This design comes from an exercise in tuning for small area on the open sky130 flow, not from production work. RTL that was checked went through simulation tests only; none was proved equivalent to the original. Not every run is shown, and edits may drop behaviour that the tests do not exercise. The RTL of run 2 was laid out without a check of its function.

--- flow/run.sh ---
#!/bin/bash
# synth_recipe.tcl (not shown) runs the flow's synth.tcl, then flattens the netlist and writes it again
# the make line also repeats each setting of config.mk as NAME=value (left out here)
make -C /OpenROAD-flow-scripts/flow DESIGN_CONFIG=/design/flow/config.mk WORK_HOME=/design/flow/orfs CLKGATE_MAP_FILE= SYNTH_SCRIPT=/design/flow/synth_recipe.tcl finish
--- flow/config.mk ---
export PLATFORM = sky130hd
export DESIGN_NAME = SevenSegmentALU
export DESIGN_NICKNAME = SevenSegmentALU
export VERILOG_FILES = /design/flow/design.v
export SDC_FILE = /design/flow/constraint.sdc
export NUM_CORES = 4
export LEC_CHECK = 0
export CAP_MARGIN = 20
export CORE_MARGIN = 2
export CORE_UTILIZATION = 40
export SLEW_MARGIN = 20
--- flow/constraint.sdc ---
create_clock -name core_clock -period 10.0 [get_ports {clk}]
set_input_delay 2.0000 -clock core_clock [delete_from_list [all_inputs] [get_ports {clk}]]
set_output_delay 2.0000 -clock core_clock [all_outputs]
set_load 0.01 [all_outputs]
--- flow/design.v ---
`timescale 1ns / 1ps
`timescale 1ns / 1ps
module buttonSyncPulse(
    input  clk,
    input  rst,
    input  button,
    output pulse
);
    localparam [9:0] TERM = 10'b0011011100;
    reg [9:0] cnt;
    reg       db;
    reg [1:0] ph;
    wire differ = button ^ db;
    wire term   = (cnt == TERM);
    wire fall   = differ & term & db;
    always @(posedge clk) begin
        if (rst | ~differ | term)
            cnt <= 10'd0;
        else
            cnt <= {~cnt[8:0], cnt[9] ^ cnt[6]};
        if (rst)
            db <= 1'b1;
        else if (differ & term)
            db <= button;
        ph[0] <= ~ph[1] & (ph[0] | fall);
        ph[1] <= ph[0];
    end
    assign pulse = ph[1] & ~ph[0];
endmodule
`timescale 1ns / 1ps
module systemResetHandler(
    input  clk,
    input  reset,
    output rst
);
    localparam [9:0] SEED = 10'b0101001100;
    reg [9:0] cnt;
    reg       db;
    wire differ = reset ^ db;
    wire hi9    = (cnt[9:1] == 9'b010101010);
    wire term   = hi9 & ~cnt[0];
    always @(posedge clk) begin
        if (~differ | hi9)
            cnt <= SEED;
        else
            cnt <= {~cnt[8:0], cnt[9] ^ cnt[6]};
        if (differ & term)
            db <= reset;
    end
    assign rst = db;
endmodule
`timescale 1ns / 1ps
module SevenSegmentALU(
    input clk,
    input reset,
    input onesBtn,
    input tensBtn,
    input hundredsBtn,
    input sign,
    input enter,
    output [6:0] seg,
    output [3:0] anode
);
    wire rst;
    systemResetHandler resetHandlerInstance (.clk(clk), .reset(reset), .rst(rst));
    wire pOnes, pTens, pHund, pSign, pEnter;
    buttonSyncPulse onesBtnGen     (.clk(clk), .rst(rst), .button(onesBtn),     .pulse(pOnes));
    buttonSyncPulse tensBtnGen     (.clk(clk), .rst(rst), .button(tensBtn),     .pulse(pTens));
    buttonSyncPulse hundredsBtnGen (.clk(clk), .rst(rst), .button(hundredsBtn), .pulse(pHund));
    buttonSyncPulse signBtnGen     (.clk(clk), .rst(rst), .button(sign),        .pulse(pSign));
    buttonSyncPulse enterBtnGen    (.clk(clk), .rst(rst), .button(enter),       .pulse(pEnter));
    localparam [2:0] S_IN1  = 3'd0;
    localparam [2:0] S_W1   = 3'd1;
    localparam [2:0] S_IN2  = 3'd2;
    localparam [2:0] S_W2   = 3'd3;
    localparam [2:0] S_CALC = 3'd4;
    localparam [2:0] S_UPD  = 3'd5;
    localparam [2:0] S_DONE = 3'd6;
    reg [2:0] state;
    reg [3:0] d0, d1, d2;
    reg       neg;
    reg [3:0] a0, a1, a2;
    reg       aneg;
    wire inMode = (state == S_IN1) | (state == S_IN2);
    function [3:0] incDigit(input [3:0] d);
        incDigit = (d == 4'd9) ? 4'd0 : d + 4'd1;
    endfunction
    function [4:0] bcdAdd(input [3:0] x, input [3:0] y, input c);
        reg [4:0] s;
        begin
            s = x + y + c;
            bcdAdd = (s > 9) ? {1'b1, s[3:0] + 4'd6} : {1'b0, s[3:0]};
        end
    endfunction
    function [3:0] nines(input [3:0] x);
        nines = 4'd9 - x;
    endfunction
    wire [11:0] magA = {a2, a1, a0};
    wire [11:0] magB = {d2, d1, d0};
    wire diff = aneg ^ neg;
    wire aGt  = magA > magB;
    wire [11:0] opY = diff ? {nines(d2), nines(d1), nines(d0)} : magB;
    wire [4:0] s0 = bcdAdd(a0, opY[3:0],  diff & aGt);
    wire [4:0] s1 = bcdAdd(a1, opY[7:4],  s0[4]);
    wire [4:0] s2 = bcdAdd(a2, opY[11:8], s1[4]);
    wire [11:0] sumS = {s2[3:0], s1[3:0], s0[3:0]};
    wire [11:0] resMag = (diff & ~aGt) ? {nines(sumS[11:8]), nines(sumS[7:4]), nines(sumS[3:0])} : sumS;
    wire        resNeg = diff ? (aGt ? aneg : (resMag != 12'd0) & neg) : aneg;
    always @(posedge clk) begin
        if (rst) begin
            state <= S_IN1;
            d0 <= 4'd0; d1 <= 4'd0; d2 <= 4'd0; neg <= 1'b0;
        end else begin
            case (state)
                S_IN1, S_IN2: begin
                    if (pEnter) begin
                        state <= state + 3'd1;
                    end else begin
                        if (pOnes) d0 <= incDigit(d0);
                        if (pTens) d1 <= incDigit(d1);
                        if (pHund) d2 <= incDigit(d2);
                        if (pSign) neg <= ~neg;
                    end
                end
                S_W1: begin
                    if (~enter) begin
                        d0 <= 4'd0; d1 <= 4'd0; d2 <= 4'd0; neg <= 1'b0;
                        state <= S_IN2;
                    end
                end
                S_W2: begin
                    if (~enter) state <= S_CALC;
                end
                S_CALC: state <= S_UPD;
                S_UPD: begin
                    {d2, d1, d0} <= resMag;
                    neg <= resNeg;
                    state <= S_DONE;
                end
                default: ;
            endcase
        end
    end
    always @(posedge clk) begin
        if ((state == S_IN1) & pEnter) begin
            {a2, a1, a0} <= {d2, d1, d0};
            aneg <= neg;
        end
    end
    localparam [11:0] MUX_TERM = 12'b101001111100;
    reg [11:0] mcnt;
    reg        mp;
    reg [1:0]  sel;
    reg [3:0]  an;
    reg [3:0]  cd;
    wire mterm = (mcnt == MUX_TERM);
    always @(posedge clk) begin
        mp <= mterm;
        if (rst | mterm)
            mcnt <= 12'd0;
        else
            mcnt <= {~mcnt[10:0], mcnt[11] ^ mcnt[10]};
        if (rst) begin
            sel <= 2'd0;
            an  <= 4'b1111;
            cd  <= 4'd0;
        end else begin
            if (mterm) sel <= sel + 2'd1;
            if (mp) begin
                case (sel)
                    2'd0: begin an <= 4'b1110; cd <= d0; end
                    2'd1: begin an <= 4'b1101; cd <= d1; end
                    2'd2: begin an <= 4'b1011; cd <= d2; end
                    2'd3: begin an <= 4'b0111; cd <= {3'b111, ~neg}; end
                endcase
            end
        end
    end
    assign anode = an;
    reg [6:0] segv;
    always @(*) begin
        case (cd)
            4'd0: segv = 7'b0111111;
            4'd1: segv = 7'b0000110;
            4'd2: segv = 7'b1011011;
            4'd3: segv = 7'b1001111;
            4'd4: segv = 7'b1100110;
            4'd5: segv = 7'b1101101;
            4'd6: segv = 7'b1111101;
            4'd7: segv = 7'b0000111;
            4'd8: segv = 7'b1111111;
            4'd9: segv = 7'b1101111;
            4'd14: segv = 7'b1000000;
            default: segv = 7'b0000000;
        endcase
    end
    assign seg = segv;
endmodule
### Supply voltage drop heat map, run 1

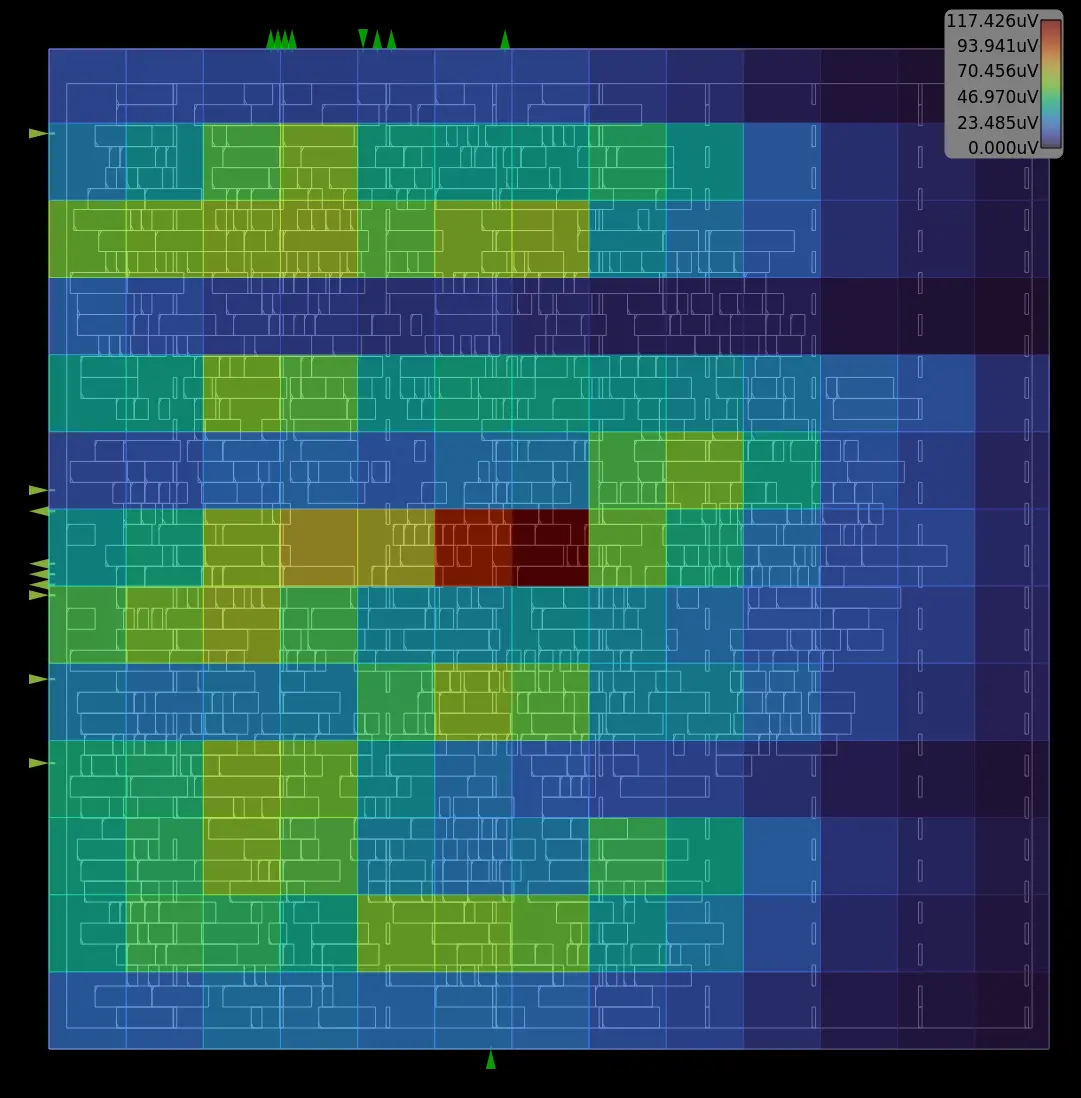

### Wiring by layer, run 1

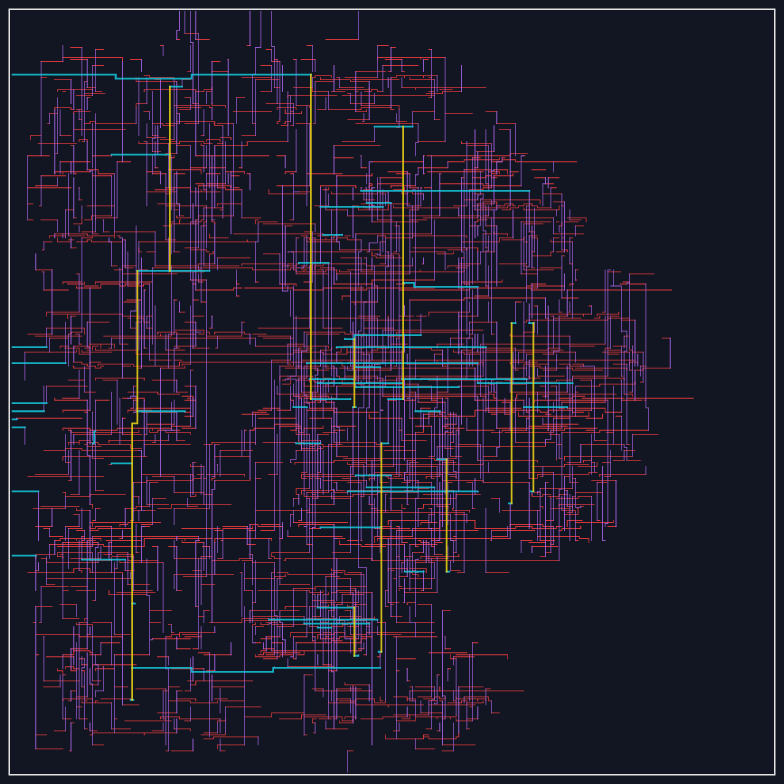
purple -> met2  # wire length 5980 um
yellow -> met4  # wire length 340 um
cyan -> met3  # wire length 522 um
red -> met1  # wire length 5800 um
GR Util All Layers: 0.166
vias: 4648
detailed-route wire length per cell: 14.1 um
Total Routed Length: 12600 um

### Met1 routing, run 1

Bar = 50 um.
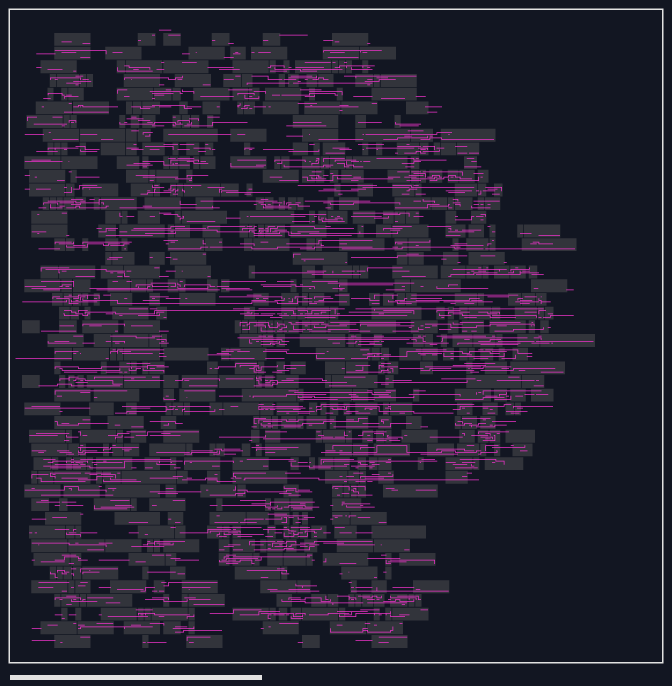
share of all routed wire = 46%
longest straight run = 36.8 um
nets with wire on the layer = 692

==> implementation parameters, run 1 <==
Parameter                              Value

Die
  Horiz. Die Dim    between 100 and 150 um
  Rows    45
  Die Ht    130 um
  Die footprint    approximately 17000 sq um
  Starting Density    0.412
  Top-Level Pins    18
  Core Footprint    roughly 15000 sq um
  Well Taps    around 210

Yosys
  Synth top area cells    dfxtp_1 (38%), ha_1 (10%), edfxtp_1 (6.7%), nor2_1 (6.4%), xnor2_1 (3.5%)
  Count of state elements after synthesis    between 100 and 150
  Sequential share of the synthesized area    0.450
  Yosys cell types    just under 70
  Most instantiated flip-flop cell in the synthesis netlist    dfxtp_1
  Compound-cell area share of the yosys netlist    0.141
  Largest family of logic cells by synthesized area    simple AND/OR/NAND/NOR gates
  Cell type contributing the most total cell area after synthesis    dfxtp_1
  Mapped Nets    721
  Post-synth top area share    0.384
  Share of async-settable or async-resettable flops after synthesis    0
  Adder-Cell Fraction of Synth Area    0.122
  Parity-gate share of the synthesized area counting xor and xnor cells    0.0511
  Number of instances in the synthesized netlist    656
  Top post-synthesis cells by count    dfxtp_1 (121), nor2_1 (108), ha_1 (52), inv_1 (45), nand2_1 (33)
  Number of enable flip-flop cells after synthesis    14
  Netlist Area Pre-Place    roughly 6300 sq um
  YS warnings    3
  Avg Synthesized Cell Area    9.62 sq um
  Mux contribution to synthesized area    0.0220
  Most frequent cell after synthesis    dfxtp_1
  Share of synthesized cell area in and, or, nand and nor gates    0.175

Final layout
  Relative area of non-clock buffer cells in the final design    0.0243
  Final sequential cell count    ~140
  Flip-flop count of the largest register, all copies and words added    12
  Seq area share    0.389
  Multi-In Gates    approximately 460
  Sequential Area    around 2800 sq um
  Number of clock buffer instances in the layout    19
  Share of layout cells above drive strength 1    0.0860
  Proportion of cell area occupied by multi-input gates    0.441
  Area of the multi-input gates    roughly 3200 sq um
  Register bank with the most flops    mcnt
  Net count, final    ~740
  Non-clk bufs    18
  Non-clk invs    45
  Fill cell count    between 1000 and 1500
  Largest area class, layout    multi-input combinational cells
  Final Instance Count excl. Fillers    897
  Post-route cell area    7310 sq um
  Synthesis-to-finish area growth    15.8%
  Most frequent standard cell in the layout excluding fill and tap cells    dfxtp_1
  Clock-cell share of area    0.0865
  Commonest cells after routing, fill and taps aside    dfxtp_1 (121), nor2_1 (108), ha_1 (52)
  Inserted Diodes    0
  Post-layout util    0.477

Drt
  Met2 Wirelength    about 6000 um
  Average via count per standard cell    just over 5
  Post-Route M1 WL    between 5000 and 6000 um
  Routed wl met3    between 500 and 600 um
  DRC violation total after the first TritonRoute iteration    263
  Number of remaining DRC errors    0
  Number of search-and-repair iterations in the first detailed-routing pass    5
  Top layer in use    met4
  Final antenna-violating net count    0

STA
  Final-report setup violation count    0
  Setup repair after global routing missed its margin    false
  Highest attainable clock frequency    around 120 MHz
  Worst slew margin    0.407
  Setup TNS after final layout    0 ns
  Worst-Margin Slew    about 0.89 ns
  Final worst path period need    8.65 ns
  Minimum setup slack in the final design    roughly 1.4 ns
  Clock tree skew after final layout    roughly 0.0098 ns
  Slew Limit Fails    0
  Tcrit/Tclk final    0.865
  Final worst hold slack    0.348 ns
  Hold violation total from the final report    0

Critical path
  Highest-delay cell along the critical path    dfxtp_1
  Critical path data required time    10.34 ns
  Startpoint kind of the worst setup timing path    flop
  Critical path depth    36
  Critical Path Source    d2[2]$_SDFFE_PP0P_
  Length in cells of the worst reg-to-reg path    36
  Data arrival at the endpoint of the critical path    roughly 9 ns
  Buffering stage count on the worst path with inverters included    4
  Last element of the critical path    d2[3]$_SDFFE_PP0P_
  Crit Reg-Reg Startpoint    d2[2]$_SDFFE_PP0P_
  Most common cell on crit path    fa_1
  Kind of capture point of the worst setup path    flop
  Largest driver fanout on the critical path    6
  Capturing point of the worst reg2reg path    d2[3]$_SDFFE_PP0P_
  Reg-to-reg setup timing slack    around 1.4 ns
  Worst stage delay on the critical path    0.45 ns
  Category of the most critical setup path    flop to flop
  Family with the most delay on the worst path    adder cells

Clock tree
  Clock Sinks    around 140
  Clock latency at the later pin of the worst-skew pair    approximately 0.42 ns
  Cts-stage hold buffer count    0
  Cts repair resizes    0
  Worst-path clk slew    about 0.060 ns
  H-Tree Depth    4
  TritonCTS clock tree    done
  Clock Root Buffer    clkbuf_16
  Total setup buffers inserted after CTS    0
  Number of CTS-inserted buffers    17
  Max Root-Sink Buffers    2

Outcome
  Result of the run    complete, no violations

Global route
  Met1 global-route usage    0.206
  Total grt overflow    0
  Fraction of met2 tracks used by global routing    0.273
  First-pass GRT wire length    21900 um
  Pin count of the biggest net entering global routing    a little over 40
  Top Usage Layer GRT    met2
  Number of global-route vias before repair    between 4000 and 5000
  Number of antenna violations at the first check in global routing    0
  Met3 Use GR    0.0339

Placed design
  Global placer's final weighted congestion    0.891
  Post-DP HPWL    9280 um
  Instance area after placement    about 6700 sq um
  Number of cells after detailed placement    slightly below 900
  Number of port buffers    17
  Post-placement setup slack    around 1.4 ns

Min path
  Beginning of the worst hold path    enterBtnGen.ph[0]$_DFF_P_
  Endpoint with the worst hold slack    enterBtnGen.ph[1]$_DFF_P_
  Worst hold path class    flop to flop
  Worst Hold Depth    0

Run
  Max Cap Violations    0
==> run 2: a larger rewrite; changed files in full <==
removed: flow/run.sh
==> flow/design.v <==
`timescale 1ns / 1ps
`timescale 1ns / 1ps
module buttonSyncPulse(
    input  clk,
    input  rst,
    input  button,
    output pulse
);
    localparam [9:0] TERM = 10'b0011011100;
    reg [9:0] cnt;
    reg       db;
    reg [1:0] ph;
    wire differ = button ^ db;
    wire term   = (cnt == TERM);
    wire fall   = differ & term & db;
    always @(posedge clk) begin
        if (rst | ~differ | term)
            cnt <= 10'd0;
        else
            cnt <= {~cnt[8:0], cnt[9] ^ cnt[6]};
        if (rst)
            db <= 1'b1;
        else if (differ & term)
            db <= button;
        ph[0] <= ~ph[1] & (ph[0] | fall);
        ph[1] <= ph[0];
    end
    assign pulse = ph[1] & ~ph[0];
endmodule
`timescale 1ns / 1ps
module systemResetHandler(
    input  clk,
    input  reset,
    output rst
);
    localparam [9:0] SEED = 10'b0101001100;
    reg [9:0] cnt;
    reg       db;
    wire differ = reset ^ db;
    wire hi9    = (cnt[9:1] == 9'b010101010);
    wire term   = hi9 & ~cnt[0];
    always @(posedge clk) begin
        if (~differ | hi9)
            cnt <= SEED;
        else
            cnt <= {~cnt[8:0], cnt[9] ^ cnt[6]};
        if (differ & term)
            db <= reset;
    end
    assign rst = db;
endmodule
`timescale 1ns / 1ps
module SevenSegmentALU(
    input clk,
    input reset,
    input onesBtn,
    input tensBtn,
    input hundredsBtn,
    input sign,
    input enter,
    output [6:0] seg,
    output [3:0] anode
);
    wire rst;
    systemResetHandler resetHandlerInstance (.clk(clk), .reset(reset), .rst(rst));
    wire pOnes, pTens, pHund, pSign, pEnter;
    buttonSyncPulse onesBtnGen     (.clk(clk), .rst(rst), .button(onesBtn),     .pulse(pOnes));
    buttonSyncPulse tensBtnGen     (.clk(clk), .rst(rst), .button(tensBtn),     .pulse(pTens));
    buttonSyncPulse hundredsBtnGen (.clk(clk), .rst(rst), .button(hundredsBtn), .pulse(pHund));
    buttonSyncPulse signBtnGen     (.clk(clk), .rst(rst), .button(sign),        .pulse(pSign));
    buttonSyncPulse enterBtnGen    (.clk(clk), .rst(rst), .button(enter),       .pulse(pEnter));
    localparam [2:0] S_IN1  = 3'd0;
    localparam [2:0] S_W1   = 3'd1;
    localparam [2:0] S_IN2  = 3'd2;
    localparam [2:0] S_W2   = 3'd3;
    localparam [2:0] S_CALC = 3'd4;
    localparam [2:0] S_UPD  = 3'd5;
    localparam [2:0] S_DONE = 3'd6;
    reg [2:0] state;
    wire inIn1  = (state == S_IN1);
    wire inIn2  = (state == S_IN2);
    wire inW2   = (state == S_W2);
    wire inCalc = (state == S_CALC);
    wire inUpd  = (state == S_UPD);
    reg [3:0] d0, d1, d2;
    reg       neg;
    reg [3:0] a0, a1, a2;
    reg       aneg;
    reg       aGt;
    reg       cy;
    function [3:0] incDigit(input [3:0] d);
        incDigit = (d == 4'd9) ? 4'd0 : d + 4'd1;
    endfunction
    function [4:0] dadd(input [3:0] x, input [3:0] y, input c);
        reg [4:0] s;
        reg       dc;
        begin
            s = x + y + c;
            dc = s[4] | (s[3] & (s[2] | s[1]));
            dadd = {dc, s[3:0] + {1'b0, dc, dc, 1'b0}};
        end
    endfunction
    function [3:0] n9(input [3:0] x, input e);
        n9 = e ? {~(x[3] | x[2] | x[1]), x[2] ^ x[1], x[1], ~x[0]} : x;
    endfunction
    wire diff   = aneg ^ neg;
    wire [11:0] cmpA = {a2, a1, a0};
    wire [11:0] cmpB = {d2, d1, d0};
    reg  [12:0] gtc;
    integer gi;
    always @(*) begin
        gtc[0] = 1'b0;
        for (gi = 0; gi < 12; gi = gi + 1)
            gtc[gi + 1] = (cmpA[gi] & ~cmpB[gi]) | (cmpA[gi] & gtc[gi]) | (~cmpB[gi] & gtc[gi]);
    end
    wire gtNow = gtc[12];
    wire [3:0] bDig = inW2 ? d0 : (inCalc ? d1 : d2);
    wire [4:0] sd   = dadd(a0, n9(bDig, diff), cy);
    wire [3:0] rDig = n9(sd[3:0], diff & ~aGt);
    wire resNeg = (diff & ~aGt) ? (neg & ((rDig != 4'd0) | (a2 != 4'd0) | (a1 != 4'd0))) : aneg;
    always @(posedge clk) begin
        if (rst) begin
            state <= S_IN1;
            d0 <= 4'd0; d1 <= 4'd0; d2 <= 4'd0; neg <= 1'b0;
        end else begin
            case (state)
                S_IN1, S_IN2: begin
                    if (pEnter) begin
                        state <= state + 3'd1;
                    end else begin
                        if (pOnes) d0 <= incDigit(d0);
                        if (pTens) d1 <= incDigit(d1);
                        if (pHund) d2 <= incDigit(d2);
                        if (pSign) neg <= ~neg;
                    end
                end
                S_W1: begin
                    if (~enter) begin
                        d0 <= 4'd0; d1 <= 4'd0; d2 <= 4'd0; neg <= 1'b0;
                        state <= S_IN2;
                    end
                end
                S_W2: begin
                    if (~enter) state <= S_CALC;
                end
                S_CALC: state <= S_UPD;
                S_UPD: begin
                    {d2, d1, d0} <= {rDig, a2, a1};
                    neg <= resNeg;
                    state <= S_DONE;
                end
                default: ;
            endcase
        end
    end
    wire step = (inW2 & ~enter) | inCalc;
    always @(posedge clk) begin
        if (inIn1) begin
            {a2, a1, a0} <= {d2, d1, d0};
            aneg <= neg;
        end else if (step) begin
            {a2, a1, a0} <= {rDig, a2, a1};
        end
        if (inIn2 | inW2)
            aGt <= gtNow;
        cy <= (inIn2 | (inW2 & enter)) ? (diff & gtNow) : sd[4];
    end
    localparam [11:0] MUX_TERM = 12'b101001111100;
    reg [11:0] mcnt;
    reg        mp;
    reg [3:0]  an;
    reg [3:0]  cd;
    wire mterm = (mcnt == MUX_TERM);
    wire an0 = ~an[0] | (&an);    
    always @(posedge clk) begin
        mp <= mterm;
        if (rst | mterm)
            mcnt <= 12'd0;
        else
            mcnt <= {~mcnt[10:0], mcnt[11] ^ mcnt[10]};
        if (rst) begin
            an  <= 4'b1111;
            cd  <= 4'd0;
        end else if (mp) begin
            an <= an0 ? 4'b1101 : {an[2:0], an[3]};
            cd <= an0 ? d1 : ~an[1] ? d2 : ~an[2] ? {3'b111, ~neg} : d0;
        end
    end
    assign anode = an;
    reg [6:0] segv;
    always @(*) begin
        case (cd)
            4'd0: segv = 7'b0111111;
            4'd1: segv = 7'b0000110;
            4'd2: segv = 7'b1011011;
            4'd3: segv = 7'b1001111;
            4'd4: segv = 7'b1100110;
            4'd5: segv = 7'b1101101;
            4'd6: segv = 7'b1111101;
            4'd7: segv = 7'b0000111;
            4'd8: segv = 7'b1111111;
            4'd9: segv = 7'b1101111;
            4'd14: segv = 7'b1000000;
            default: segv = 7'b0000000;
        endcase
    end
    assign seg = segv;
endmodule
==> flow/flow/run.sh <==
#!/bin/bash
# Layout flow: the standard flow, except that synthesis runs ORFS's own
# synth.tcl with three changes (no Kogge-Stone carry-lookahead map, no
# full/half-adder extraction, an area-oriented ABC script in flow/abc_area.scr).
# The standard synthesis is also run, into ref/, and the custom netlist is used
# only if its flip-flops (instance names and cell types) match the standard
# netlist's exactly; otherwise the standard synthesis is used.
# Each tool's output goes to a log file of its own in this folder.
set -uo pipefail
W=$(pwd)
RES=orfs/results/${FLOW_PLATFORM}/SevenSegmentALU/base

sed -e "s#WORK_HOME=[^ ]*orfs#WORK_HOME=$W/ref#" standard.sh > ref.sh
sed -e "s#SYNTH_SCRIPT=[^ ]*synth_recipe.tcl#SYNTH_SCRIPT=$W/my_synth.tcl#" standard.sh > custom.sh

# custom synthesis script
python3 - "$FLOW_HOME/scripts/synth.tcl" "$W/synth_custom.tcl" "$W/flow/abc_area.scr" > patch_synth.log 2>&1 <<'PY'
import sys
src = open(sys.argv[1]).read()
src = src.replace('"-extra-map $::env(FLOW_HOME)/platforms/common/lcu_kogge_stone.v"', '""')
a = src.index('# Technology mapping of adders')
b = src.index('# Technology mapping of latches')
src = src[:a] + src[b:]
old = 'log_cmd abc {*}$abc_args'
assert old in src
src = src.replace(old, 'log_cmd abc -script ' + sys.argv[3] + ' {*}$lib_args {*}$lib_dont_use_args')
assert 'lcu_kogge' not in src and 'extract_fa' not in src
open(sys.argv[2], 'w').write(src)
print("patched synth.tcl")
PY
sed -e "s#source \$::env(SCRIPTS_DIR)/synth.tcl#source $W/synth_custom.tcl#" synth_recipe.tcl > my_synth.tcl

flops() {
  # instance name and cell type (drive strength stripped) of every flip-flop
  awk '/^ *sky130_fd_sc_hd__(df|edf|sdf|dl)[a-z]*_[0-9]+ /{c=$1; sub(/_[0-9]+$/,"",c); n=$2; print n, c}' "$1" | sort
}

use_custom=0
if grep -q "patched" patch_synth.log \
   && bash ref.sh synth > synth_ref.log 2>&1 \
   && bash custom.sh synth > synth_custom.log 2>&1; then
  flops ref/results/${FLOW_PLATFORM}/SevenSegmentALU/base/1_2_yosys.v > flops_ref.txt
  flops $RES/1_2_yosys.v > flops_custom.txt
  if [[ -s flops_ref.txt ]] && cmp -s flops_ref.txt flops_custom.txt; then
    use_custom=1
  fi
fi
echo "use_custom=$use_custom" | tee flow_choice.log
if [[ $use_custom == 0 ]]; then
  rm -rf orfs
  bash standard.sh synth > synth_standard.log 2>&1
fi
bash standard.sh > layout.log 2>&1
==> flow/flow/abc_area.scr <==
strash
&get -n
&st
&dch -f
&nf -a -R 1000
&put
strash
&get -n
&st
&dch -f
&nf -a -R 1000
&put
topo
==> flow/standard.sh <==
#!/bin/bash
# synth_recipe.tcl (not shown) runs the flow's synth.tcl, then flattens the netlist and writes it again
# the make line also repeats each setting of config.mk as NAME=value (left out here)
make -C /OpenROAD-flow-scripts/flow DESIGN_CONFIG=/design/flow/config.mk WORK_HOME=/design/flow/orfs CLKGATE_MAP_FILE= SYNTH_SCRIPT=/design/flow/synth_recipe.tcl "${@:-finish}"
### The worst timing path, run 2

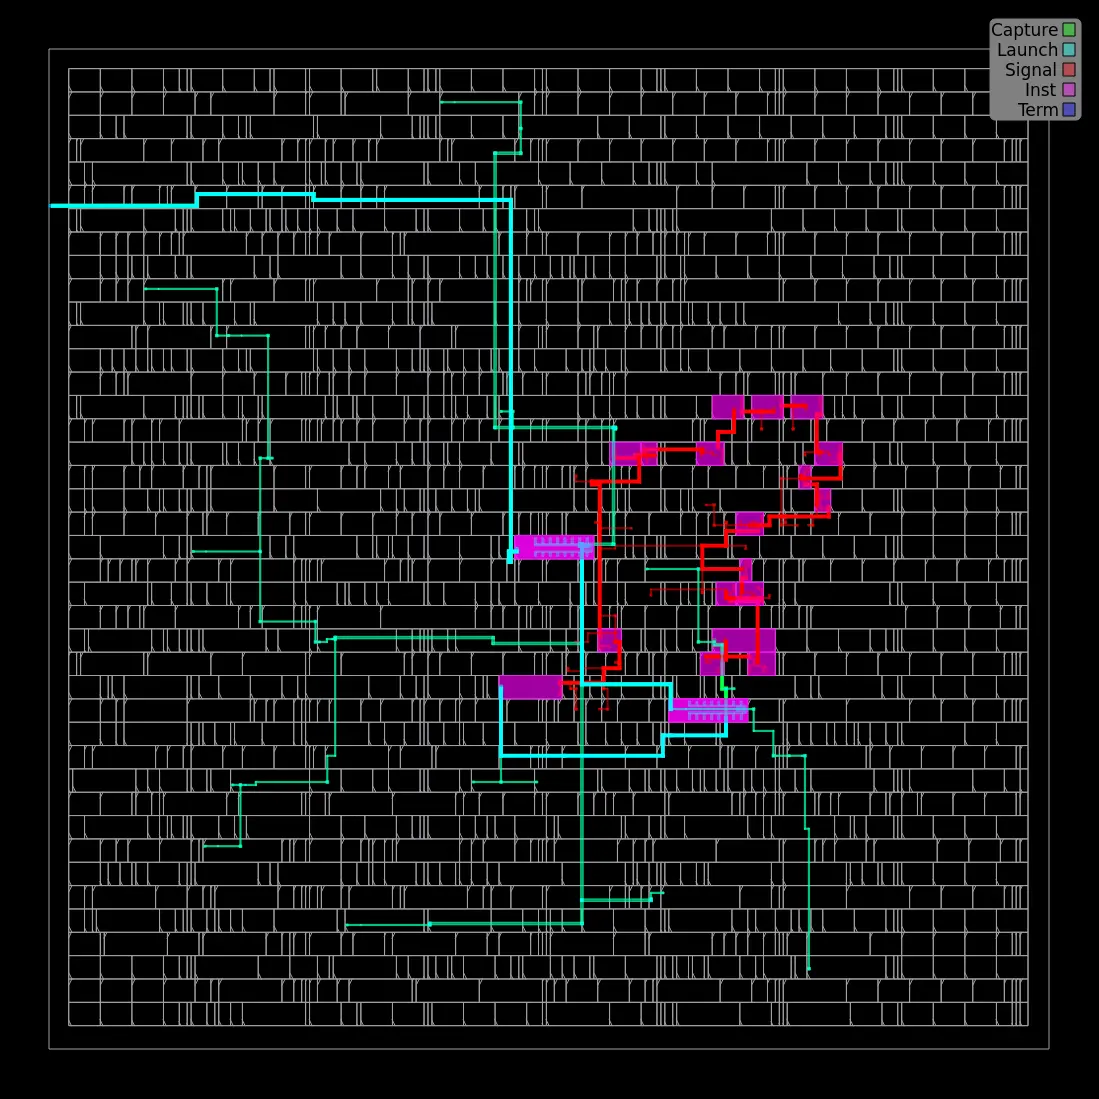
final worst path period need: 4.58 ns
Final Instance Count excl. Fillers: 769

### Met1 routing, run 2

Bar = 20 um.
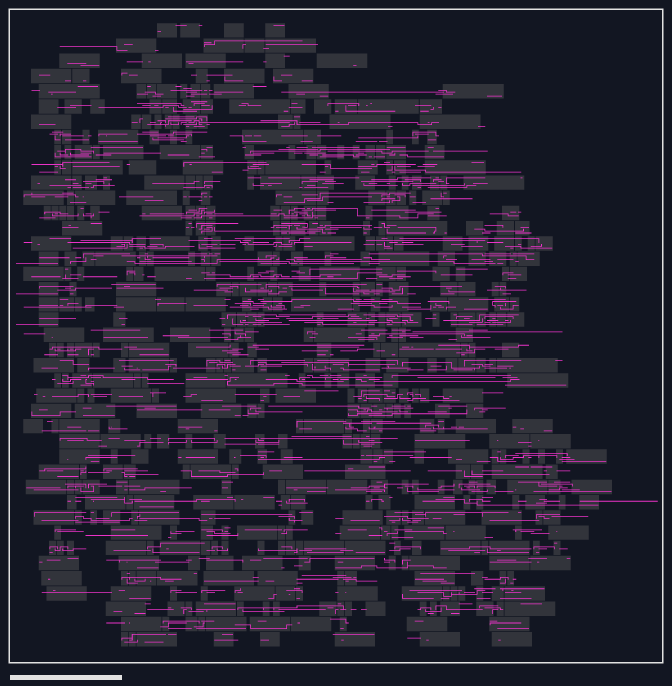
nets with wire on the layer = 569
share of all routed wire = 49%
main direction = horizontal

==> run 2 against run 1 <==
Critical path depth decreased by 20. Worst hold slack better by 0.013 ns. Still clean. Sequential share of layout area grew 8.4 points. Non-clock buffer count increased by 2. Global-route usage hardly changed. Wire length decreased by 19%. Highest routed layer unchanged. First-iteration DRC count decreased by 29%.
==> implementation parameters, run 2 <==
Parameter                              Value

Drt
  Number of search-and-repair iterations in the first detailed-routing pass    4 (-1)
  Met2 Wirelength    4750 um (-21%)
  Vias    3881 (-17%)
  Number of remaining DRC errors    0 (unchanged)
  Average via count per standard cell    5.05 (-2.6%)
  Total Routed Length    10300 um (-19%)
  DRC violation total after the first TritonRoute iteration    187 (-29%)

Final layout
  Final sequential cell count    135 (unchanged)
  Flip-flop count of the largest register, all copies and words added    12 (unchanged)
  Inserted Diodes    0 (unchanged)
  Area of the multi-input gates    2160 sq um (-33%)
  Sequential Area    2850 sq um (+0.35%)
  Relative area of non-clock buffer cells in the final design    0.0320 (+0.00767)
  Proportion of cell area occupied by multi-input gates    0.358 (-0.0830)
  Non-clk invs    16 (-64%)
  Clock-cell share of area    0.0909 (+0.00449)
  Largest area class, layout    registers
  Commonest cells after routing, fill and taps aside    nor2_1 (127), dfxtp_1 (120), a21oi_1 (44)
  Seq area share    0.473 (+0.0844)

Critical path
  Reg-to-reg setup timing slack    5.42 ns (+4.07 ns)
  Category of the most critical setup path    flop to flop
  Kind of capture point of the worst setup path    flop
  Highest-delay cell along the critical path    nor3b_1
  Data arrival at the endpoint of the critical path    4.91 ns (-4.08 ns)
  Critical path data required time    10.33 ns (about the same)
  Critical Path Source    state[2]$_SDFFE_PP0P_
  Last element of the critical path    neg$_SDFFE_PP0P_

Yosys
  Yosys cell types    40 (-41%)
  Mux contribution to synthesized area    0.0170 (-0.00496)
  Number of instances in the synthesized netlist    546 (-17%)
  Mapped Nets    553 (-23%)
  Adder-Cell Fraction of Synth Area    0.0217 (-0.100)
  Number of enable flip-flop cells after synthesis    15 (+1)
  Sequential share of the synthesized area    0.563 (+0.113)
  Synth top area cells    dfxtp_1 (47%), nor2_1 (9.4%), edfxtp_1 (8.9%), a21oi_1 (4.3%), xnor2_1 (3.8%)
  Cell type contributing the most total cell area after synthesis    dfxtp_1
  Largest family of logic cells by synthesized area    simple AND/OR/NAND/NOR gates
  Most instantiated flip-flop cell in the synthesis netlist    dfxtp_1
  Post-synth top area share    0.474 (+0.0905)
  Parity-gate share of the synthesized area counting xor and xnor cells    0.0484 (-0.00273)
  Share of async-settable or async-resettable flops after synthesis    0 (unchanged)

STA
  Slew Limit Fails    0 (unchanged)
  Setup repair after global routing missed its margin    false
  Clock tree skew after final layout    0.00836 ns (-0.00142 ns)
  Worst slew margin    0.466 (+0.0587)
  Final worst hold slack    0.361 ns (+0.0125 ns)
  Tcrit/Tclk final    0.458 (-0.407)
  Minimum setup slack in the final design    5.42 ns (+4.07 ns)
  Worst-Margin Slew    0.799 ns (-0.0898 ns)

Clock tree
  Clock Root Buffer    clkbuf_16
  Number of CTS-inserted buffers    17 (unchanged)
  H-Tree Depth    4 (unchanged)
  Worst-path clk slew    0.05 ns (about the same)
  Clock Sinks    135 (unchanged)
  TritonCTS clock tree    done

Die
  Top-Level Pins    18 (unchanged)
  Well Taps    172 (-18%)
  Starting Density    0.406 (-0.00579)
  Rows    41 (-8.9%)

Outcome
  Result of the run    complete, no violations

Placed design
  Post-placement setup slack    5.44 ns (+3.99 ns)
  Instance area after placement    5480 sq um (-18%)

Min path
  Endpoint with the worst hold slack    signBtnGen.ph[1]$_DFF_P_
  Worst Hold Depth    0 (unchanged)
  Beginning of the worst hold path    signBtnGen.ph[0]$_DFF_P_
  Worst hold path class    flop to flop

Global route
  Met3 Use GR    0.0488 (+0.0149)
  GR Util All Layers    0.167 (+0.000255)
  Number of global-route vias before repair    3742 (-20%)
  Number of antenna violations at the first check in global routing    0 (unchanged)

Run
  Max Cap Violations    0 (unchanged)
### Supply voltage drop heat map, run 2

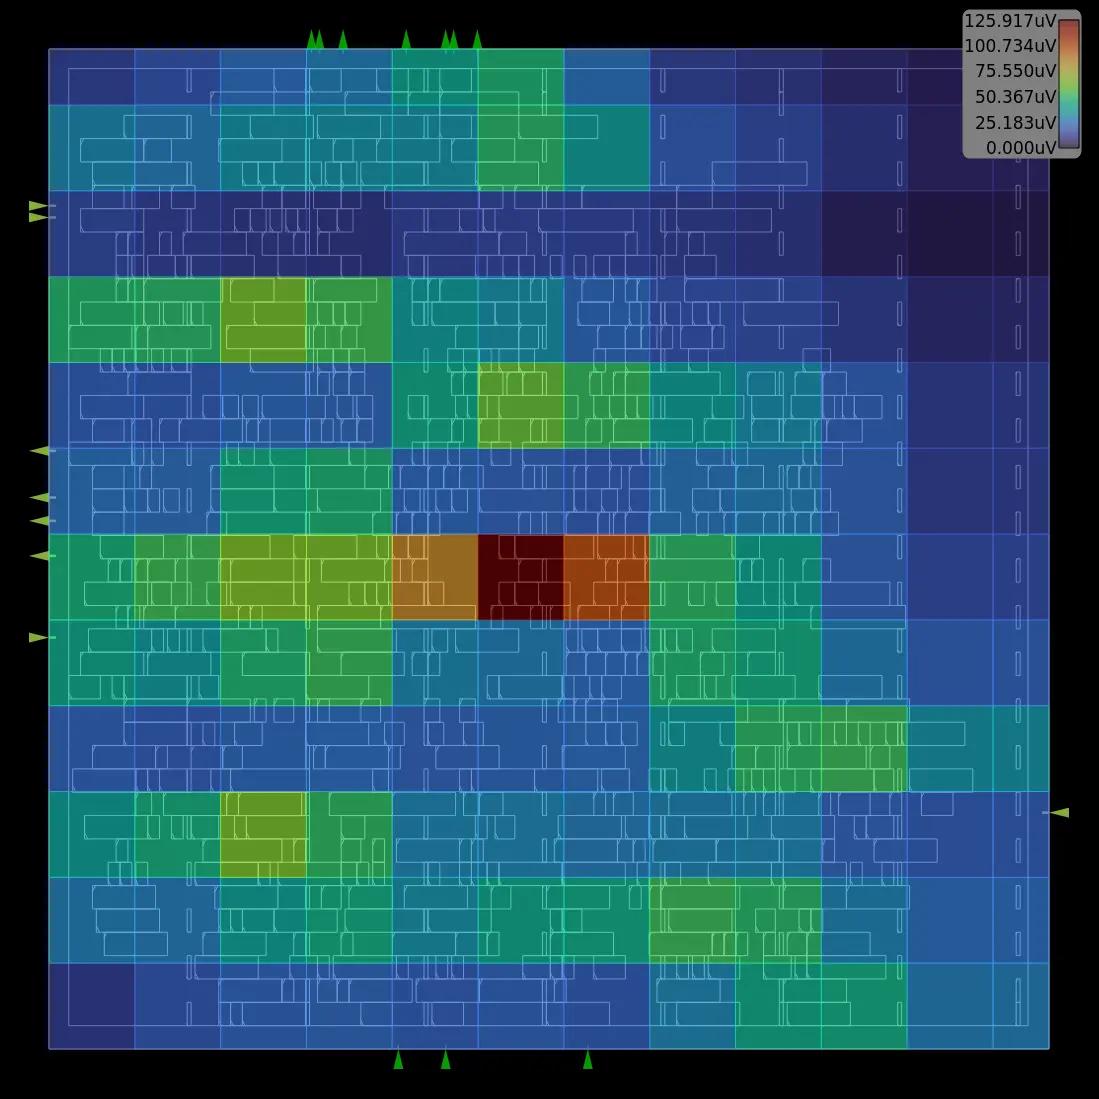

## Run 3: what changed since run 2
--- a/flow/design.v
+++ b/flow/design.v
@@ -126,7 +126,7 @@
             case (state)
                 S_IN1, S_IN2: begin
                     if (pEnter) begin
-                        state <= state + 3'd1;
+                        state <= inIn1 ? S_W1 : S_W2;
                     end else begin
                         if (pOnes) d0 <= incDigit(d0);
                         if (pTens) d1 <= incDigit(d1);
@@ -165,17 +165,19 @@
             aGt <= gtNow;
         cy <= (inIn2 | (inW2 & enter)) ? (diff & gtNow) : sd[4];
     end
-    localparam [11:0] MUX_TERM = 12'b101001111100;
+    localparam [11:0] MUX_RST  = 12'b101010101010;
+    localparam [11:0] MUX_RUN  = 12'b101010101011;
+    localparam [11:0] MUX_TERM = 12'b010000101110;
     reg [11:0] mcnt;
-    reg        mp;
     reg [3:0]  an;
     reg [3:0]  cd;
-    wire mterm = (mcnt == MUX_TERM);
+    wire mp = (mcnt == MUX_TERM);
     wire an0 = ~an[0] | (&an);    
     always @(posedge clk) begin
-        mp <= mterm;
-        if (rst | mterm)
-            mcnt <= 12'd0;
+        if (rst)
+            mcnt <= MUX_RST;
+        else if (mp)
+            mcnt <= MUX_RUN;
         else
             mcnt <= {~mcnt[10:0], mcnt[11] ^ mcnt[10]};
         if (rst) begin
@@ -187,22 +189,17 @@
         end
     end
     assign anode = an;
-    reg [6:0] segv;
-    always @(*) begin
-        case (cd)
-            4'd0: segv = 7'b0111111;
-            4'd1: segv = 7'b0000110;
-            4'd2: segv = 7'b1011011;
-            4'd3: segv = 7'b1001111;
-            4'd4: segv = 7'b1100110;
-            4'd5: segv = 7'b1101101;
-            4'd6: segv = 7'b1111101;
-            4'd7: segv = 7'b0000111;
-            4'd8: segv = 7'b1111111;
-            4'd9: segv = 7'b1101111;
-            4'd14: segv = 7'b1000000;
-            default: segv = 7'b0000000;
-        endcase
-    end
+    wire [6:0] segv =
+        (cd == 4'd0)  ? 7'b0111111 :
+        (cd == 4'd1)  ? 7'b0000110 :
+        (cd == 4'd2)  ? 7'b1011011 :
+        (cd == 4'd3)  ? 7'b1001111 :
+        (cd == 4'd4)  ? 7'b1100110 :
+        (cd == 4'd5)  ? 7'b1101101 :
+        (cd == 4'd6)  ? 7'b1111101 :
+        (cd == 4'd7)  ? 7'b0000111 :
+        (cd == 4'd8)  ? 7'b1111111 :
+        (cd == 4'd9)  ? 7'b1101111 :
+        (cd == 4'd14) ? 7'b1000000 : 7'b0000000;
     assign seg = segv;
 endmodule
--- a/flow/flow/run.sh
+++ b/flow/flow/run.sh
@@ -5,6 +5,8 @@
 # The standard synthesis is also run, into ref/, and the custom netlist is used
 # only if its flip-flops (instance names and cell types) match the standard
 # netlist's exactly; otherwise the standard synthesis is used.
+# Placement buffers the ports with buf_1 and CTS builds the clock tree from
+# clkbuf_4 without dummy loads.
 # Each tool's output goes to a log file of its own in this folder.
 set -uo pipefail
 W=$(pwd)
@@ -50,4 +52,7 @@
   rm -rf orfs
   bash standard.sh synth > synth_standard.log 2>&1
 fi
-bash standard.sh > layout.log 2>&1
+# clock tree of clkbuf_4 without dummy loads; port buffers of buf_1
+EXTRA=("CTS_ARGS=-sink_clustering_enable -repair_clock_nets -dont_use_dummy_load -buf_list sky130_fd_sc_hd__clkbuf_4"
+       "BUFFER_PORTS_ARGS=-buffer_cell sky130_fd_sc_hd__buf_1")
+bash standard.sh "${EXTRA[@]}" finish > layout.log 2>&1
### The worst timing path, run 3

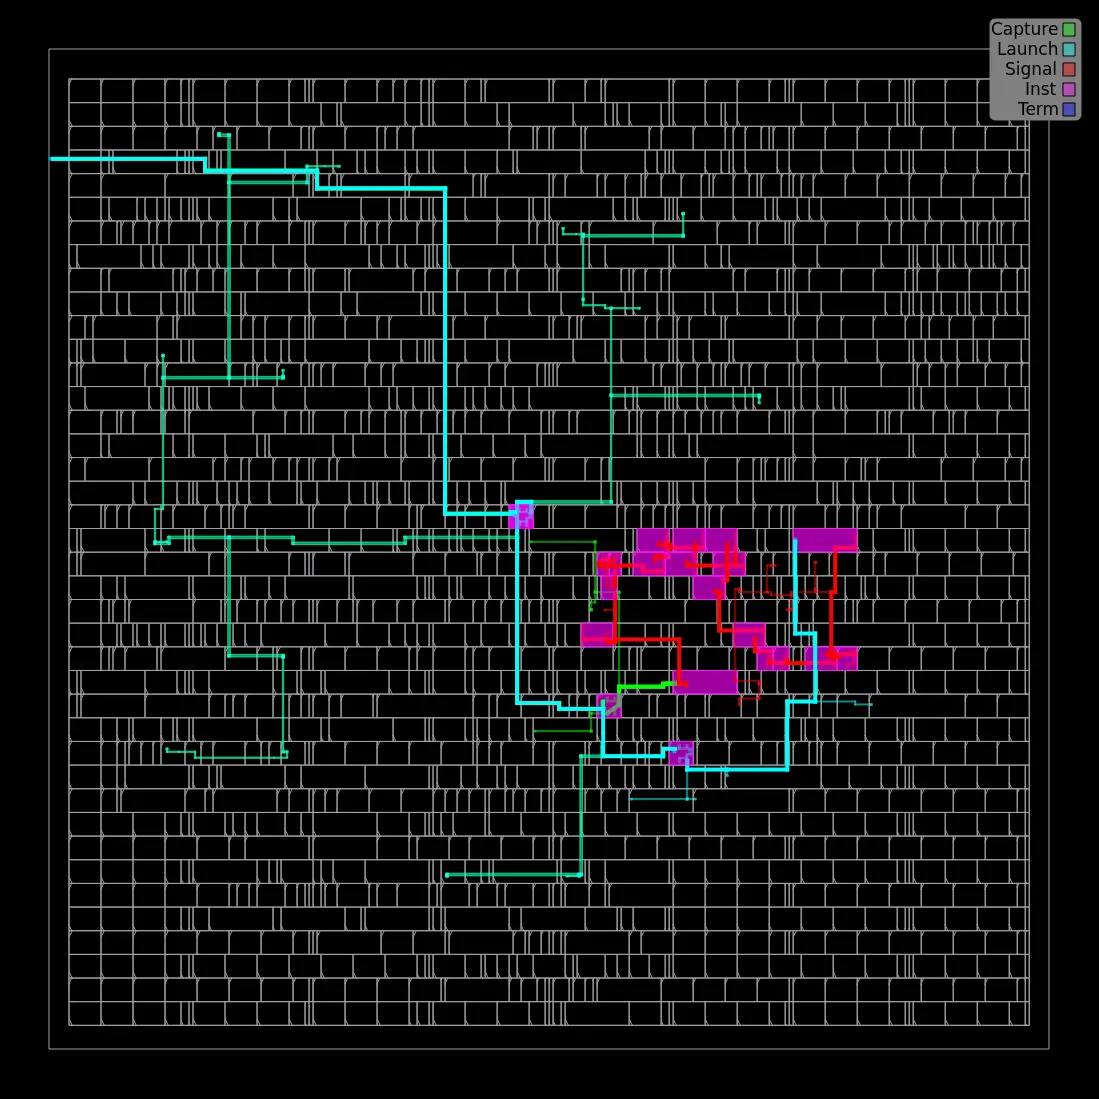
Final Instance Count excl. Fillers: 718
setup TNS after final layout: 0 ns

### M3 wires, run 3

Bar = 20 um.
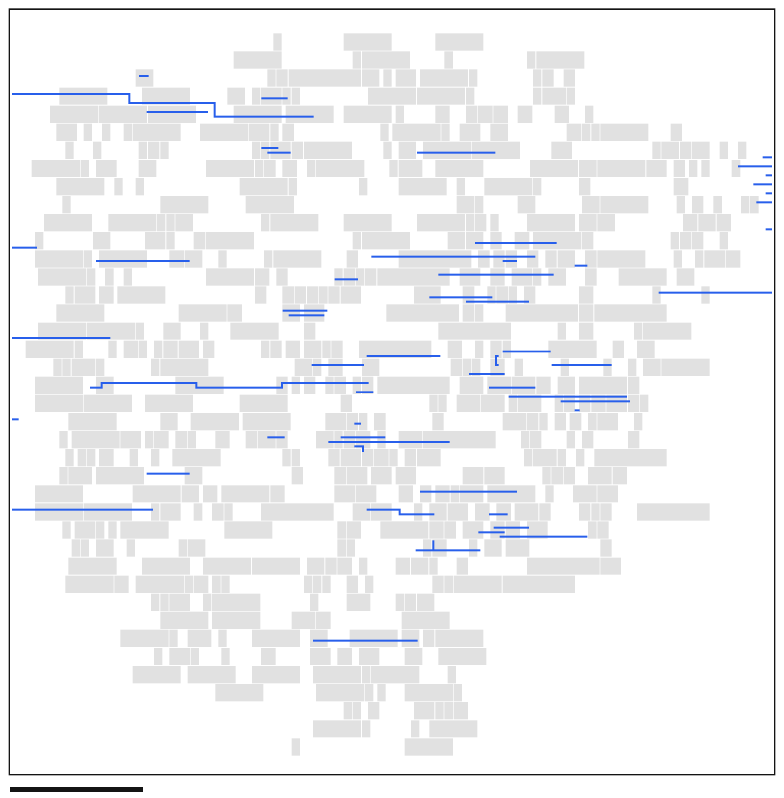
longest straight run = 24.4 um
wire length on this layer = 484 um
share of all routed wire = 4.9%
main direction = horizontal

==> run 3 against run 2 <==
Sequential share of layout area up 3.2 points. Clock-buffer cell count is 8 lower. Area after synthesis down 2.7%. Utilization fell by 4.0 points. Critical path depth unchanged. Still clean. Die area is 2.7% lower. Largest cell class unchanged. Fmax is 1.4% higher. Setup slack gained 0.062 ns. Highest routed layer unchanged. Global-route usage fell by 0.21 points. Clock skew rose by 0.029 ns.
==> implementation parameters, run 3 <==
Parameter                              Value

Outcome
  Result of the run    complete, no violations

Drt
  Met2 Wirelength    4600 um (-3.2%)
  Number of remaining DRC errors    0 (unchanged)
  Vias    3825 (-1.4%)
  Average via count per standard cell    5.33 (+5.6%)
  Number of search-and-repair iterations in the first detailed-routing pass    4 (unchanged)
  DRC violation total after the first TritonRoute iteration    234 (+25%)
  Total Routed Length    9950 um (-3.2%)

Final layout
  Clock-cell share of area    0.0240 (-0.0670)
  Sequential Area    2690 sq um (-5.6%)
  Share of layout cells above drive strength 1    0.0350
  Flip-flop count of the largest register, all copies and words added    12 (unchanged)
  Proportion of cell area occupied by multi-input gates    0.408 (+0.0503)
  Seq area share    0.506 (+0.0323)
  Non-clk invs    16 (unchanged)
  Area of the multi-input gates    2170 sq um (+0.75%)
  Relative area of non-clock buffer cells in the final design    0.0162 (-0.0158)
  Inserted Diodes    0 (unchanged)

Yosys
  Adder-Cell Fraction of Synth Area    0.0244 (+0.00264)
  Cell type contributing the most total cell area after synthesis    dfxtp_1
  Synth top area cells    dfxtp_1 (46%), edfxtp_1 (9.1%), nor2_1 (8.7%), xnor2_1 (5.0%), o21ai_0 (3.7%)
  Number of enable flip-flop cells after synthesis    15 (unchanged)
  Most instantiated flip-flop cell in the synthesis netlist    dfxtp_1
  Sequential share of the synthesized area    0.547 (-0.0166)
  Mux contribution to synthesized area    0.00432 (-0.0127)
  Post-synth top area share    0.455 (-0.0191)
  Largest family of logic cells by synthesized area    simple AND/OR/NAND/NOR gates
  Share of async-settable or async-resettable flops after synthesis    0 (unchanged)
  Parity-gate share of the synthesized area counting xor and xnor cells    0.0587 (+0.0103)

Min path
  Endpoint with the worst hold slack    tensBtnGen.ph[1]$_DFF_P_
  Worst hold path class    flop to flop
  Worst Hold Depth    0 (unchanged)
  Beginning of the worst hold path    tensBtnGen.ph[0]$_DFF_P_

Critical path
  Last element of the critical path    cy$_DFF_P_
  Critical Path Source    d0[0]$_SDFFE_PP0P_
  Data arrival at the endpoint of the critical path    4.95 ns (+0.04 ns)
  Reg-to-reg setup timing slack    5.48 ns (+0.06 ns)
  Highest-delay cell along the critical path    dfxtp_1
  Kind of capture point of the worst setup path    flop
  Critical path data required time    10.43 ns (+0.10 ns)

STA
  Final worst hold slack    0.347 ns (-0.0134 ns)
  Slew Limit Fails    0 (unchanged)
  Final worst path period need    4.52 ns (-0.0622 ns)
  Tcrit/Tclk final    0.452 (-0.00622)
  Setup repair after global routing missed its margin    false
  Minimum setup slack in the final design    5.48 ns (+0.0622 ns)
  Worst slew margin    0.346 (-0.120)

Clock tree
  H-Tree Depth    4 (unchanged)
  Clock Root Buffer    clkbuf_4
  Clock Sinks    127 (-5.9%)
  TritonCTS clock tree    done

Die
  Starting Density    0.410 (+0.00380)
  Well Taps    147 (-15%)
  Rows    40 (-2.4%)

Placed design
  Instance area after placement    5200 sq um (-5.1%)
  Post-placement setup slack    5.54 ns (+0.101 ns)

Global route
  Number of global-route vias before repair    3664 (-2.1%)
  Number of antenna violations at the first check in global routing    0 (unchanged)
### Supply voltage drop heat map, run 3

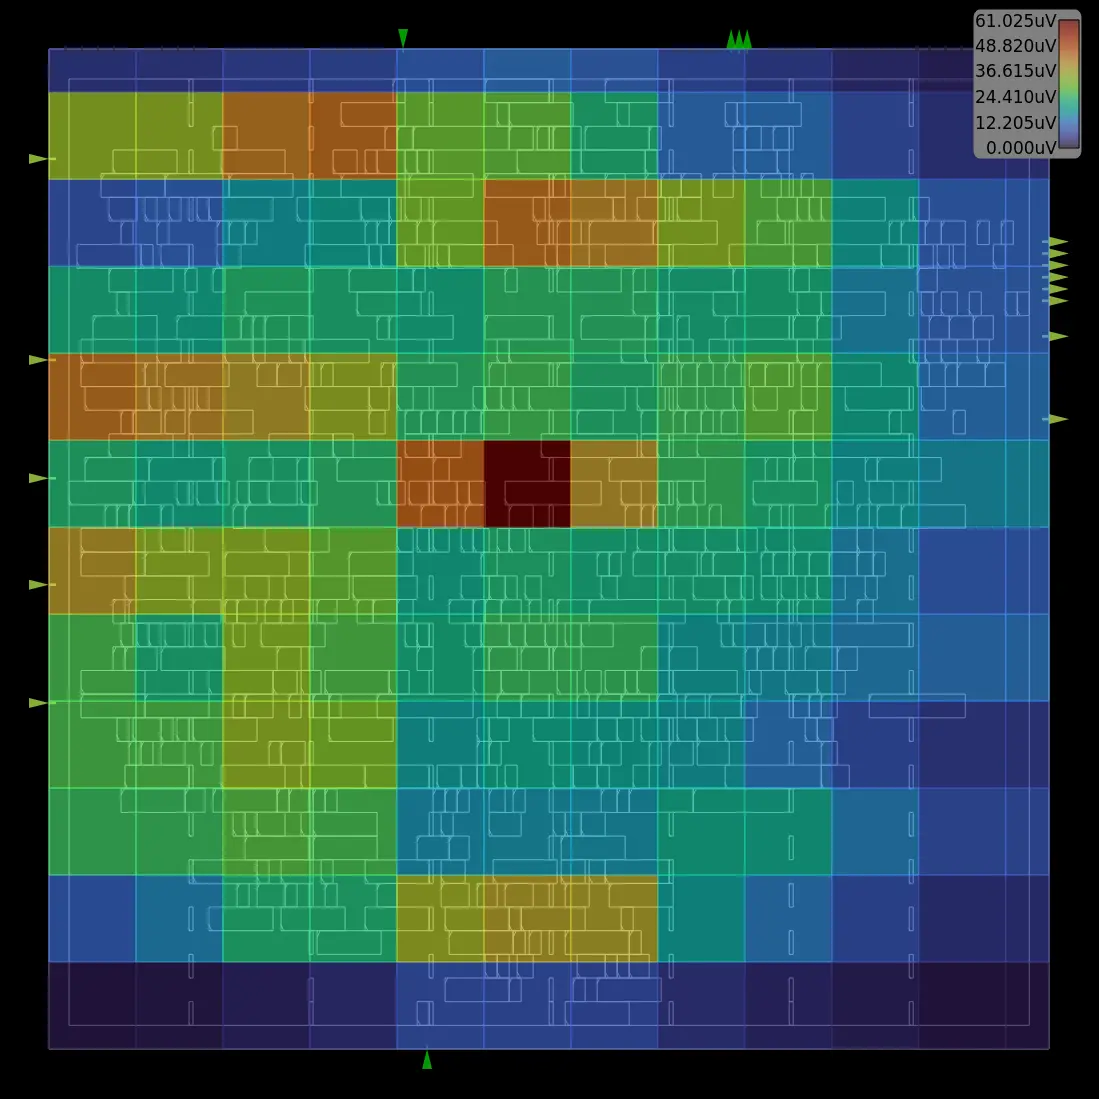

## Run 4: what changed since run 3
--- a/flow/design.v
+++ b/flow/design.v
@@ -84,7 +84,8 @@
     wire inUpd  = (state == S_UPD);
     reg [3:0] d0, d1, d2;
     reg       neg;
-    reg [3:0] a0, a1, a2;
+    reg [3:0] na0, na1, na2;
+    wire [3:0] a0 = ~na0, a1 = ~na1, a2 = ~na2;
     reg       aneg;
     reg       aGt;
     reg       cy;
@@ -156,10 +157,10 @@
     wire step = (inW2 & ~enter) | inCalc;
     always @(posedge clk) begin
         if (inIn1) begin
-            {a2, a1, a0} <= {d2, d1, d0};
+            {na2, na1, na0} <= ~{d2, d1, d0};
             aneg <= neg;
         end else if (step) begin
-            {a2, a1, a0} <= {rDig, a2, a1};
+            {na2, na1, na0} <= ~{rDig, a2, a1};
         end
         if (inIn2 | inW2)
             aGt <= gtNow;
==> flow/flow/abc_area.scr (replaced) <==
strash
&get -n
&st
&deepsyn -T 60
&dch -f
&nf -a -R 1000
&put
strash
&get -n
&st
&dch -f
&nf -a -R 1000
&put
topo
### Met1 routing, run 4

Bar = 20 um.
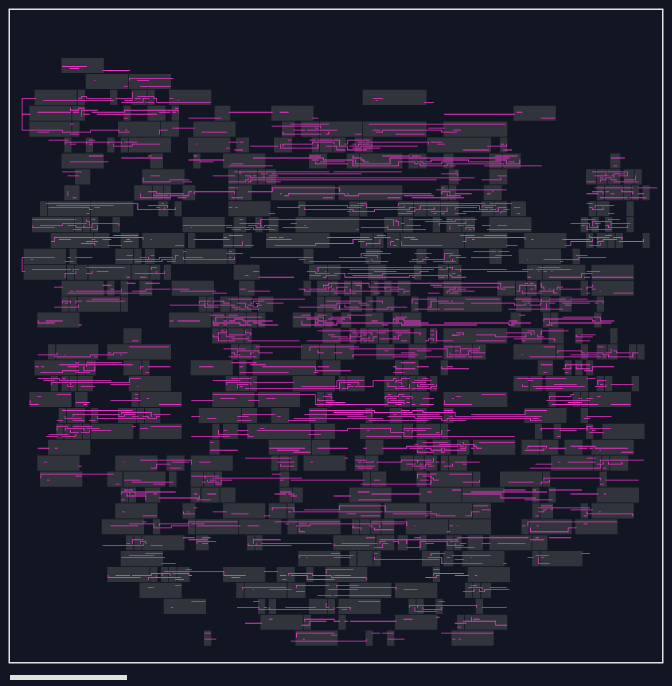
vias: 3557
met1 global-route usage: 0.210

### Logic cells by family, run 4

Bar = 20 um.
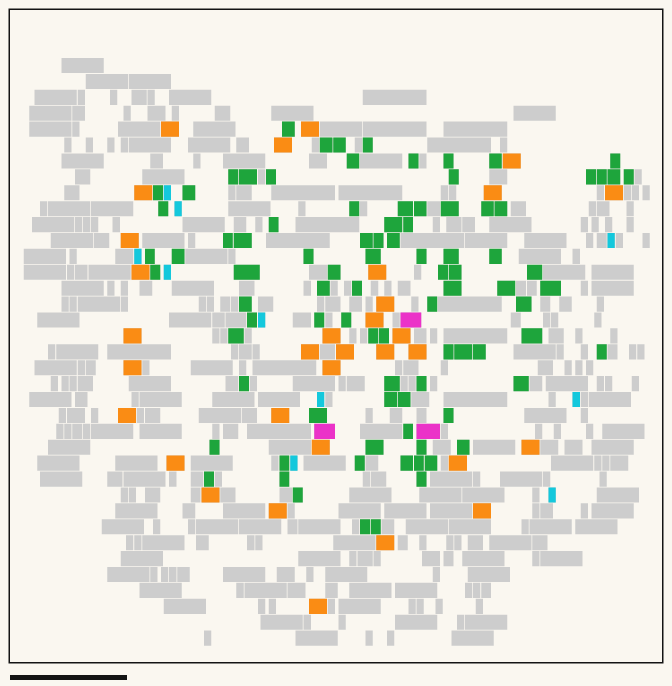
green -> inverting AOI/OAI gates  # cells 90, most used a21oi_1
magenta -> multiplexers  # cells 3, most used mux2i_1
orange -> XOR/XNOR gates  # cells 32, most used xnor2_1
cyan -> inverters  # cells 10, most used clkinv_1
Final Instance Count excl. Fillers: 664
most frequent standard cell in the layout excluding fill and tap cells: nor2_1
proportion of cell area occupied by multi-input gates: 0.379

==> run 4 against run 3 <==
Still clean on timing, DRC and antenna. Area after synthesis is 6.2% lower. Clock-buffer cell count did not move. Wire length is 6.7% lower. Global-route usage is essentially flat. Clock skew up 0.0059 ns. Register-to-register slack improved by 0.09 ns. Utilization down 0.19 points. Highest routed layer unchanged.
==> implementation parameters, run 4 <==
Parameter                              Value

Min path
  Worst hold path class    flop to flop
  Endpoint with the worst hold slack    enterBtnGen.ph[1]$_DFF_P_
  Worst Hold Depth    0 (unchanged)
  Beginning of the worst hold path    enterBtnGen.ph[0]$_DFF_P_

Placed design
  Number of cells after detailed placement    647
  Instance area after placement    4890 sq um (-5.9%)
  Post-placement setup slack    5.67 ns (+0.130 ns)
  Post-DP HPWL    roughly 6700 um
  Global placer's final weighted congestion    0.852
  Number of port buffers    17

STA
  Minimum setup slack in the final design    5.57 ns (+0.0912 ns)
  Worst slew margin    0.418 (+0.0718)
  Tcrit/Tclk final    0.443 (-0.00912)
  Final-report setup violation count    0
  Setup repair after global routing missed its margin    false
  Slew Limit Fails    0 (unchanged)
  Final worst hold slack    0.354 ns (+0.00728 ns)
  Final worst path period need    4.43 ns (-0.0912 ns)
  Worst-Margin Slew    just under 0.9 ns
  Setup TNS after final layout    0 ns (unchanged)

Final layout
  Relative area of non-clock buffer cells in the final design    0.0157 (-0.000505)
  Synthesis-to-finish area growth    8.55%
  Commonest cells after routing, fill and taps aside    nor2_1 (123), dfxtp_1 (112), nand2_1 (33)
  Net count, final    530
  Final sequential cell count    127
  Fill cell count    around 1100
  Clock-cell share of area    0.0254 (+0.00146)
  Post-layout util    0.441
  Inserted Diodes    0 (unchanged)
  Non-clk invs    10 (-6)
  Flip-flop count of the largest register, all copies and words added    12 (unchanged)
  Sequential Area    2690 sq um (unchanged)
  Register bank with the most flops    mcnt
  Largest area class, layout    registers
  Number of clock buffer instances in the layout    17
  Share of layout cells above drive strength 1    0.0403 (+0.00528)
  Seq area share    0.537 (+0.0309)
  Area of the multi-input gates    1900 sq um (-12%)

Clock tree
  Total setup buffers inserted after CTS    0
  Number of CTS-inserted buffers    17
  Clock Sinks    127 (unchanged)
  Clock latency at the later pin of the worst-skew pair    0.53 ns
  TritonCTS clock tree    done
  Cts repair resizes    0
  H-Tree Depth    4 (unchanged)
  Max Root-Sink Buffers    2
  Cts-stage hold buffer count    0
  Clock Root Buffer    clkbuf_4

Yosys
  Share of async-settable or async-resettable flops after synthesis    0 (unchanged)
  Adder-Cell Fraction of Synth Area    0 (-0.0244)
  Share of synthesized cell area in and, or, nand and nor gates    0.209
  Cell type contributing the most total cell area after synthesis    dfxtp_1
  Sequential share of the synthesized area    0.583 (+0.0360)
  Netlist Area Pre-Place    4620 sq um
  Count of state elements after synthesis    about 130
  Synth top area cells    dfxtp_1 (49%), nor2_1 (10%), edfxtp_1 (9.7%), xnor2_1 (4.7%), a21oi_1 (3.4%)
  Post-synth top area share    0.485 (+0.0299)
  Mapped Nets    roughly 500
  Compound-cell area share of the yosys netlist    0.133
  Mux contribution to synthesized area    0.00677 (+0.00245)
  Top post-synthesis cells by count    nor2_1 (123), dfxtp_1 (112), nand2_1 (33), a21oi_1 (31), xnor2_1 (25)
  Parity-gate share of the synthesized area counting xor and xnor cells    0.0606 (+0.00196)
  Most instantiated flip-flop cell in the synthesis netlist    dfxtp_1
  YS warnings    3
  Number of enable flip-flop cells after synthesis    15 (unchanged)
  Largest family of logic cells by synthesized area    simple AND/OR/NAND/NOR gates
  Number of instances in the synthesized netlist    between 400 and 500

Global route
  Number of global-route vias before repair    3401 (-7.2%)
  First-pass GRT wire length    roughly 16000 um
  GR Util All Layers    0.165
  Pin count of the biggest net entering global routing    26
  Number of antenna violations at the first check in global routing    0 (unchanged)
  Total grt overflow    0

Critical path
  Crit Reg-Reg Startpoint    state[1]$_SDFFE_PP0P_
  Kind of capture point of the worst setup path    flop
  Last element of the critical path    na2[3]$_DFFE_PP_
  Length in cells of the worst reg-to-reg path    18
  Highest-delay cell along the critical path    dfxtp_1
  Reg-to-reg setup timing slack    5.57 ns (+0.09 ns)
  Critical Path Source    state[1]$_SDFFE_PP0P_
  Buffering stage count on the worst path with inverters included    0
  Largest driver fanout on the critical path    8
  Data arrival at the endpoint of the critical path    4.68 ns (-0.27 ns)
  Critical path data required time    10.25 ns (-0.18 ns)
  Startpoint kind of the worst setup timing path    flop
  Critical path depth    18

Drt
  DRC violation total after the first TritonRoute iteration    189 (-19%)
  Average via count per standard cell    5.36 (+0.56%)
  Number of search-and-repair iterations in the first detailed-routing pass    5 (+1)
  Met2 Wirelength    4270 um (-7.1%)
  Detailed-route wire length per cell    between 10 and 15 um
  Number of remaining DRC errors    0 (unchanged)
  Final antenna-violating net count    0

Die
  Core Footprint    11400 sq um
  Starting Density    0.407 (-0.00359)
  Well Taps    143 (-2.7%)
  Die footprint    12400 sq um
  Die Ht    111 um
  Rows    39 (-2.5%)

Outcome
  Result of the run    complete, no violations
### M3 wires, run 4

Bar = 20 um.
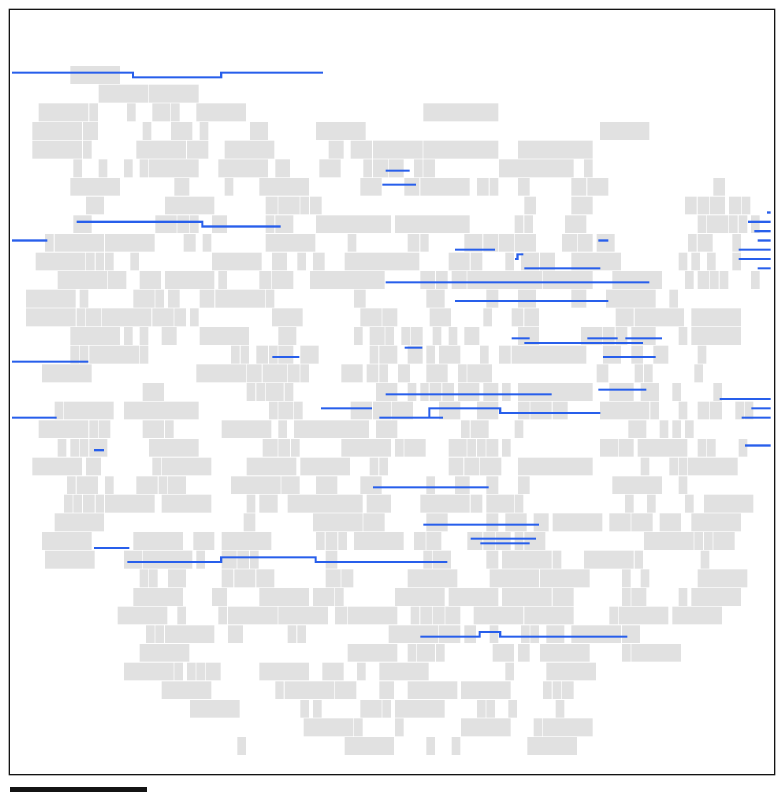
met3 Use GR: 0.0572
Total Routed Length: 9290 um

## Run 5: what changed since run 4
==> flow/flow/run.sh (replaced) <==
#!/bin/bash
# Layout flow: the standard flow, except for synthesis and two settings.
#
# Synthesis runs ORFS's own synth.tcl with three changes: no Kogge-Stone
# carry-lookahead map, no full/half-adder extraction, and an area-oriented ABC
# script. It is run with several ABC scripts (flow/abc_*.scr, and &deepsyn
# with seeds 1-5) and the netlist with the smallest cell area is kept. The
# standard synthesis is also run, into ref/; a custom netlist is used only if
# its flip-flops (instance names and cell types) match the standard netlist's
# exactly, otherwise the standard synthesis is used.
# Placement buffers the ports with buf_1, and CTS builds the clock tree from
# clkbuf_4 without dummy loads.
# Each tool's output goes to a log file of its own in this folder.
set -uo pipefail
W=$(pwd)
RESREL=results/${FLOW_PLATFORM}/SevenSegmentALU/base

sed -e "s#WORK_HOME=[^ ]*orfs#WORK_HOME=$W/ref#" standard.sh > ref.sh

python3 - "$FLOW_HOME/scripts/synth.tcl" "$W/synth_custom.tcl" > patch_synth.log 2>&1 <<'PY'
import sys
src = open(sys.argv[1]).read()
src = src.replace('"-extra-map $::env(FLOW_HOME)/platforms/common/lcu_kogge_stone.v"', '""')
a = src.index('# Technology mapping of adders')
b = src.index('# Technology mapping of latches')
src = src[:a] + src[b:]
old = 'log_cmd abc {*}$abc_args'
assert old in src
src = src.replace(old, 'log_cmd abc -script $::env(CUSTOM_ABC_SCRIPT) {*}$lib_args {*}$lib_dont_use_args')
assert 'lcu_kogge' not in src and 'extract_fa' not in src
open(sys.argv[2], 'w').write(src)
print("patched synth.tcl")
PY
sed -e "s#source \$::env(SCRIPTS_DIR)/synth.tcl#source $W/synth_custom.tcl#" synth_recipe.tcl > my_synth.tcl

# candidate ABC scripts
mkdir -p abc
cp flow/abc_*.scr abc/
for s in 1 2 3 4 5; do
  sed -e "s/&deepsyn -T 60/\&deepsyn -T 60 -S $s/" flow/abc_deepsyn.scr > abc/abc_deepsyn_s$s.scr
done

flops() {
  # instance name and cell type (drive strength stripped) of every flip-flop
  awk '/^ *sky130_fd_sc_hd__(df|edf|sdf|dl)[a-z]*_[0-9]+ /{c=$1; sub(/_[0-9]+$/,"",c); n=$2; print n, c}' "$1" | sort
}
area() {
  awk '/Chip area for module/{print $NF}' "$1/reports/${FLOW_PLATFORM}/SevenSegmentALU/base/synth_stat.txt" 2>/dev/null
}

bash ref.sh synth > synth_ref.log 2>&1
flops ref/$RESREL/1_2_yosys.v > flops_ref.txt

best=""; best_area=""
if grep -q "patched" patch_synth.log && [[ -s flops_ref.txt ]]; then
  names=()
  for f in abc/*.scr; do names+=("$(basename "$f" .scr)"); done
  run_one() {
    local n=$1
    sed -e "s#WORK_HOME=[^ ]*orfs#WORK_HOME=$W/cand_$n#" \
        -e "s#SYNTH_SCRIPT=[^ ]*synth_recipe.tcl#SYNTH_SCRIPT=$W/my_synth.tcl#" standard.sh > cand_$n.sh
    CUSTOM_ABC_SCRIPT=$W/abc/$n.scr bash cand_$n.sh synth > synth_$n.log 2>&1
  }
  i=0
  for n in "${names[@]}"; do
    run_one "$n" &
    i=$((i+1))
    if (( i % 4 == 0 )); then wait; fi
  done
  wait
  for n in "${names[@]}"; do
    a=$(area cand_$n)
    [[ -n "$a" ]] || continue
    flops cand_$n/$RESREL/1_2_yosys.v > flops_$n.txt
    if cmp -s flops_ref.txt flops_$n.txt; then
      echo "$n $a" >> candidates.log
      if [[ -z "$best" ]] || awk -v a="$a" -v b="$best_area" 'BEGIN{exit !(a<b)}'; then
        best=$n; best_area=$a
      fi
    else
      echo "$n $a flip-flops differ from the standard synthesis" >> candidates.log
    fi
  done
fi

rm -rf orfs
if [[ -n "$best" ]]; then
  echo "synthesis: custom $best, area $best_area" | tee flow_choice.log
  mv cand_$best orfs
else
  echo "synthesis: standard" | tee flow_choice.log
  bash standard.sh synth > synth_standard.log 2>&1
fi
for n in cand_*; do [[ -d "$n" ]] && rm -rf "$n"; done

EXTRA=("CTS_ARGS=-sink_clustering_enable -repair_clock_nets -dont_use_dummy_load -buf_list sky130_fd_sc_hd__clkbuf_4"
       "BUFFER_PORTS_ARGS=-buffer_cell sky130_fd_sc_hd__buf_1")
bash standard.sh "${EXTRA[@]}" finish > layout.log 2>&1
==> flow/flow/abc_deepsyn.scr (new file) <==
strash
&get -n
&st
&deepsyn -T 60
&dch -f
&nf -a -R 1000
&put
strash
&get -n
&st
&dch -f
&nf -a -R 1000
&put
topo
==> flow/flow/abc_nf.scr (new file) <==
strash
&get -n
&st
&dch -f
&nf -a -R 1000
&put
strash
&get -n
&st
&dch -f
&nf -a -R 1000
&put
topo
removed: flow/flow/abc_area.scr
### The worst timing path, run 5

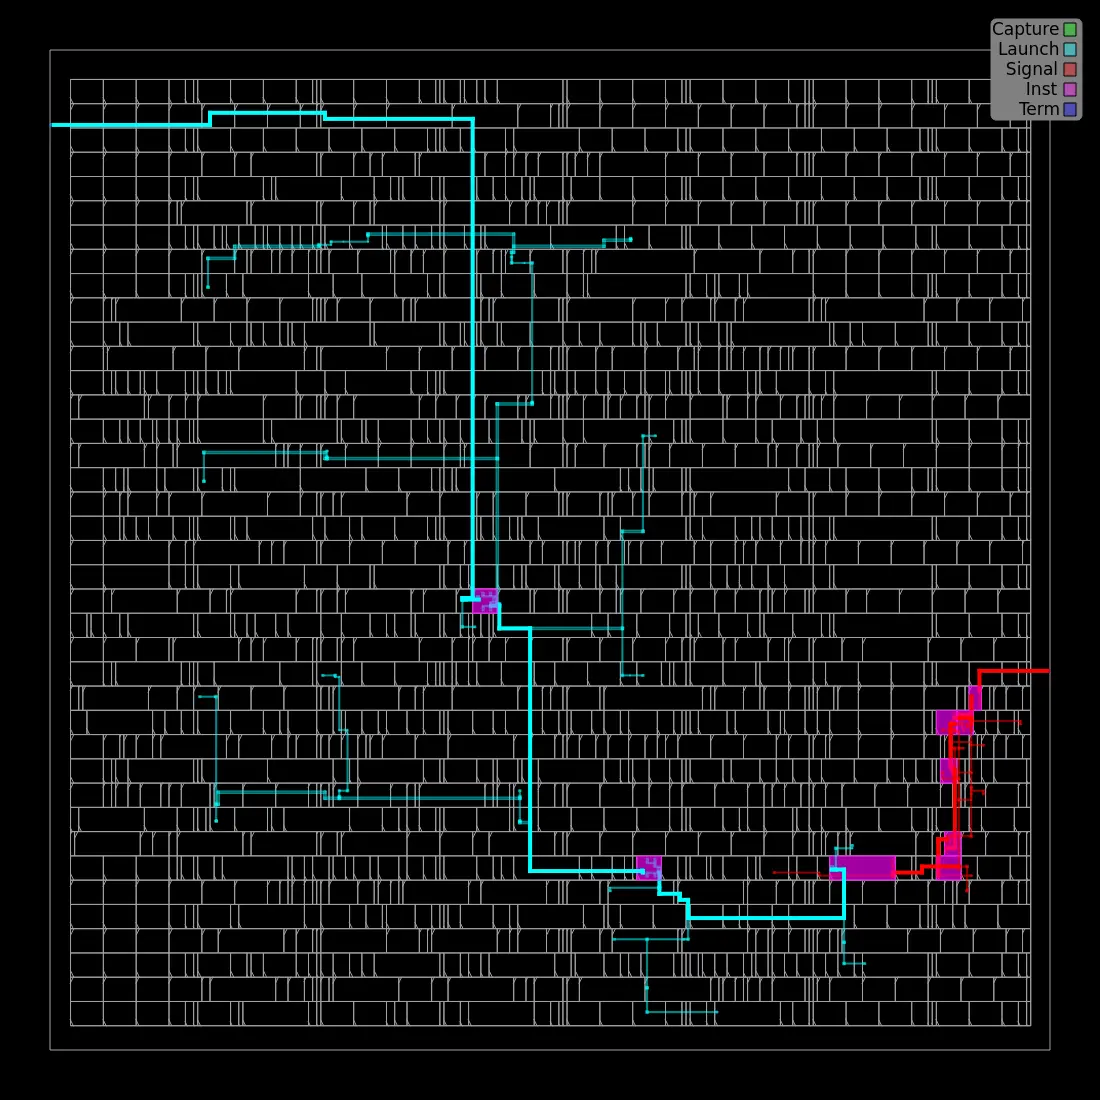
post-layout util: 0.444
Final Instance Count excl. Fillers: 676
final worst path period need: 3.93 ns

### Supply voltage drop heat map, run 5

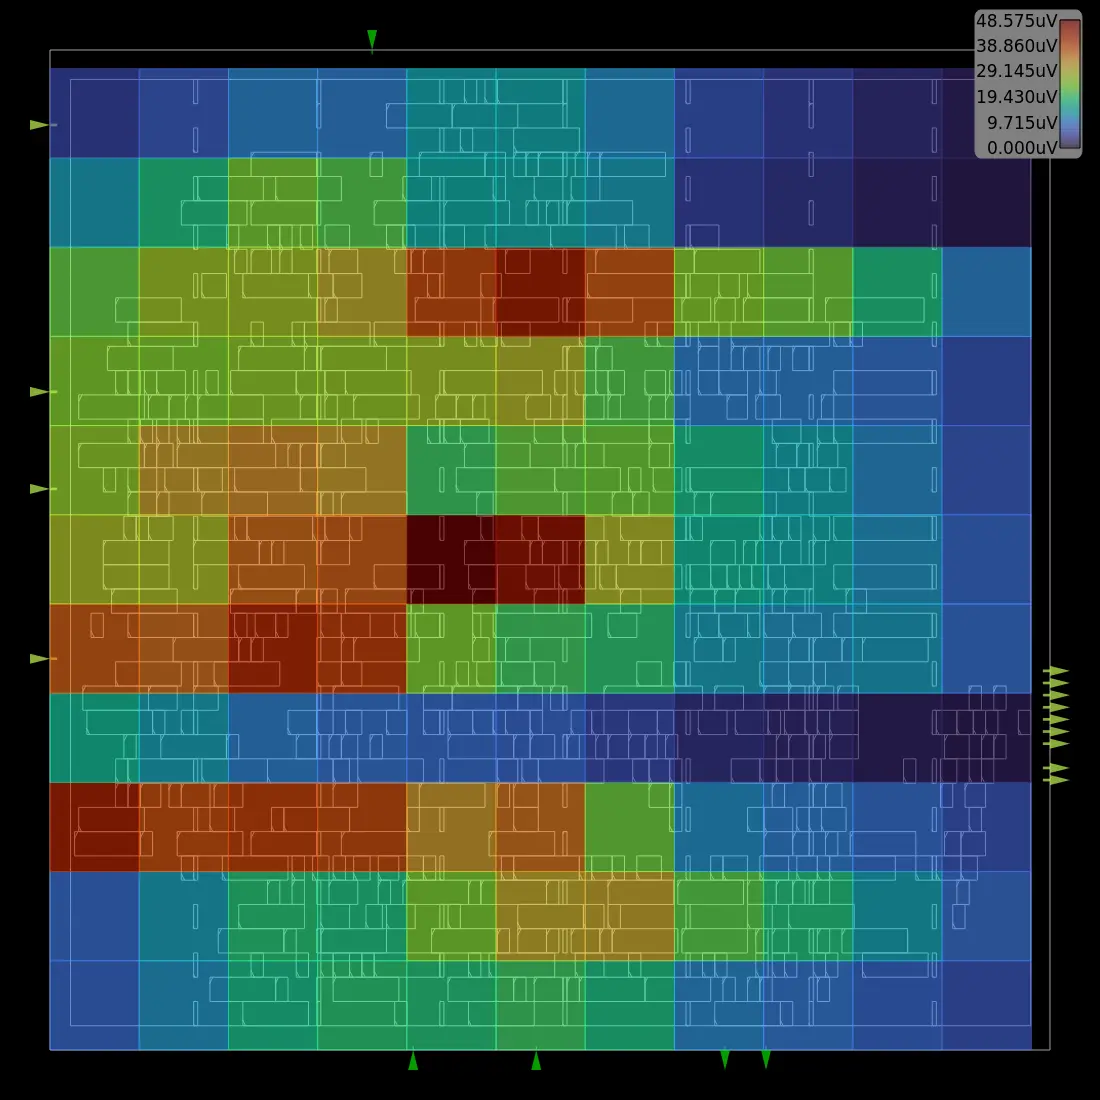

==> run 5 against run 4 <==
Still clean on timing, DRC and antenna. Non-clock buffer count is 1 higher. Via count is 2.5% higher. Setup slack better by 0.49 ns. First-iteration DRC count is 19% higher. Critical endpoint is now seg[1]. Largest cell class unchanged.
==> implementation parameters, run 5 <==
Parameter                              Value

Global route
  Pin count of the biggest net entering global routing    26 (unchanged)
  Met3 Use GR    0.0508 (-0.00640)
  Number of global-route vias before repair    3469 (+2.0%)
  Number of antenna violations at the first check in global routing    1 (+1)

Drt
  Number of remaining DRC errors    0 (unchanged)
  Number of search-and-repair iterations in the first detailed-routing pass    4 (-1)
  Average via count per standard cell    5.39 (+0.65%)
  Total Routed Length    9590 um (+3.2%)

Yosys
  Number of enable flip-flop cells after synthesis    15 (unchanged)
  Sequential share of the synthesized area    0.576 (-0.00655)
  Count of state elements after synthesis    127 (unchanged)
  Share of synthesized cell area in and, or, nand and nor gates    0.214 (+0.00541)
  Largest family of logic cells by synthesized area    simple AND/OR/NAND/NOR gates
  Mux contribution to synthesized area    0 (-0.00677)
  Mapped Nets    502 (+2.0%)
  Compound-cell area share of the yosys netlist    0.143 (+0.0103)
  Share of async-settable or async-resettable flops after synthesis    0 (unchanged)
  Cell type contributing the most total cell area after synthesis    dfxtp_1
  Adder-Cell Fraction of Synth Area    0.00214 (+0.00214)
  Post-synth top area share    0.480 (-0.00545)
  Most instantiated flip-flop cell in the synthesis netlist    dfxtp_1
  Top post-synthesis cells by count    nor2_1 (114), dfxtp_1 (112), nand2_1 (40), a21oi_1 (34), xnor2_1 (22)
  Netlist Area Pre-Place    4670 sq um (+1.1%)

Die
  Die Ht    112 um (+0.54%)
  Starting Density    0.409 (+0.00286)
  Rows    39 (unchanged)
  Core Footprint    11400 sq um (+0.43%)
  Die footprint    12600 sq um (+1.1%)

Clock tree
  TritonCTS clock tree    done
  Clock Sinks    127 (unchanged)
  Cts repair resizes    0 (unchanged)
  Total setup buffers inserted after CTS    0 (unchanged)
  Number of CTS-inserted buffers    17 (unchanged)
  Cts-stage hold buffer count    0 (unchanged)
  Clock Root Buffer    clkbuf_4

Placed design
  Post-DP HPWL    6900 um (+3.5%)
  Number of port buffers    17 (unchanged)
  Post-placement setup slack    6.25 ns (+0.579 ns)

Critical path
  Critical path depth    6 (-12)
  Highest-delay cell along the critical path    dfxtp_1
  Buffering stage count on the worst path with inverters included    1 (+1)
  Kind of capture point of the worst setup path    output pin
  Length in cells of the worst reg-to-reg path    16 (-2)
  Critical Path Source    cd[1]$_SDFFE_PP0P_
  Largest driver fanout on the critical path    8 (unchanged)

Final layout
  Seq area share    0.531 (-0.00609)
  Area of the multi-input gates    1950 sq um (+2.5%)
  Most frequent standard cell in the layout excluding fill and tap cells    nor2_1
  Largest area class, layout    registers
  Flip-flop count of the largest register, all copies and words added    12 (unchanged)
  Non-clk invs    10 (unchanged)
  Sequential Area    2690 sq um (unchanged)
  Commonest cells after routing, fill and taps aside    nor2_1 (114), dfxtp_1 (112), nand2_1 (40)
  Relative area of non-clock buffer cells in the final design    0.0170 (+0.00130)
  Number of clock buffer instances in the layout    17 (unchanged)

STA
  Slew Limit Fails    0 (unchanged)
  Final worst hold slack    0.354 ns (-0.000574 ns)
  Final-report setup violation count    0 (unchanged)
  Worst slew margin    0.566 (+0.148)

Outcome
  Result of the run    complete, no violations

Min path
  Beginning of the worst hold path    enterBtnGen.ph[0]$_DFF_P_
  Worst Hold Depth    0 (unchanged)
  Worst hold path class    flop to flop
### Met1 routing, run 5

Bar = 20 um.
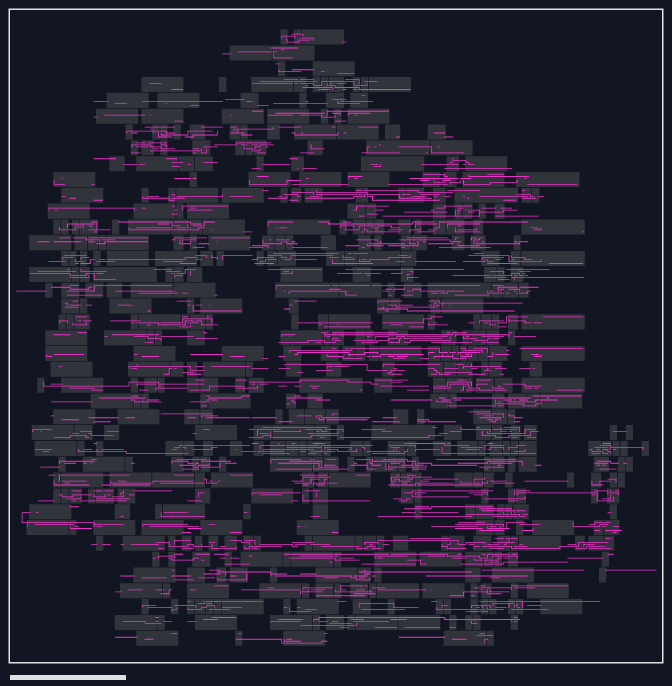
share of all routed wire = 45%
wire length on this layer = 4360 um
nets with wire on the layer = 516
longest straight run = 22.1 um
met1 global-route usage: 0.199
vias: 3645

## Run 6: what changed since run 5
--- a/flow/design.v
+++ b/flow/design.v
@@ -172,7 +172,8 @@
     reg [11:0] mcnt;
     reg [3:0]  an;
     reg [3:0]  cd;
-    wire mp = (mcnt == MUX_TERM);
+    localparam [11:0] MUX_MASK = 12'b111110110111;
+    wire mp = ((mcnt & MUX_MASK) == (MUX_TERM & MUX_MASK));
     wire an0 = ~an[0] | (&an);    
     always @(posedge clk) begin
         if (rst)
--- a/flow/flow/run.sh
+++ b/flow/flow/run.sh
@@ -4,7 +4,7 @@
 # Synthesis runs ORFS's own synth.tcl with three changes: no Kogge-Stone
 # carry-lookahead map, no full/half-adder extraction, and an area-oriented ABC
 # script. It is run with several ABC scripts (flow/abc_*.scr, and &deepsyn
-# with seeds 1-5) and the netlist with the smallest cell area is kept. The
+# with seeds 1-11) and the netlist with the smallest cell area is kept. The
 # standard synthesis is also run, into ref/; a custom netlist is used only if
 # its flip-flops (instance names and cell types) match the standard netlist's
 # exactly, otherwise the standard synthesis is used.
@@ -36,7 +36,7 @@
 # candidate ABC scripts
 mkdir -p abc
 cp flow/abc_*.scr abc/
-for s in 1 2 3 4 5; do
+for s in 1 2 3 4 5 6 7 8 9 10 11; do
   sed -e "s/&deepsyn -T 60/\&deepsyn -T 60 -S $s/" flow/abc_deepsyn.scr > abc/abc_deepsyn_s$s.scr
 done
 
### Met1 routing, run 6

Bar = 20 um.
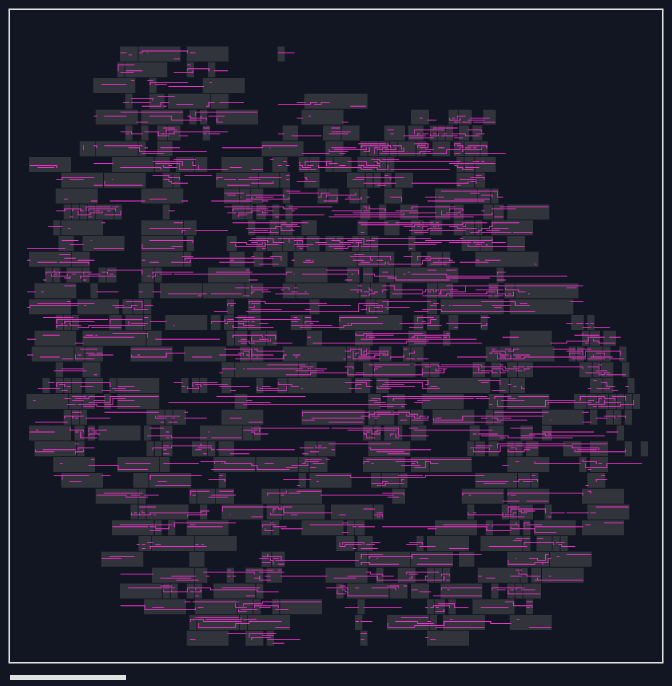
Total Routed Length: 9480 um
vias: 3698
met1 global-route usage: 0.203

### M3 wires, run 6

Bar = 20 um.
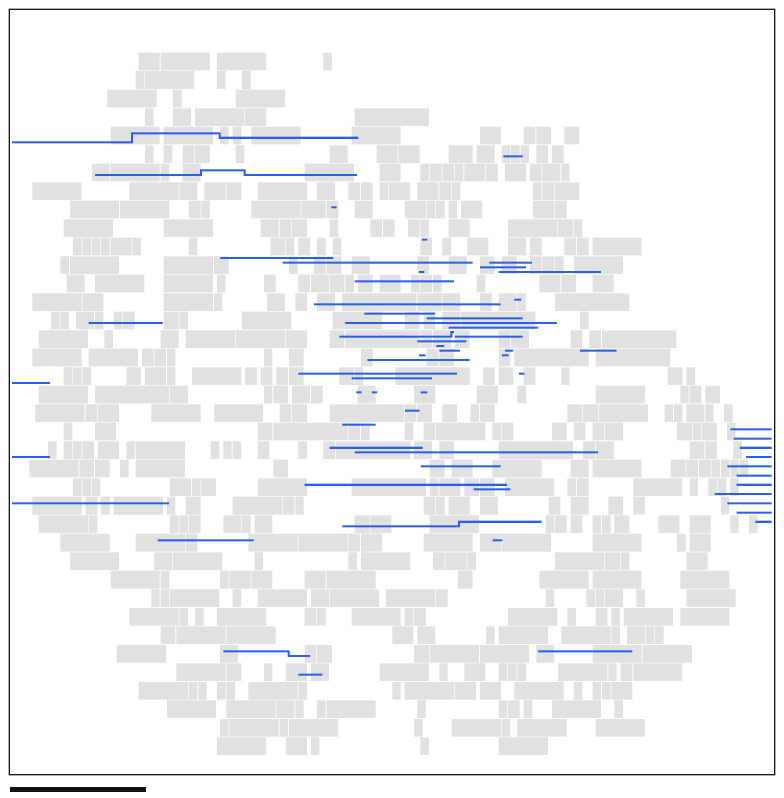
longest straight run = 35.4 um
share of all routed wire = 6.8%
main direction = horizontal
wire length on this layer = 647 um

==> run 6 against run 5 <==
Fmax shrank 11%. Flip-flop and latch count unchanged. Via count rose by 1.5%. Global-route usage rose by 0.19 points. Clock skew up 0.026 ns. Wire length down 1.1%. Area after synthesis up 0.35%. Critical path type is now flop to flop. Critical endpoint is now neg$_SDFFE_PP0P_. Highest routed layer unchanged.
==> implementation parameters, run 6 <==
Parameter                              Value

Yosys
  Sequential share of the synthesized area    0.574 (-0.00200)
  Post-synth top area share    0.478 (-0.00166)
  Compound-cell area share of the yosys netlist    0.160 (+0.0171)
  Share of async-settable or async-resettable flops after synthesis    0 (unchanged)
  Yosys cell types    42
  Netlist Area Pre-Place    4690 sq um (+0.35%)
  Mapped Nets    504 (+0.40%)
  Cell type contributing the most total cell area after synthesis    dfxtp_1
  Mux contribution to synthesized area    0.00213 (+0.00213)
  Largest family of logic cells by synthesized area    simple AND/OR/NAND/NOR gates
  Number of enable flip-flop cells after synthesis    15 (unchanged)
  Adder-Cell Fraction of Synth Area    0.00213 (-0.00000743)
  Share of synthesized cell area in and, or, nand and nor gates    0.199 (-0.0157)
  Top post-synthesis cells by count    dfxtp_1 (112), nor2_1 (101), a21oi_1 (42), nand2_1 (36), o21ai_0 (25)
  Count of state elements after synthesis    127 (unchanged)

Critical path
  Crit Reg-Reg Startpoint    state[2]$_SDFFE_PP0P_
  Capturing point of the worst reg2reg path    neg$_SDFFE_PP0P_
  Kind of capture point of the worst setup path    flop
  Buffering stage count on the worst path with inverters included    0 (-1)
  Highest-delay cell along the critical path    dfxtp_1
  Startpoint kind of the worst setup timing path    flop
  Critical Path Source    state[2]$_SDFFE_PP0P_
  Critical path depth    23 (+17)
  Length in cells of the worst reg-to-reg path    23 (+7)

Clock tree
  Cts repair resizes    0 (unchanged)
  Number of CTS-inserted buffers    17 (unchanged)
  Total setup buffers inserted after CTS    0 (unchanged)
  TritonCTS clock tree    done
  Clock Sinks    127 (unchanged)
  Clock Root Buffer    clkbuf_4
  Cts-stage hold buffer count    0 (unchanged)

Placed design
  Number of port buffers    17 (unchanged)
  Post-placement setup slack    5.61 ns (-0.645 ns)
  Post-DP HPWL    6710 um (-2.8%)

Final layout
  Largest area class, layout    registers
  Non-clk invs    13 (+3)
  Area of the multi-input gates    1950 sq um (+0.26%)
  Post-layout util    0.446 (+0.00186)
  Final Instance Count excl. Fillers    678 (+0.30%)
  Relative area of non-clock buffer cells in the final design    0.0184 (+0.00140)
  Commonest cells after routing, fill and taps aside    dfxtp_1 (112), nor2_1 (101), a21oi_1 (42)
  Flip-flop count of the largest register, all copies and words added    12 (unchanged)
  Most frequent standard cell in the layout excluding fill and tap cells    dfxtp_1
  Seq area share    0.528 (-0.00221)
  Number of clock buffer instances in the layout    17 (unchanged)
  Sequential Area    2690 sq um (unchanged)

STA
  Final-report setup violation count    0 (unchanged)
  Highest attainable clock frequency    approximately 230 MHz
  Slew Limit Fails    0 (unchanged)
  Final worst path period need    4.43 ns (+0.492 ns)
  Worst slew margin    0.601 (+0.0347)

Run
  Max Cap Violations    0

Global route
  Number of global-route vias before repair    3552 (+2.4%)
  Total grt overflow    0
  Met3 Use GR    0.0540 (+0.00324)
  Number of antenna violations at the first check in global routing    0 (-1)

Drt
  Average via count per standard cell    5.45 (+1.2%)
  Number of remaining DRC errors    0 (unchanged)
  Detailed-route wire length per cell    between 10 and 15 um
  Number of search-and-repair iterations in the first detailed-routing pass    5 (+1)

Min path
  Beginning of the worst hold path    hundredsBtnGen.ph[0]$_DFF_P_
  Worst Hold Depth    0 (unchanged)

Die
  Die footprint    12600 sq um (+0.34%)
  Core Footprint    11400 sq um (unchanged)
  Starting Density    0.411 (+0.00142)
  Die Ht    112 um (+0.17%)
  Top-Level Pins    18

Outcome
  Result of the run    complete, no violations
### Wiring by layer, run 6

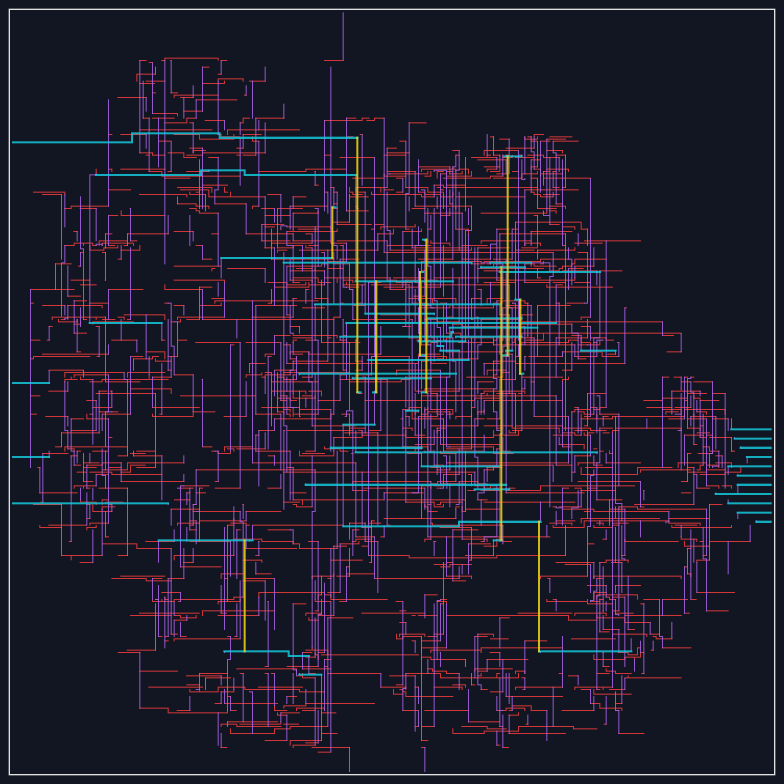
cyan -> met3  # wire length 647 um
red -> met1  # wire length 4270 um
purple -> met2  # wire length 4350 um
yellow -> met4  # wire length 212 um

## Run 7: what changed since run 6
--- a/flow/design.v
+++ b/flow/design.v
@@ -90,7 +90,7 @@
     reg       aGt;
     reg       cy;
     function [3:0] incDigit(input [3:0] d);
-        incDigit = (d == 4'd9) ? 4'd0 : d + 4'd1;
+        incDigit = (d[3] & d[0]) ? 4'd0 : d + 4'd1;
     endfunction
     function [4:0] dadd(input [3:0] x, input [3:0] y, input c);
         reg [4:0] s;
@@ -191,17 +191,11 @@
         end
     end
     assign anode = an;
-    wire [6:0] segv =
-        (cd == 4'd0)  ? 7'b0111111 :
-        (cd == 4'd1)  ? 7'b0000110 :
-        (cd == 4'd2)  ? 7'b1011011 :
-        (cd == 4'd3)  ? 7'b1001111 :
-        (cd == 4'd4)  ? 7'b1100110 :
-        (cd == 4'd5)  ? 7'b1101101 :
-        (cd == 4'd6)  ? 7'b1111101 :
-        (cd == 4'd7)  ? 7'b0000111 :
-        (cd == 4'd8)  ? 7'b1111111 :
-        (cd == 4'd9)  ? 7'b1101111 :
-        (cd == 4'd14) ? 7'b1000000 : 7'b0000000;
-    assign seg = segv;
+    assign seg[0] = (~cd[0] & ~cd[2]) | (cd[0] & ~cd[1] & cd[2]) | (cd[1] & ~cd[3]) | (~cd[1] & cd[3]);
+    assign seg[1] = (~cd[0] & ~cd[1]) | (~cd[2]) | (cd[0] & cd[1] & ~cd[3]);
+    assign seg[2] = (~cd[1]) | (cd[0] & ~cd[2]) | (cd[2] & ~cd[3]);
+    assign seg[3] = (~cd[0] & ~cd[2]) | (cd[1] & ~cd[2]) | (cd[0] & ~cd[1] & cd[2]) | (~cd[1] & cd[3]) | (~cd[0] & cd[1] & ~cd[3]);
+    assign seg[4] = (~cd[0] & ~cd[2]) | (~cd[0] & cd[1] & ~cd[3]);
+    assign seg[5] = (~cd[0] & ~cd[1]) | (~cd[1] & cd[2]) | (~cd[1] & cd[3]) | (~cd[0] & cd[2] & ~cd[3]);
+    assign seg[6] = (~cd[0] & cd[1]) | (cd[1] & ~cd[2]) | (~cd[1] & cd[2]) | (~cd[1] & cd[3]);
 endmodule
--- a/flow/flow/run.sh
+++ b/flow/flow/run.sh
@@ -4,7 +4,7 @@
 # Synthesis runs ORFS's own synth.tcl with three changes: no Kogge-Stone
 # carry-lookahead map, no full/half-adder extraction, and an area-oriented ABC
 # script. It is run with several ABC scripts (flow/abc_*.scr, and &deepsyn
-# with seeds 1-11) and the netlist with the smallest cell area is kept. The
+# with seeds 1-23) and the netlist with the smallest cell area is kept. The
 # standard synthesis is also run, into ref/; a custom netlist is used only if
 # its flip-flops (instance names and cell types) match the standard netlist's
 # exactly, otherwise the standard synthesis is used.
@@ -36,8 +36,8 @@
 # candidate ABC scripts
 mkdir -p abc
 cp flow/abc_*.scr abc/
-for s in 1 2 3 4 5 6 7 8 9 10 11; do
-  sed -e "s/&deepsyn -T 60/\&deepsyn -T 60 -S $s/" flow/abc_deepsyn.scr > abc/abc_deepsyn_s$s.scr
+for s in $(seq 1 23); do
+  sed -e "s/&deepsyn -J 50 -T 600/\&deepsyn -J 50 -T 600 -S $s/" flow/abc_deepsyn.scr > abc/abc_deepsyn_s$s.scr
 done
 
 flops() {
==> flow/flow/abc_deepsyn.scr (replaced) <==
strash
&get -n
&st
&deepsyn -J 50 -T 600
&dch -f
&nf -a -R 1000
&put
strash
&get -n
&st
&dch -f
&nf -a -R 1000
&put
topo
### Logic cells by family, run 7

Bar = 20 um.
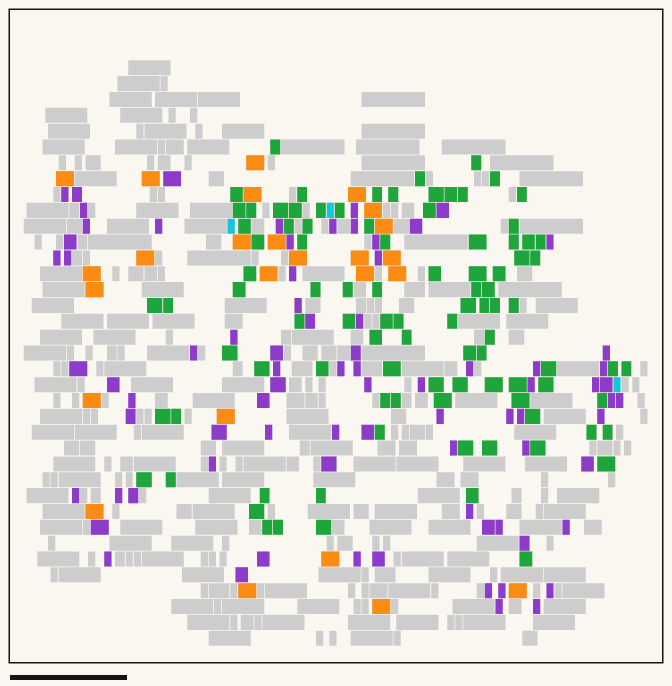
green -> inverting AOI/OAI gates  # cells 96, most used a21oi_1
orange -> XOR/XNOR gates  # cells 25, most used xnor2_1
purple -> NAND gates  # cells 79, most used nand2_1
cyan -> inverters  # cells 3, most used clkinv_1

### Supply voltage drop heat map, run 7

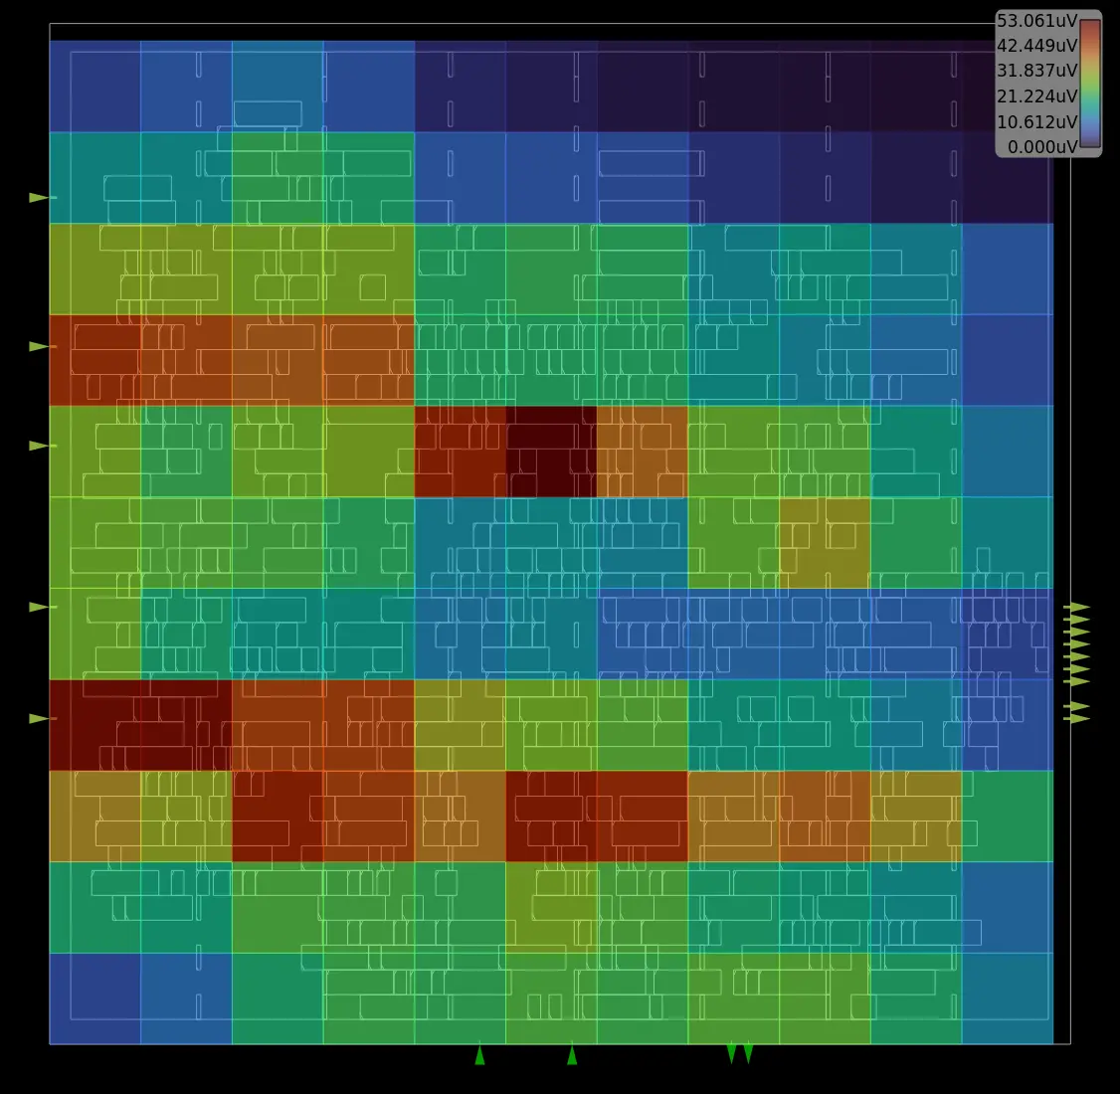

==> run 7 against run 6 <==
Critical path depth shrank 5. Setup slack improved by 0.42 ns. Clock-buffer cell count stayed put. Die area down 0.67%. Non-clock buffer count shrank 1. Critical path type unchanged.
==> implementation parameters, run 7 <==
Parameter                              Value

Clock tree
  Total setup buffers inserted after CTS    0 (unchanged)
  Cts-stage hold buffer count    0 (unchanged)
  Clock Root Buffer    clkbuf_4
  Clock Sinks    127 (unchanged)
  Number of CTS-inserted buffers    17 (unchanged)

Global route
  Total grt overflow    0 (unchanged)
  Met3 Use GR    0.0539 (-0.000103)
  Pin count of the biggest net entering global routing    30
  Number of antenna violations at the first check in global routing    0 (unchanged)
  Number of global-route vias before repair    3454 (-2.8%)

Critical path
  Critical path depth    18 (-22%)
  Length in cells of the worst reg-to-reg path    18 (-22%)
  Buffering stage count on the worst path with inverters included    1 (+1)
  Worst stage delay on the critical path    ~0.5 ns
  Highest-delay cell along the critical path    dfxtp_1
  Startpoint kind of the worst setup timing path    flop
  Crit Reg-Reg Startpoint    state[1]$_SDFFE_PP0P_
  Kind of capture point of the worst setup path    flop
  Family with the most delay on the worst path    compound AO/OA/AOI/OAI gates

Final layout
  Non-clk invs    3 (-10)
  Number of clock buffer instances in the layout    17 (unchanged)
  Seq area share    0.533 (+0.00418)
  Relative area of non-clock buffer cells in the final design    0.0171 (-0.00134)
  Area of the multi-input gates    1960 sq um (+0.26%)
  Sequential Area    2690 sq um (unchanged)
  Commonest cells after routing, fill and taps aside    nor2_1 (120), dfxtp_1 (112), nand2_1 (54)
  Largest area class, layout    registers
  Most frequent standard cell in the layout excluding fill and tap cells    nor2_1
  Flip-flop count of the largest register, all copies and words added    12 (unchanged)
  Register bank with the most flops    mcnt
  Post-layout util    0.445 (-0.00161)

Min path
  Beginning of the worst hold path    enterBtnGen.ph[0]$_DFF_P_
  Worst Hold Depth    0 (unchanged)

Drt
  Number of search-and-repair iterations in the first detailed-routing pass    4 (-1)
  Average via count per standard cell    5.34 (-2.2%)
  Number of remaining DRC errors    0 (unchanged)
  Routed wl met3    just under 500 um
  Detailed-route wire length per cell    13.8 um (-1.6%)
  Post-Route M1 WL    4410 um

Yosys
  Netlist Area Pre-Place    4660 sq um (-0.69%)
  Sequential share of the synthesized area    0.578 (+0.00401)
  Compound-cell area share of the yosys netlist    0.143 (-0.0169)
  Adder-Cell Fraction of Synth Area    0 (-0.00213)
  Post-synth top area share    0.481 (+0.00334)
  Mapped Nets    507 (+0.60%)
  Synth top area cells    dfxtp_1 (48%), edfxtp_1 (9.7%), nor2_1 (9.7%), nand2_1 (4.4%), xnor2_1 (3.8%)
  Yosys cell types    39 (-7.1%)
  Mux contribution to synthesized area    0.00215 (+0.0000149)
  Share of async-settable or async-resettable flops after synthesis    0 (unchanged)
  Top post-synthesis cells by count    nor2_1 (120), dfxtp_1 (112), nand2_1 (54), a21oi_1 (31), xnor2_1 (20)
  Count of state elements after synthesis    127 (unchanged)
  Number of instances in the synthesized netlist    500
  Number of enable flip-flop cells after synthesis    15 (unchanged)
  Share of synthesized cell area in and, or, nand and nor gates    0.227 (+0.0282)
  Largest family of logic cells by synthesized area    simple AND/OR/NAND/NOR gates

Die
  Die Ht    112 um (-0.33%)
  Rows    39
  Die footprint    12500 sq um (-0.67%)
  Core Footprint    11400 sq um (-0.43%)
  Starting Density    0.410 (-0.00110)
  Top-Level Pins    18 (unchanged)

Placed design
  Post-DP HPWL    6690 um (-0.25%)
  Number of port buffers    17 (unchanged)
  Post-placement setup slack    6.04 ns (+0.437 ns)

STA
  Final-report setup violation count    0 (unchanged)
  Highest attainable clock frequency    249 MHz (+10%)
  Slew Limit Fails    0 (unchanged)
  Final worst path period need    4.01 ns (-0.416 ns)

Outcome
  Result of the run    complete, no violations

Run
  Max Cap Violations    0 (unchanged)
### Met1 routing, run 7

Bar = 20 um.
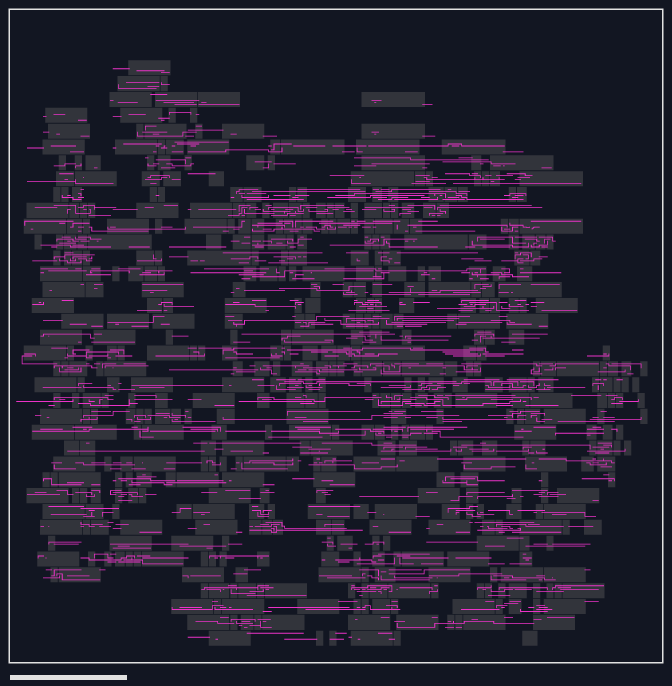
Total Routed Length: 9350 um
met1 global-route usage: 0.201
vias: 3629

## Run 8: what changed since run 7
--- a/flow/design.v
+++ b/flow/design.v
@@ -79,9 +79,9 @@
     reg [2:0] state;
     wire inIn1  = (state == S_IN1);
     wire inIn2  = (state == S_IN2);
-    wire inW2   = (state == S_W2);
+    wire inW2   = state[1] & state[0];
     wire inCalc = (state == S_CALC);
-    wire inUpd  = (state == S_UPD);
+    wire inUpd  = state[2] & state[0];
     reg [3:0] d0, d1, d2;
     reg       neg;
     reg [3:0] na0, na1, na2;
@@ -174,7 +174,7 @@
     reg [3:0]  cd;
     localparam [11:0] MUX_MASK = 12'b111110110111;
     wire mp = ((mcnt & MUX_MASK) == (MUX_TERM & MUX_MASK));
-    wire an0 = ~an[0] | (&an);    
+    wire an0 = ~an[0] | (&an[3:1]);    
     always @(posedge clk) begin
         if (rst)
             mcnt <= MUX_RST;
### Supply voltage drop heat map, run 8

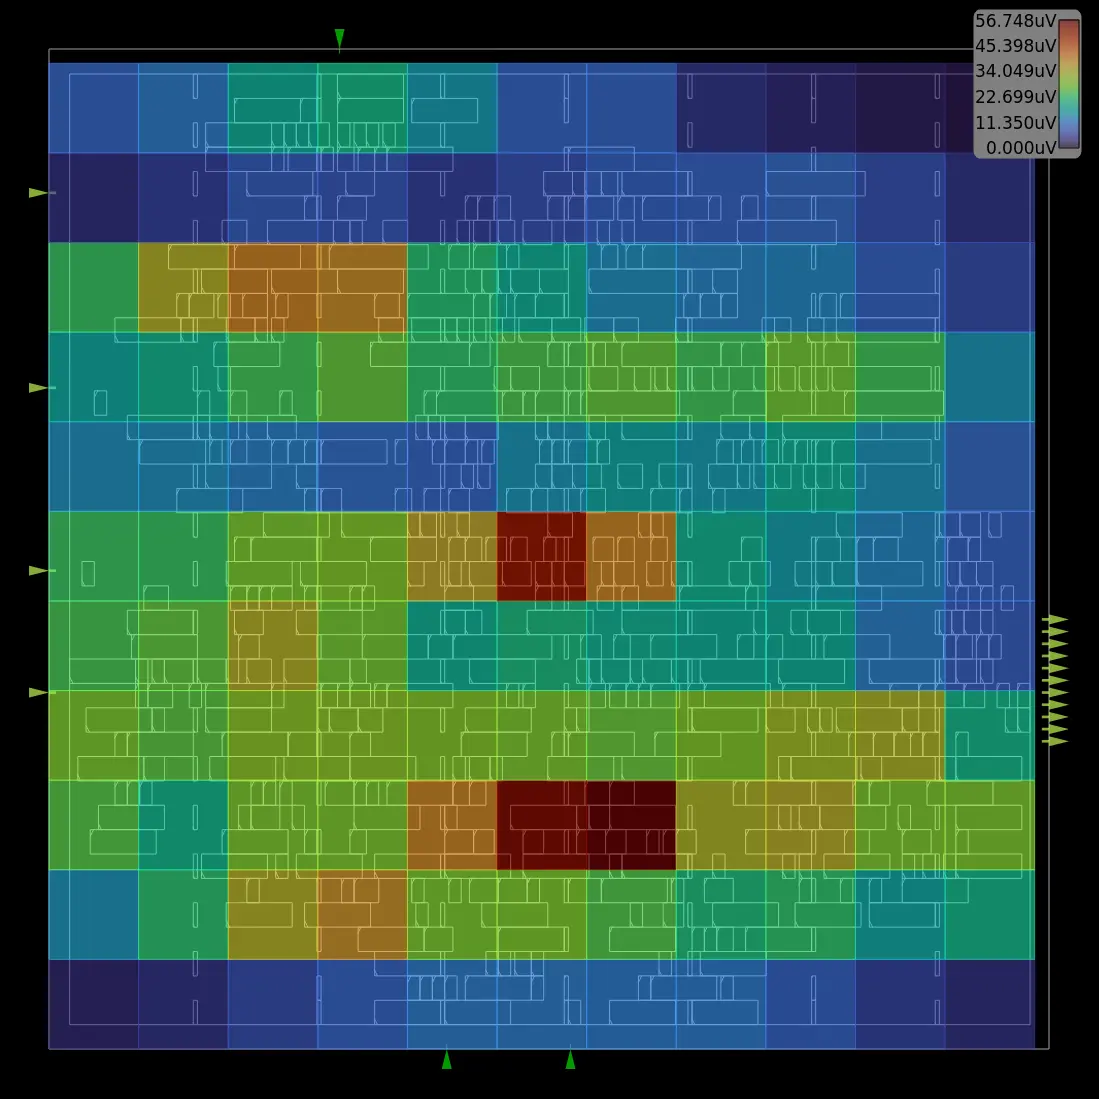

### M3 wires, run 8

Bar = 20 um.
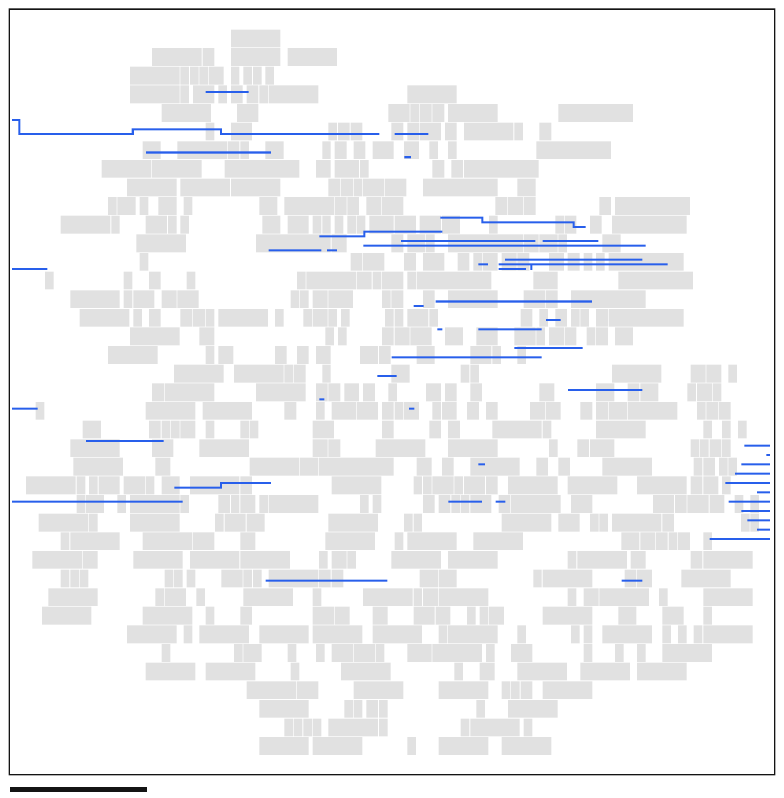
vias: 3592
met3 Use GR: 0.0544
Total Routed Length: 8940 um

==> run 8 against run 7 <==
Register-to-register slack gained 0.41 ns. Flip-flop and latch count unchanged. Design area is 0.69% lower. Fmax grew 12%.
==> implementation parameters, run 8 <==
Parameter                              Value

Drt
  Average via count per standard cell    5.31 (-0.43%)
  Number of remaining DRC errors    0 (unchanged)
  Number of search-and-repair iterations in the first detailed-routing pass    4 (unchanged)
  Routed wl met3    460 um (-5.2%)
  Post-Route M1 WL    4190 um (-4.8%)
  Detailed-route wire length per cell    13.2 um (-3.9%)

Final layout
  Most frequent standard cell in the layout excluding fill and tap cells    dfxtp_1
  Seq area share    0.536 (+0.00372)
  Non-clk invs    17 (+14)
  Commonest cells after routing, fill and taps aside    dfxtp_1 (112), nor2_1 (106), nand2_1 (42)
  Post-layout util    0.442 (-0.00308)
  Relative area of non-clock buffer cells in the final design    0.0157 (-0.00138)
  Final Instance Count excl. Fillers    about 680
  Largest area class, layout    registers
  Area of the multi-input gates    1880 sq um (-4.1%)
  Register bank with the most flops    mcnt
  Flip-flop count of the largest register, all copies and words added    12 (unchanged)
  Sequential Area    2690 sq um (unchanged)
  Number of clock buffer instances in the layout    17 (unchanged)
  Multi-In Gates    between 300 and 400

Critical path
  Startpoint kind of the worst setup timing path    flop
  Family with the most delay on the worst path    compound AO/OA/AOI/OAI gates
  Length in cells of the worst reg-to-reg path    16 (-2)
  Highest-delay cell along the critical path    dfxtp_1
  Data arrival at the endpoint of the critical path    3.83 ns
  Buffering stage count on the worst path with inverters included    0 (-1)
  Kind of capture point of the worst setup path    flop
  Worst-path cell chain    nor2_1 > nand2_1 > nand2_1 > o21ai_0 > xor2_1 > a21o_1 > o21ai_0 > maj3_1 > o22ai_1 > nor2_1 > o21ai_0 > nor2b_1 > o21ai_0 > xor2_1 > nor2_1 > a21oi_1
  Crit Reg-Reg Startpoint    state[1]$_SDFFE_PP0P_
  Critical path depth    16 (-2)
  Worst stage delay on the critical path    0.49 ns (about the same)

STA
  Slew Limit Fails    0 (unchanged)
  Final-report setup violation count    0 (unchanged)
  Setup TNS after final layout    0 ns
  Final worst path period need    3.60 ns (-0.414 ns)

Clock tree
  Cts-stage hold buffer count    0 (unchanged)
  Number of CTS-inserted buffers    17 (unchanged)
  Total setup buffers inserted after CTS    0 (unchanged)
  Clock Root Buffer    clkbuf_4
  Clock Sinks    127 (unchanged)
  Cts repair resizes    0

Run
  Max Cap Violations    0 (unchanged)

Yosys
  Yosys cell types    37 (-5.1%)
  Netlist Area Pre-Place    4630 sq um (-0.59%)
  Post-synth top area share    0.484 (+0.00286)
  Sequential share of the synthesized area    0.581 (+0.00344)
  Share of async-settable or async-resettable flops after synthesis    0 (unchanged)
  Top post-synthesis cells by count    dfxtp_1 (112), nor2_1 (106), nand2_1 (42), o21ai_0 (39), a21oi_1 (32)
  Mux contribution to synthesized area    0.00648 (+0.00434)
  Largest family of logic cells by synthesized area    simple AND/OR/NAND/NOR gates
  Number of instances in the synthesized netlist    497 (-0.60%)
  Compound-cell area share of the yosys netlist    0.150 (+0.00626)
  Share of synthesized cell area in and, or, nand and nor gates    0.201 (-0.0259)
  Mapped Nets    504 (-0.59%)
  Synth top area cells    dfxtp_1 (48%), edfxtp_1 (9.7%), nor2_1 (8.6%), o21ai_0 (4.2%), a21oi_1 (3.5%)
  Adder-Cell Fraction of Synth Area    0.00216 (+0.00216)
  Number of enable flip-flop cells after synthesis    15 (unchanged)
  Count of state elements after synthesis    127 (unchanged)

Die
  Die footprint    12500 sq um (-0.57%)
  Die Ht    112 um (-0.29%)
  Starting Density    0.407 (-0.00242)
  Core Footprint    11400 sq um (unchanged)
  Horiz. Die Dim    around 110 um
  Top-Level Pins    18 (unchanged)
  Rows    39 (unchanged)

Global route
  Number of antenna violations at the first check in global routing    0 (unchanged)
  Number of global-route vias before repair    3404 (-1.4%)
  Total grt overflow    0 (unchanged)
  Pin count of the biggest net entering global routing    28 (-6.7%)

Min path
  Worst Hold Depth    0 (unchanged)
  Beginning of the worst hold path    enterBtnGen.ph[0]$_DFF_P_

Placed design
  Post-placement setup slack    6.44 ns (+0.394 ns)
  Post-DP HPWL    6450 um (-3.5%)
  Instance area after placement    4890 sq um
  Number of port buffers    17 (unchanged)

Outcome
  Result of the run    complete, no violations
### Met1 routing, run 8

Bar = 20 um.
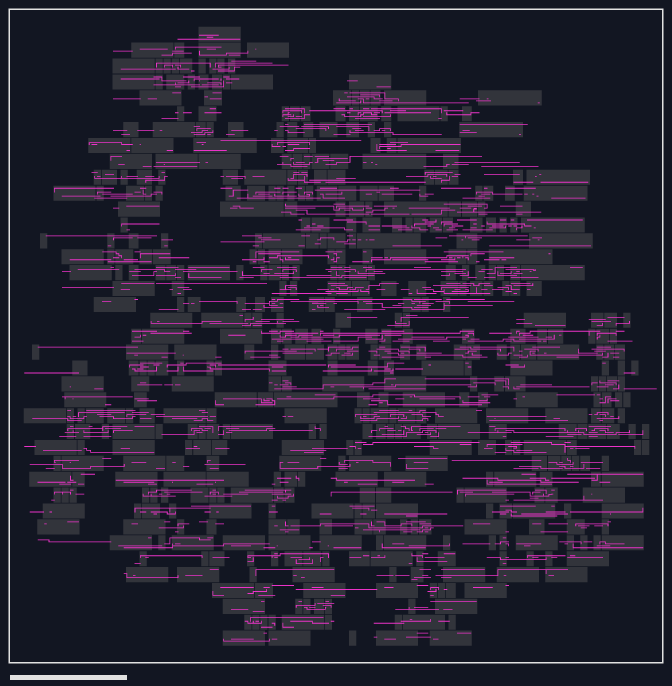
nets with wire on the layer = 515
wire length on this layer = 4190 um
main direction = horizontal
met1 global-route usage: 0.187


==> gallery <==
M3 wires.
panel A
Bar = 20 um.
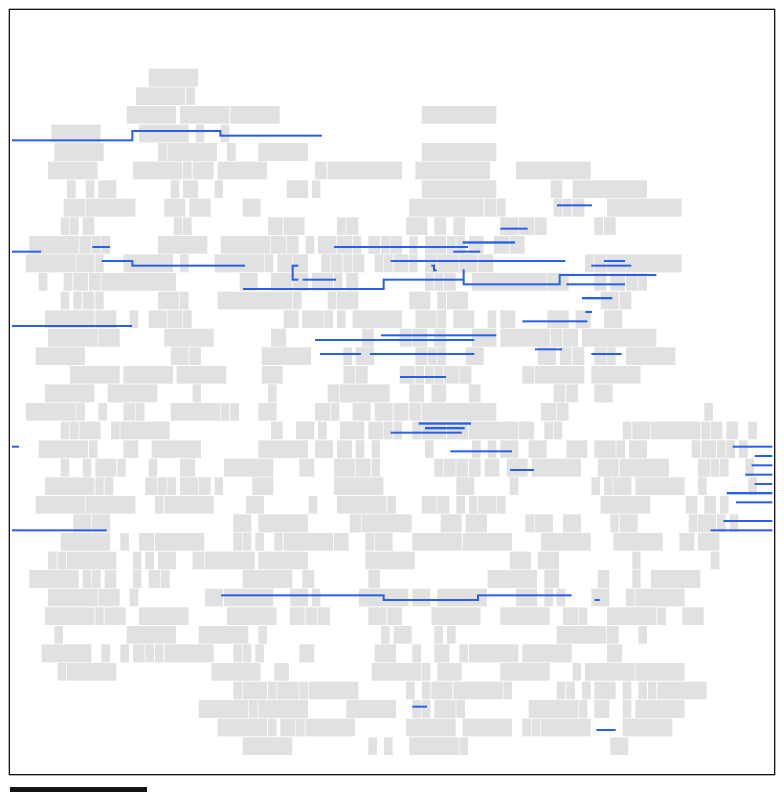
panel B
Bar = 50 um.
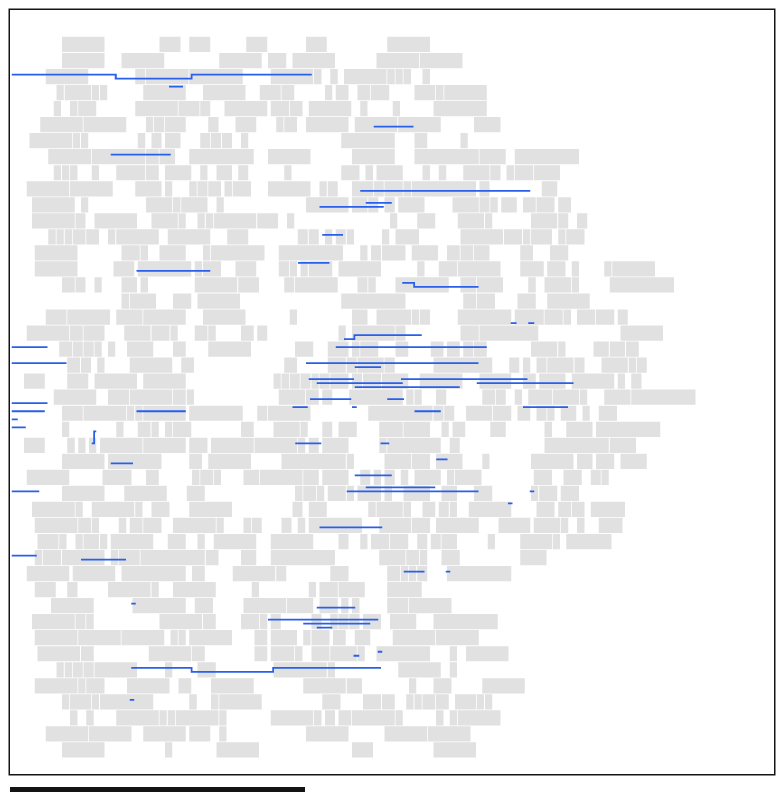
panel C
Bar = 20 um.
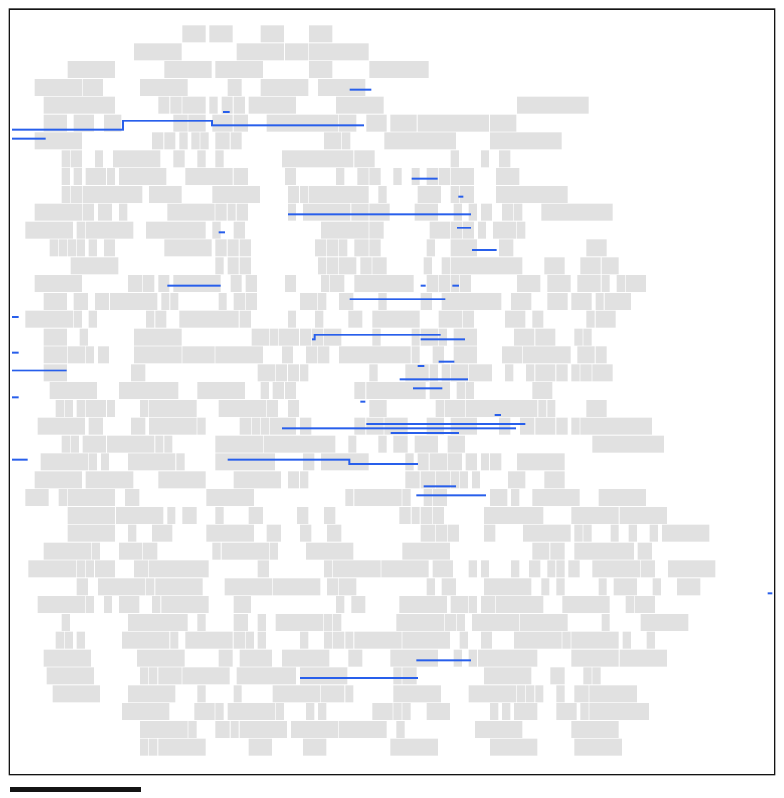
Panel A is run 7.
Panel C is run 2.
Panel B is run 1.

Key to panel B:
longest straight run = 29.0 um
nets with wire on the layer = 39

[re-timing with driven ports]
Ports are ideal in the flow. The routed layouts listed here were re-timed in OpenROAD.
Step 1 assumes that a clkbuf_16 drives the clock port and a buf_2 every other input.
Step 2, shift: input delay + t, output delay - t, t = (earliest + latest rising clock arrival at the registers) / 2. This alone moves slack from input paths to output paths.
Slacks: ideal ports / drivers / drivers and shift; pairs: ideal ports / drivers.
| run | t (ns) | slack for setup (ns) | hold slack, ns | clock arrival spread, ns |
|---|---|---|---|---|
| run 1 | 0.460 | 1.354 / 1.354 / 1.354 | 0.348 / 0.348 / 0.348 | 0.011 / 0.010 |
| run 2 | 0.450 | 5.421 / 5.421 / 5.421 | 0.361 / 0.361 / 0.361 | 0.008 / 0.008 |
| run 3 | 0.541 | 5.483 / 5.483 / 5.483 | 0.347 / 0.347 / 0.347 | 0.042 / 0.043 |
| run 4 | 0.540 | 5.574 / 5.574 / 5.574 | 0.354 / 0.354 / 0.354 | 0.043 / 0.043 |
| run 5 | 0.523 | 6.066 / 6.032 / 6.226 | 0.354 / 0.354 / 0.354 | 0.028 / 0.028 |
| run 6 | 0.516 | 5.575 / 5.575 / 5.575 | 0.367 / 0.367 / 0.367 | 0.052 / 0.051 |
| run 7 | 0.532 | 5.991 / 5.991 / 5.991 | 0.359 / 0.359 / 0.359 | 0.031 / 0.031 |
| run 8 | 0.527 | 6.405 / 6.405 / 6.405 | 0.352 / 0.352 / 0.352 | 0.040 / 0.040 |
After both steps setup and hold are still met in every run listed.
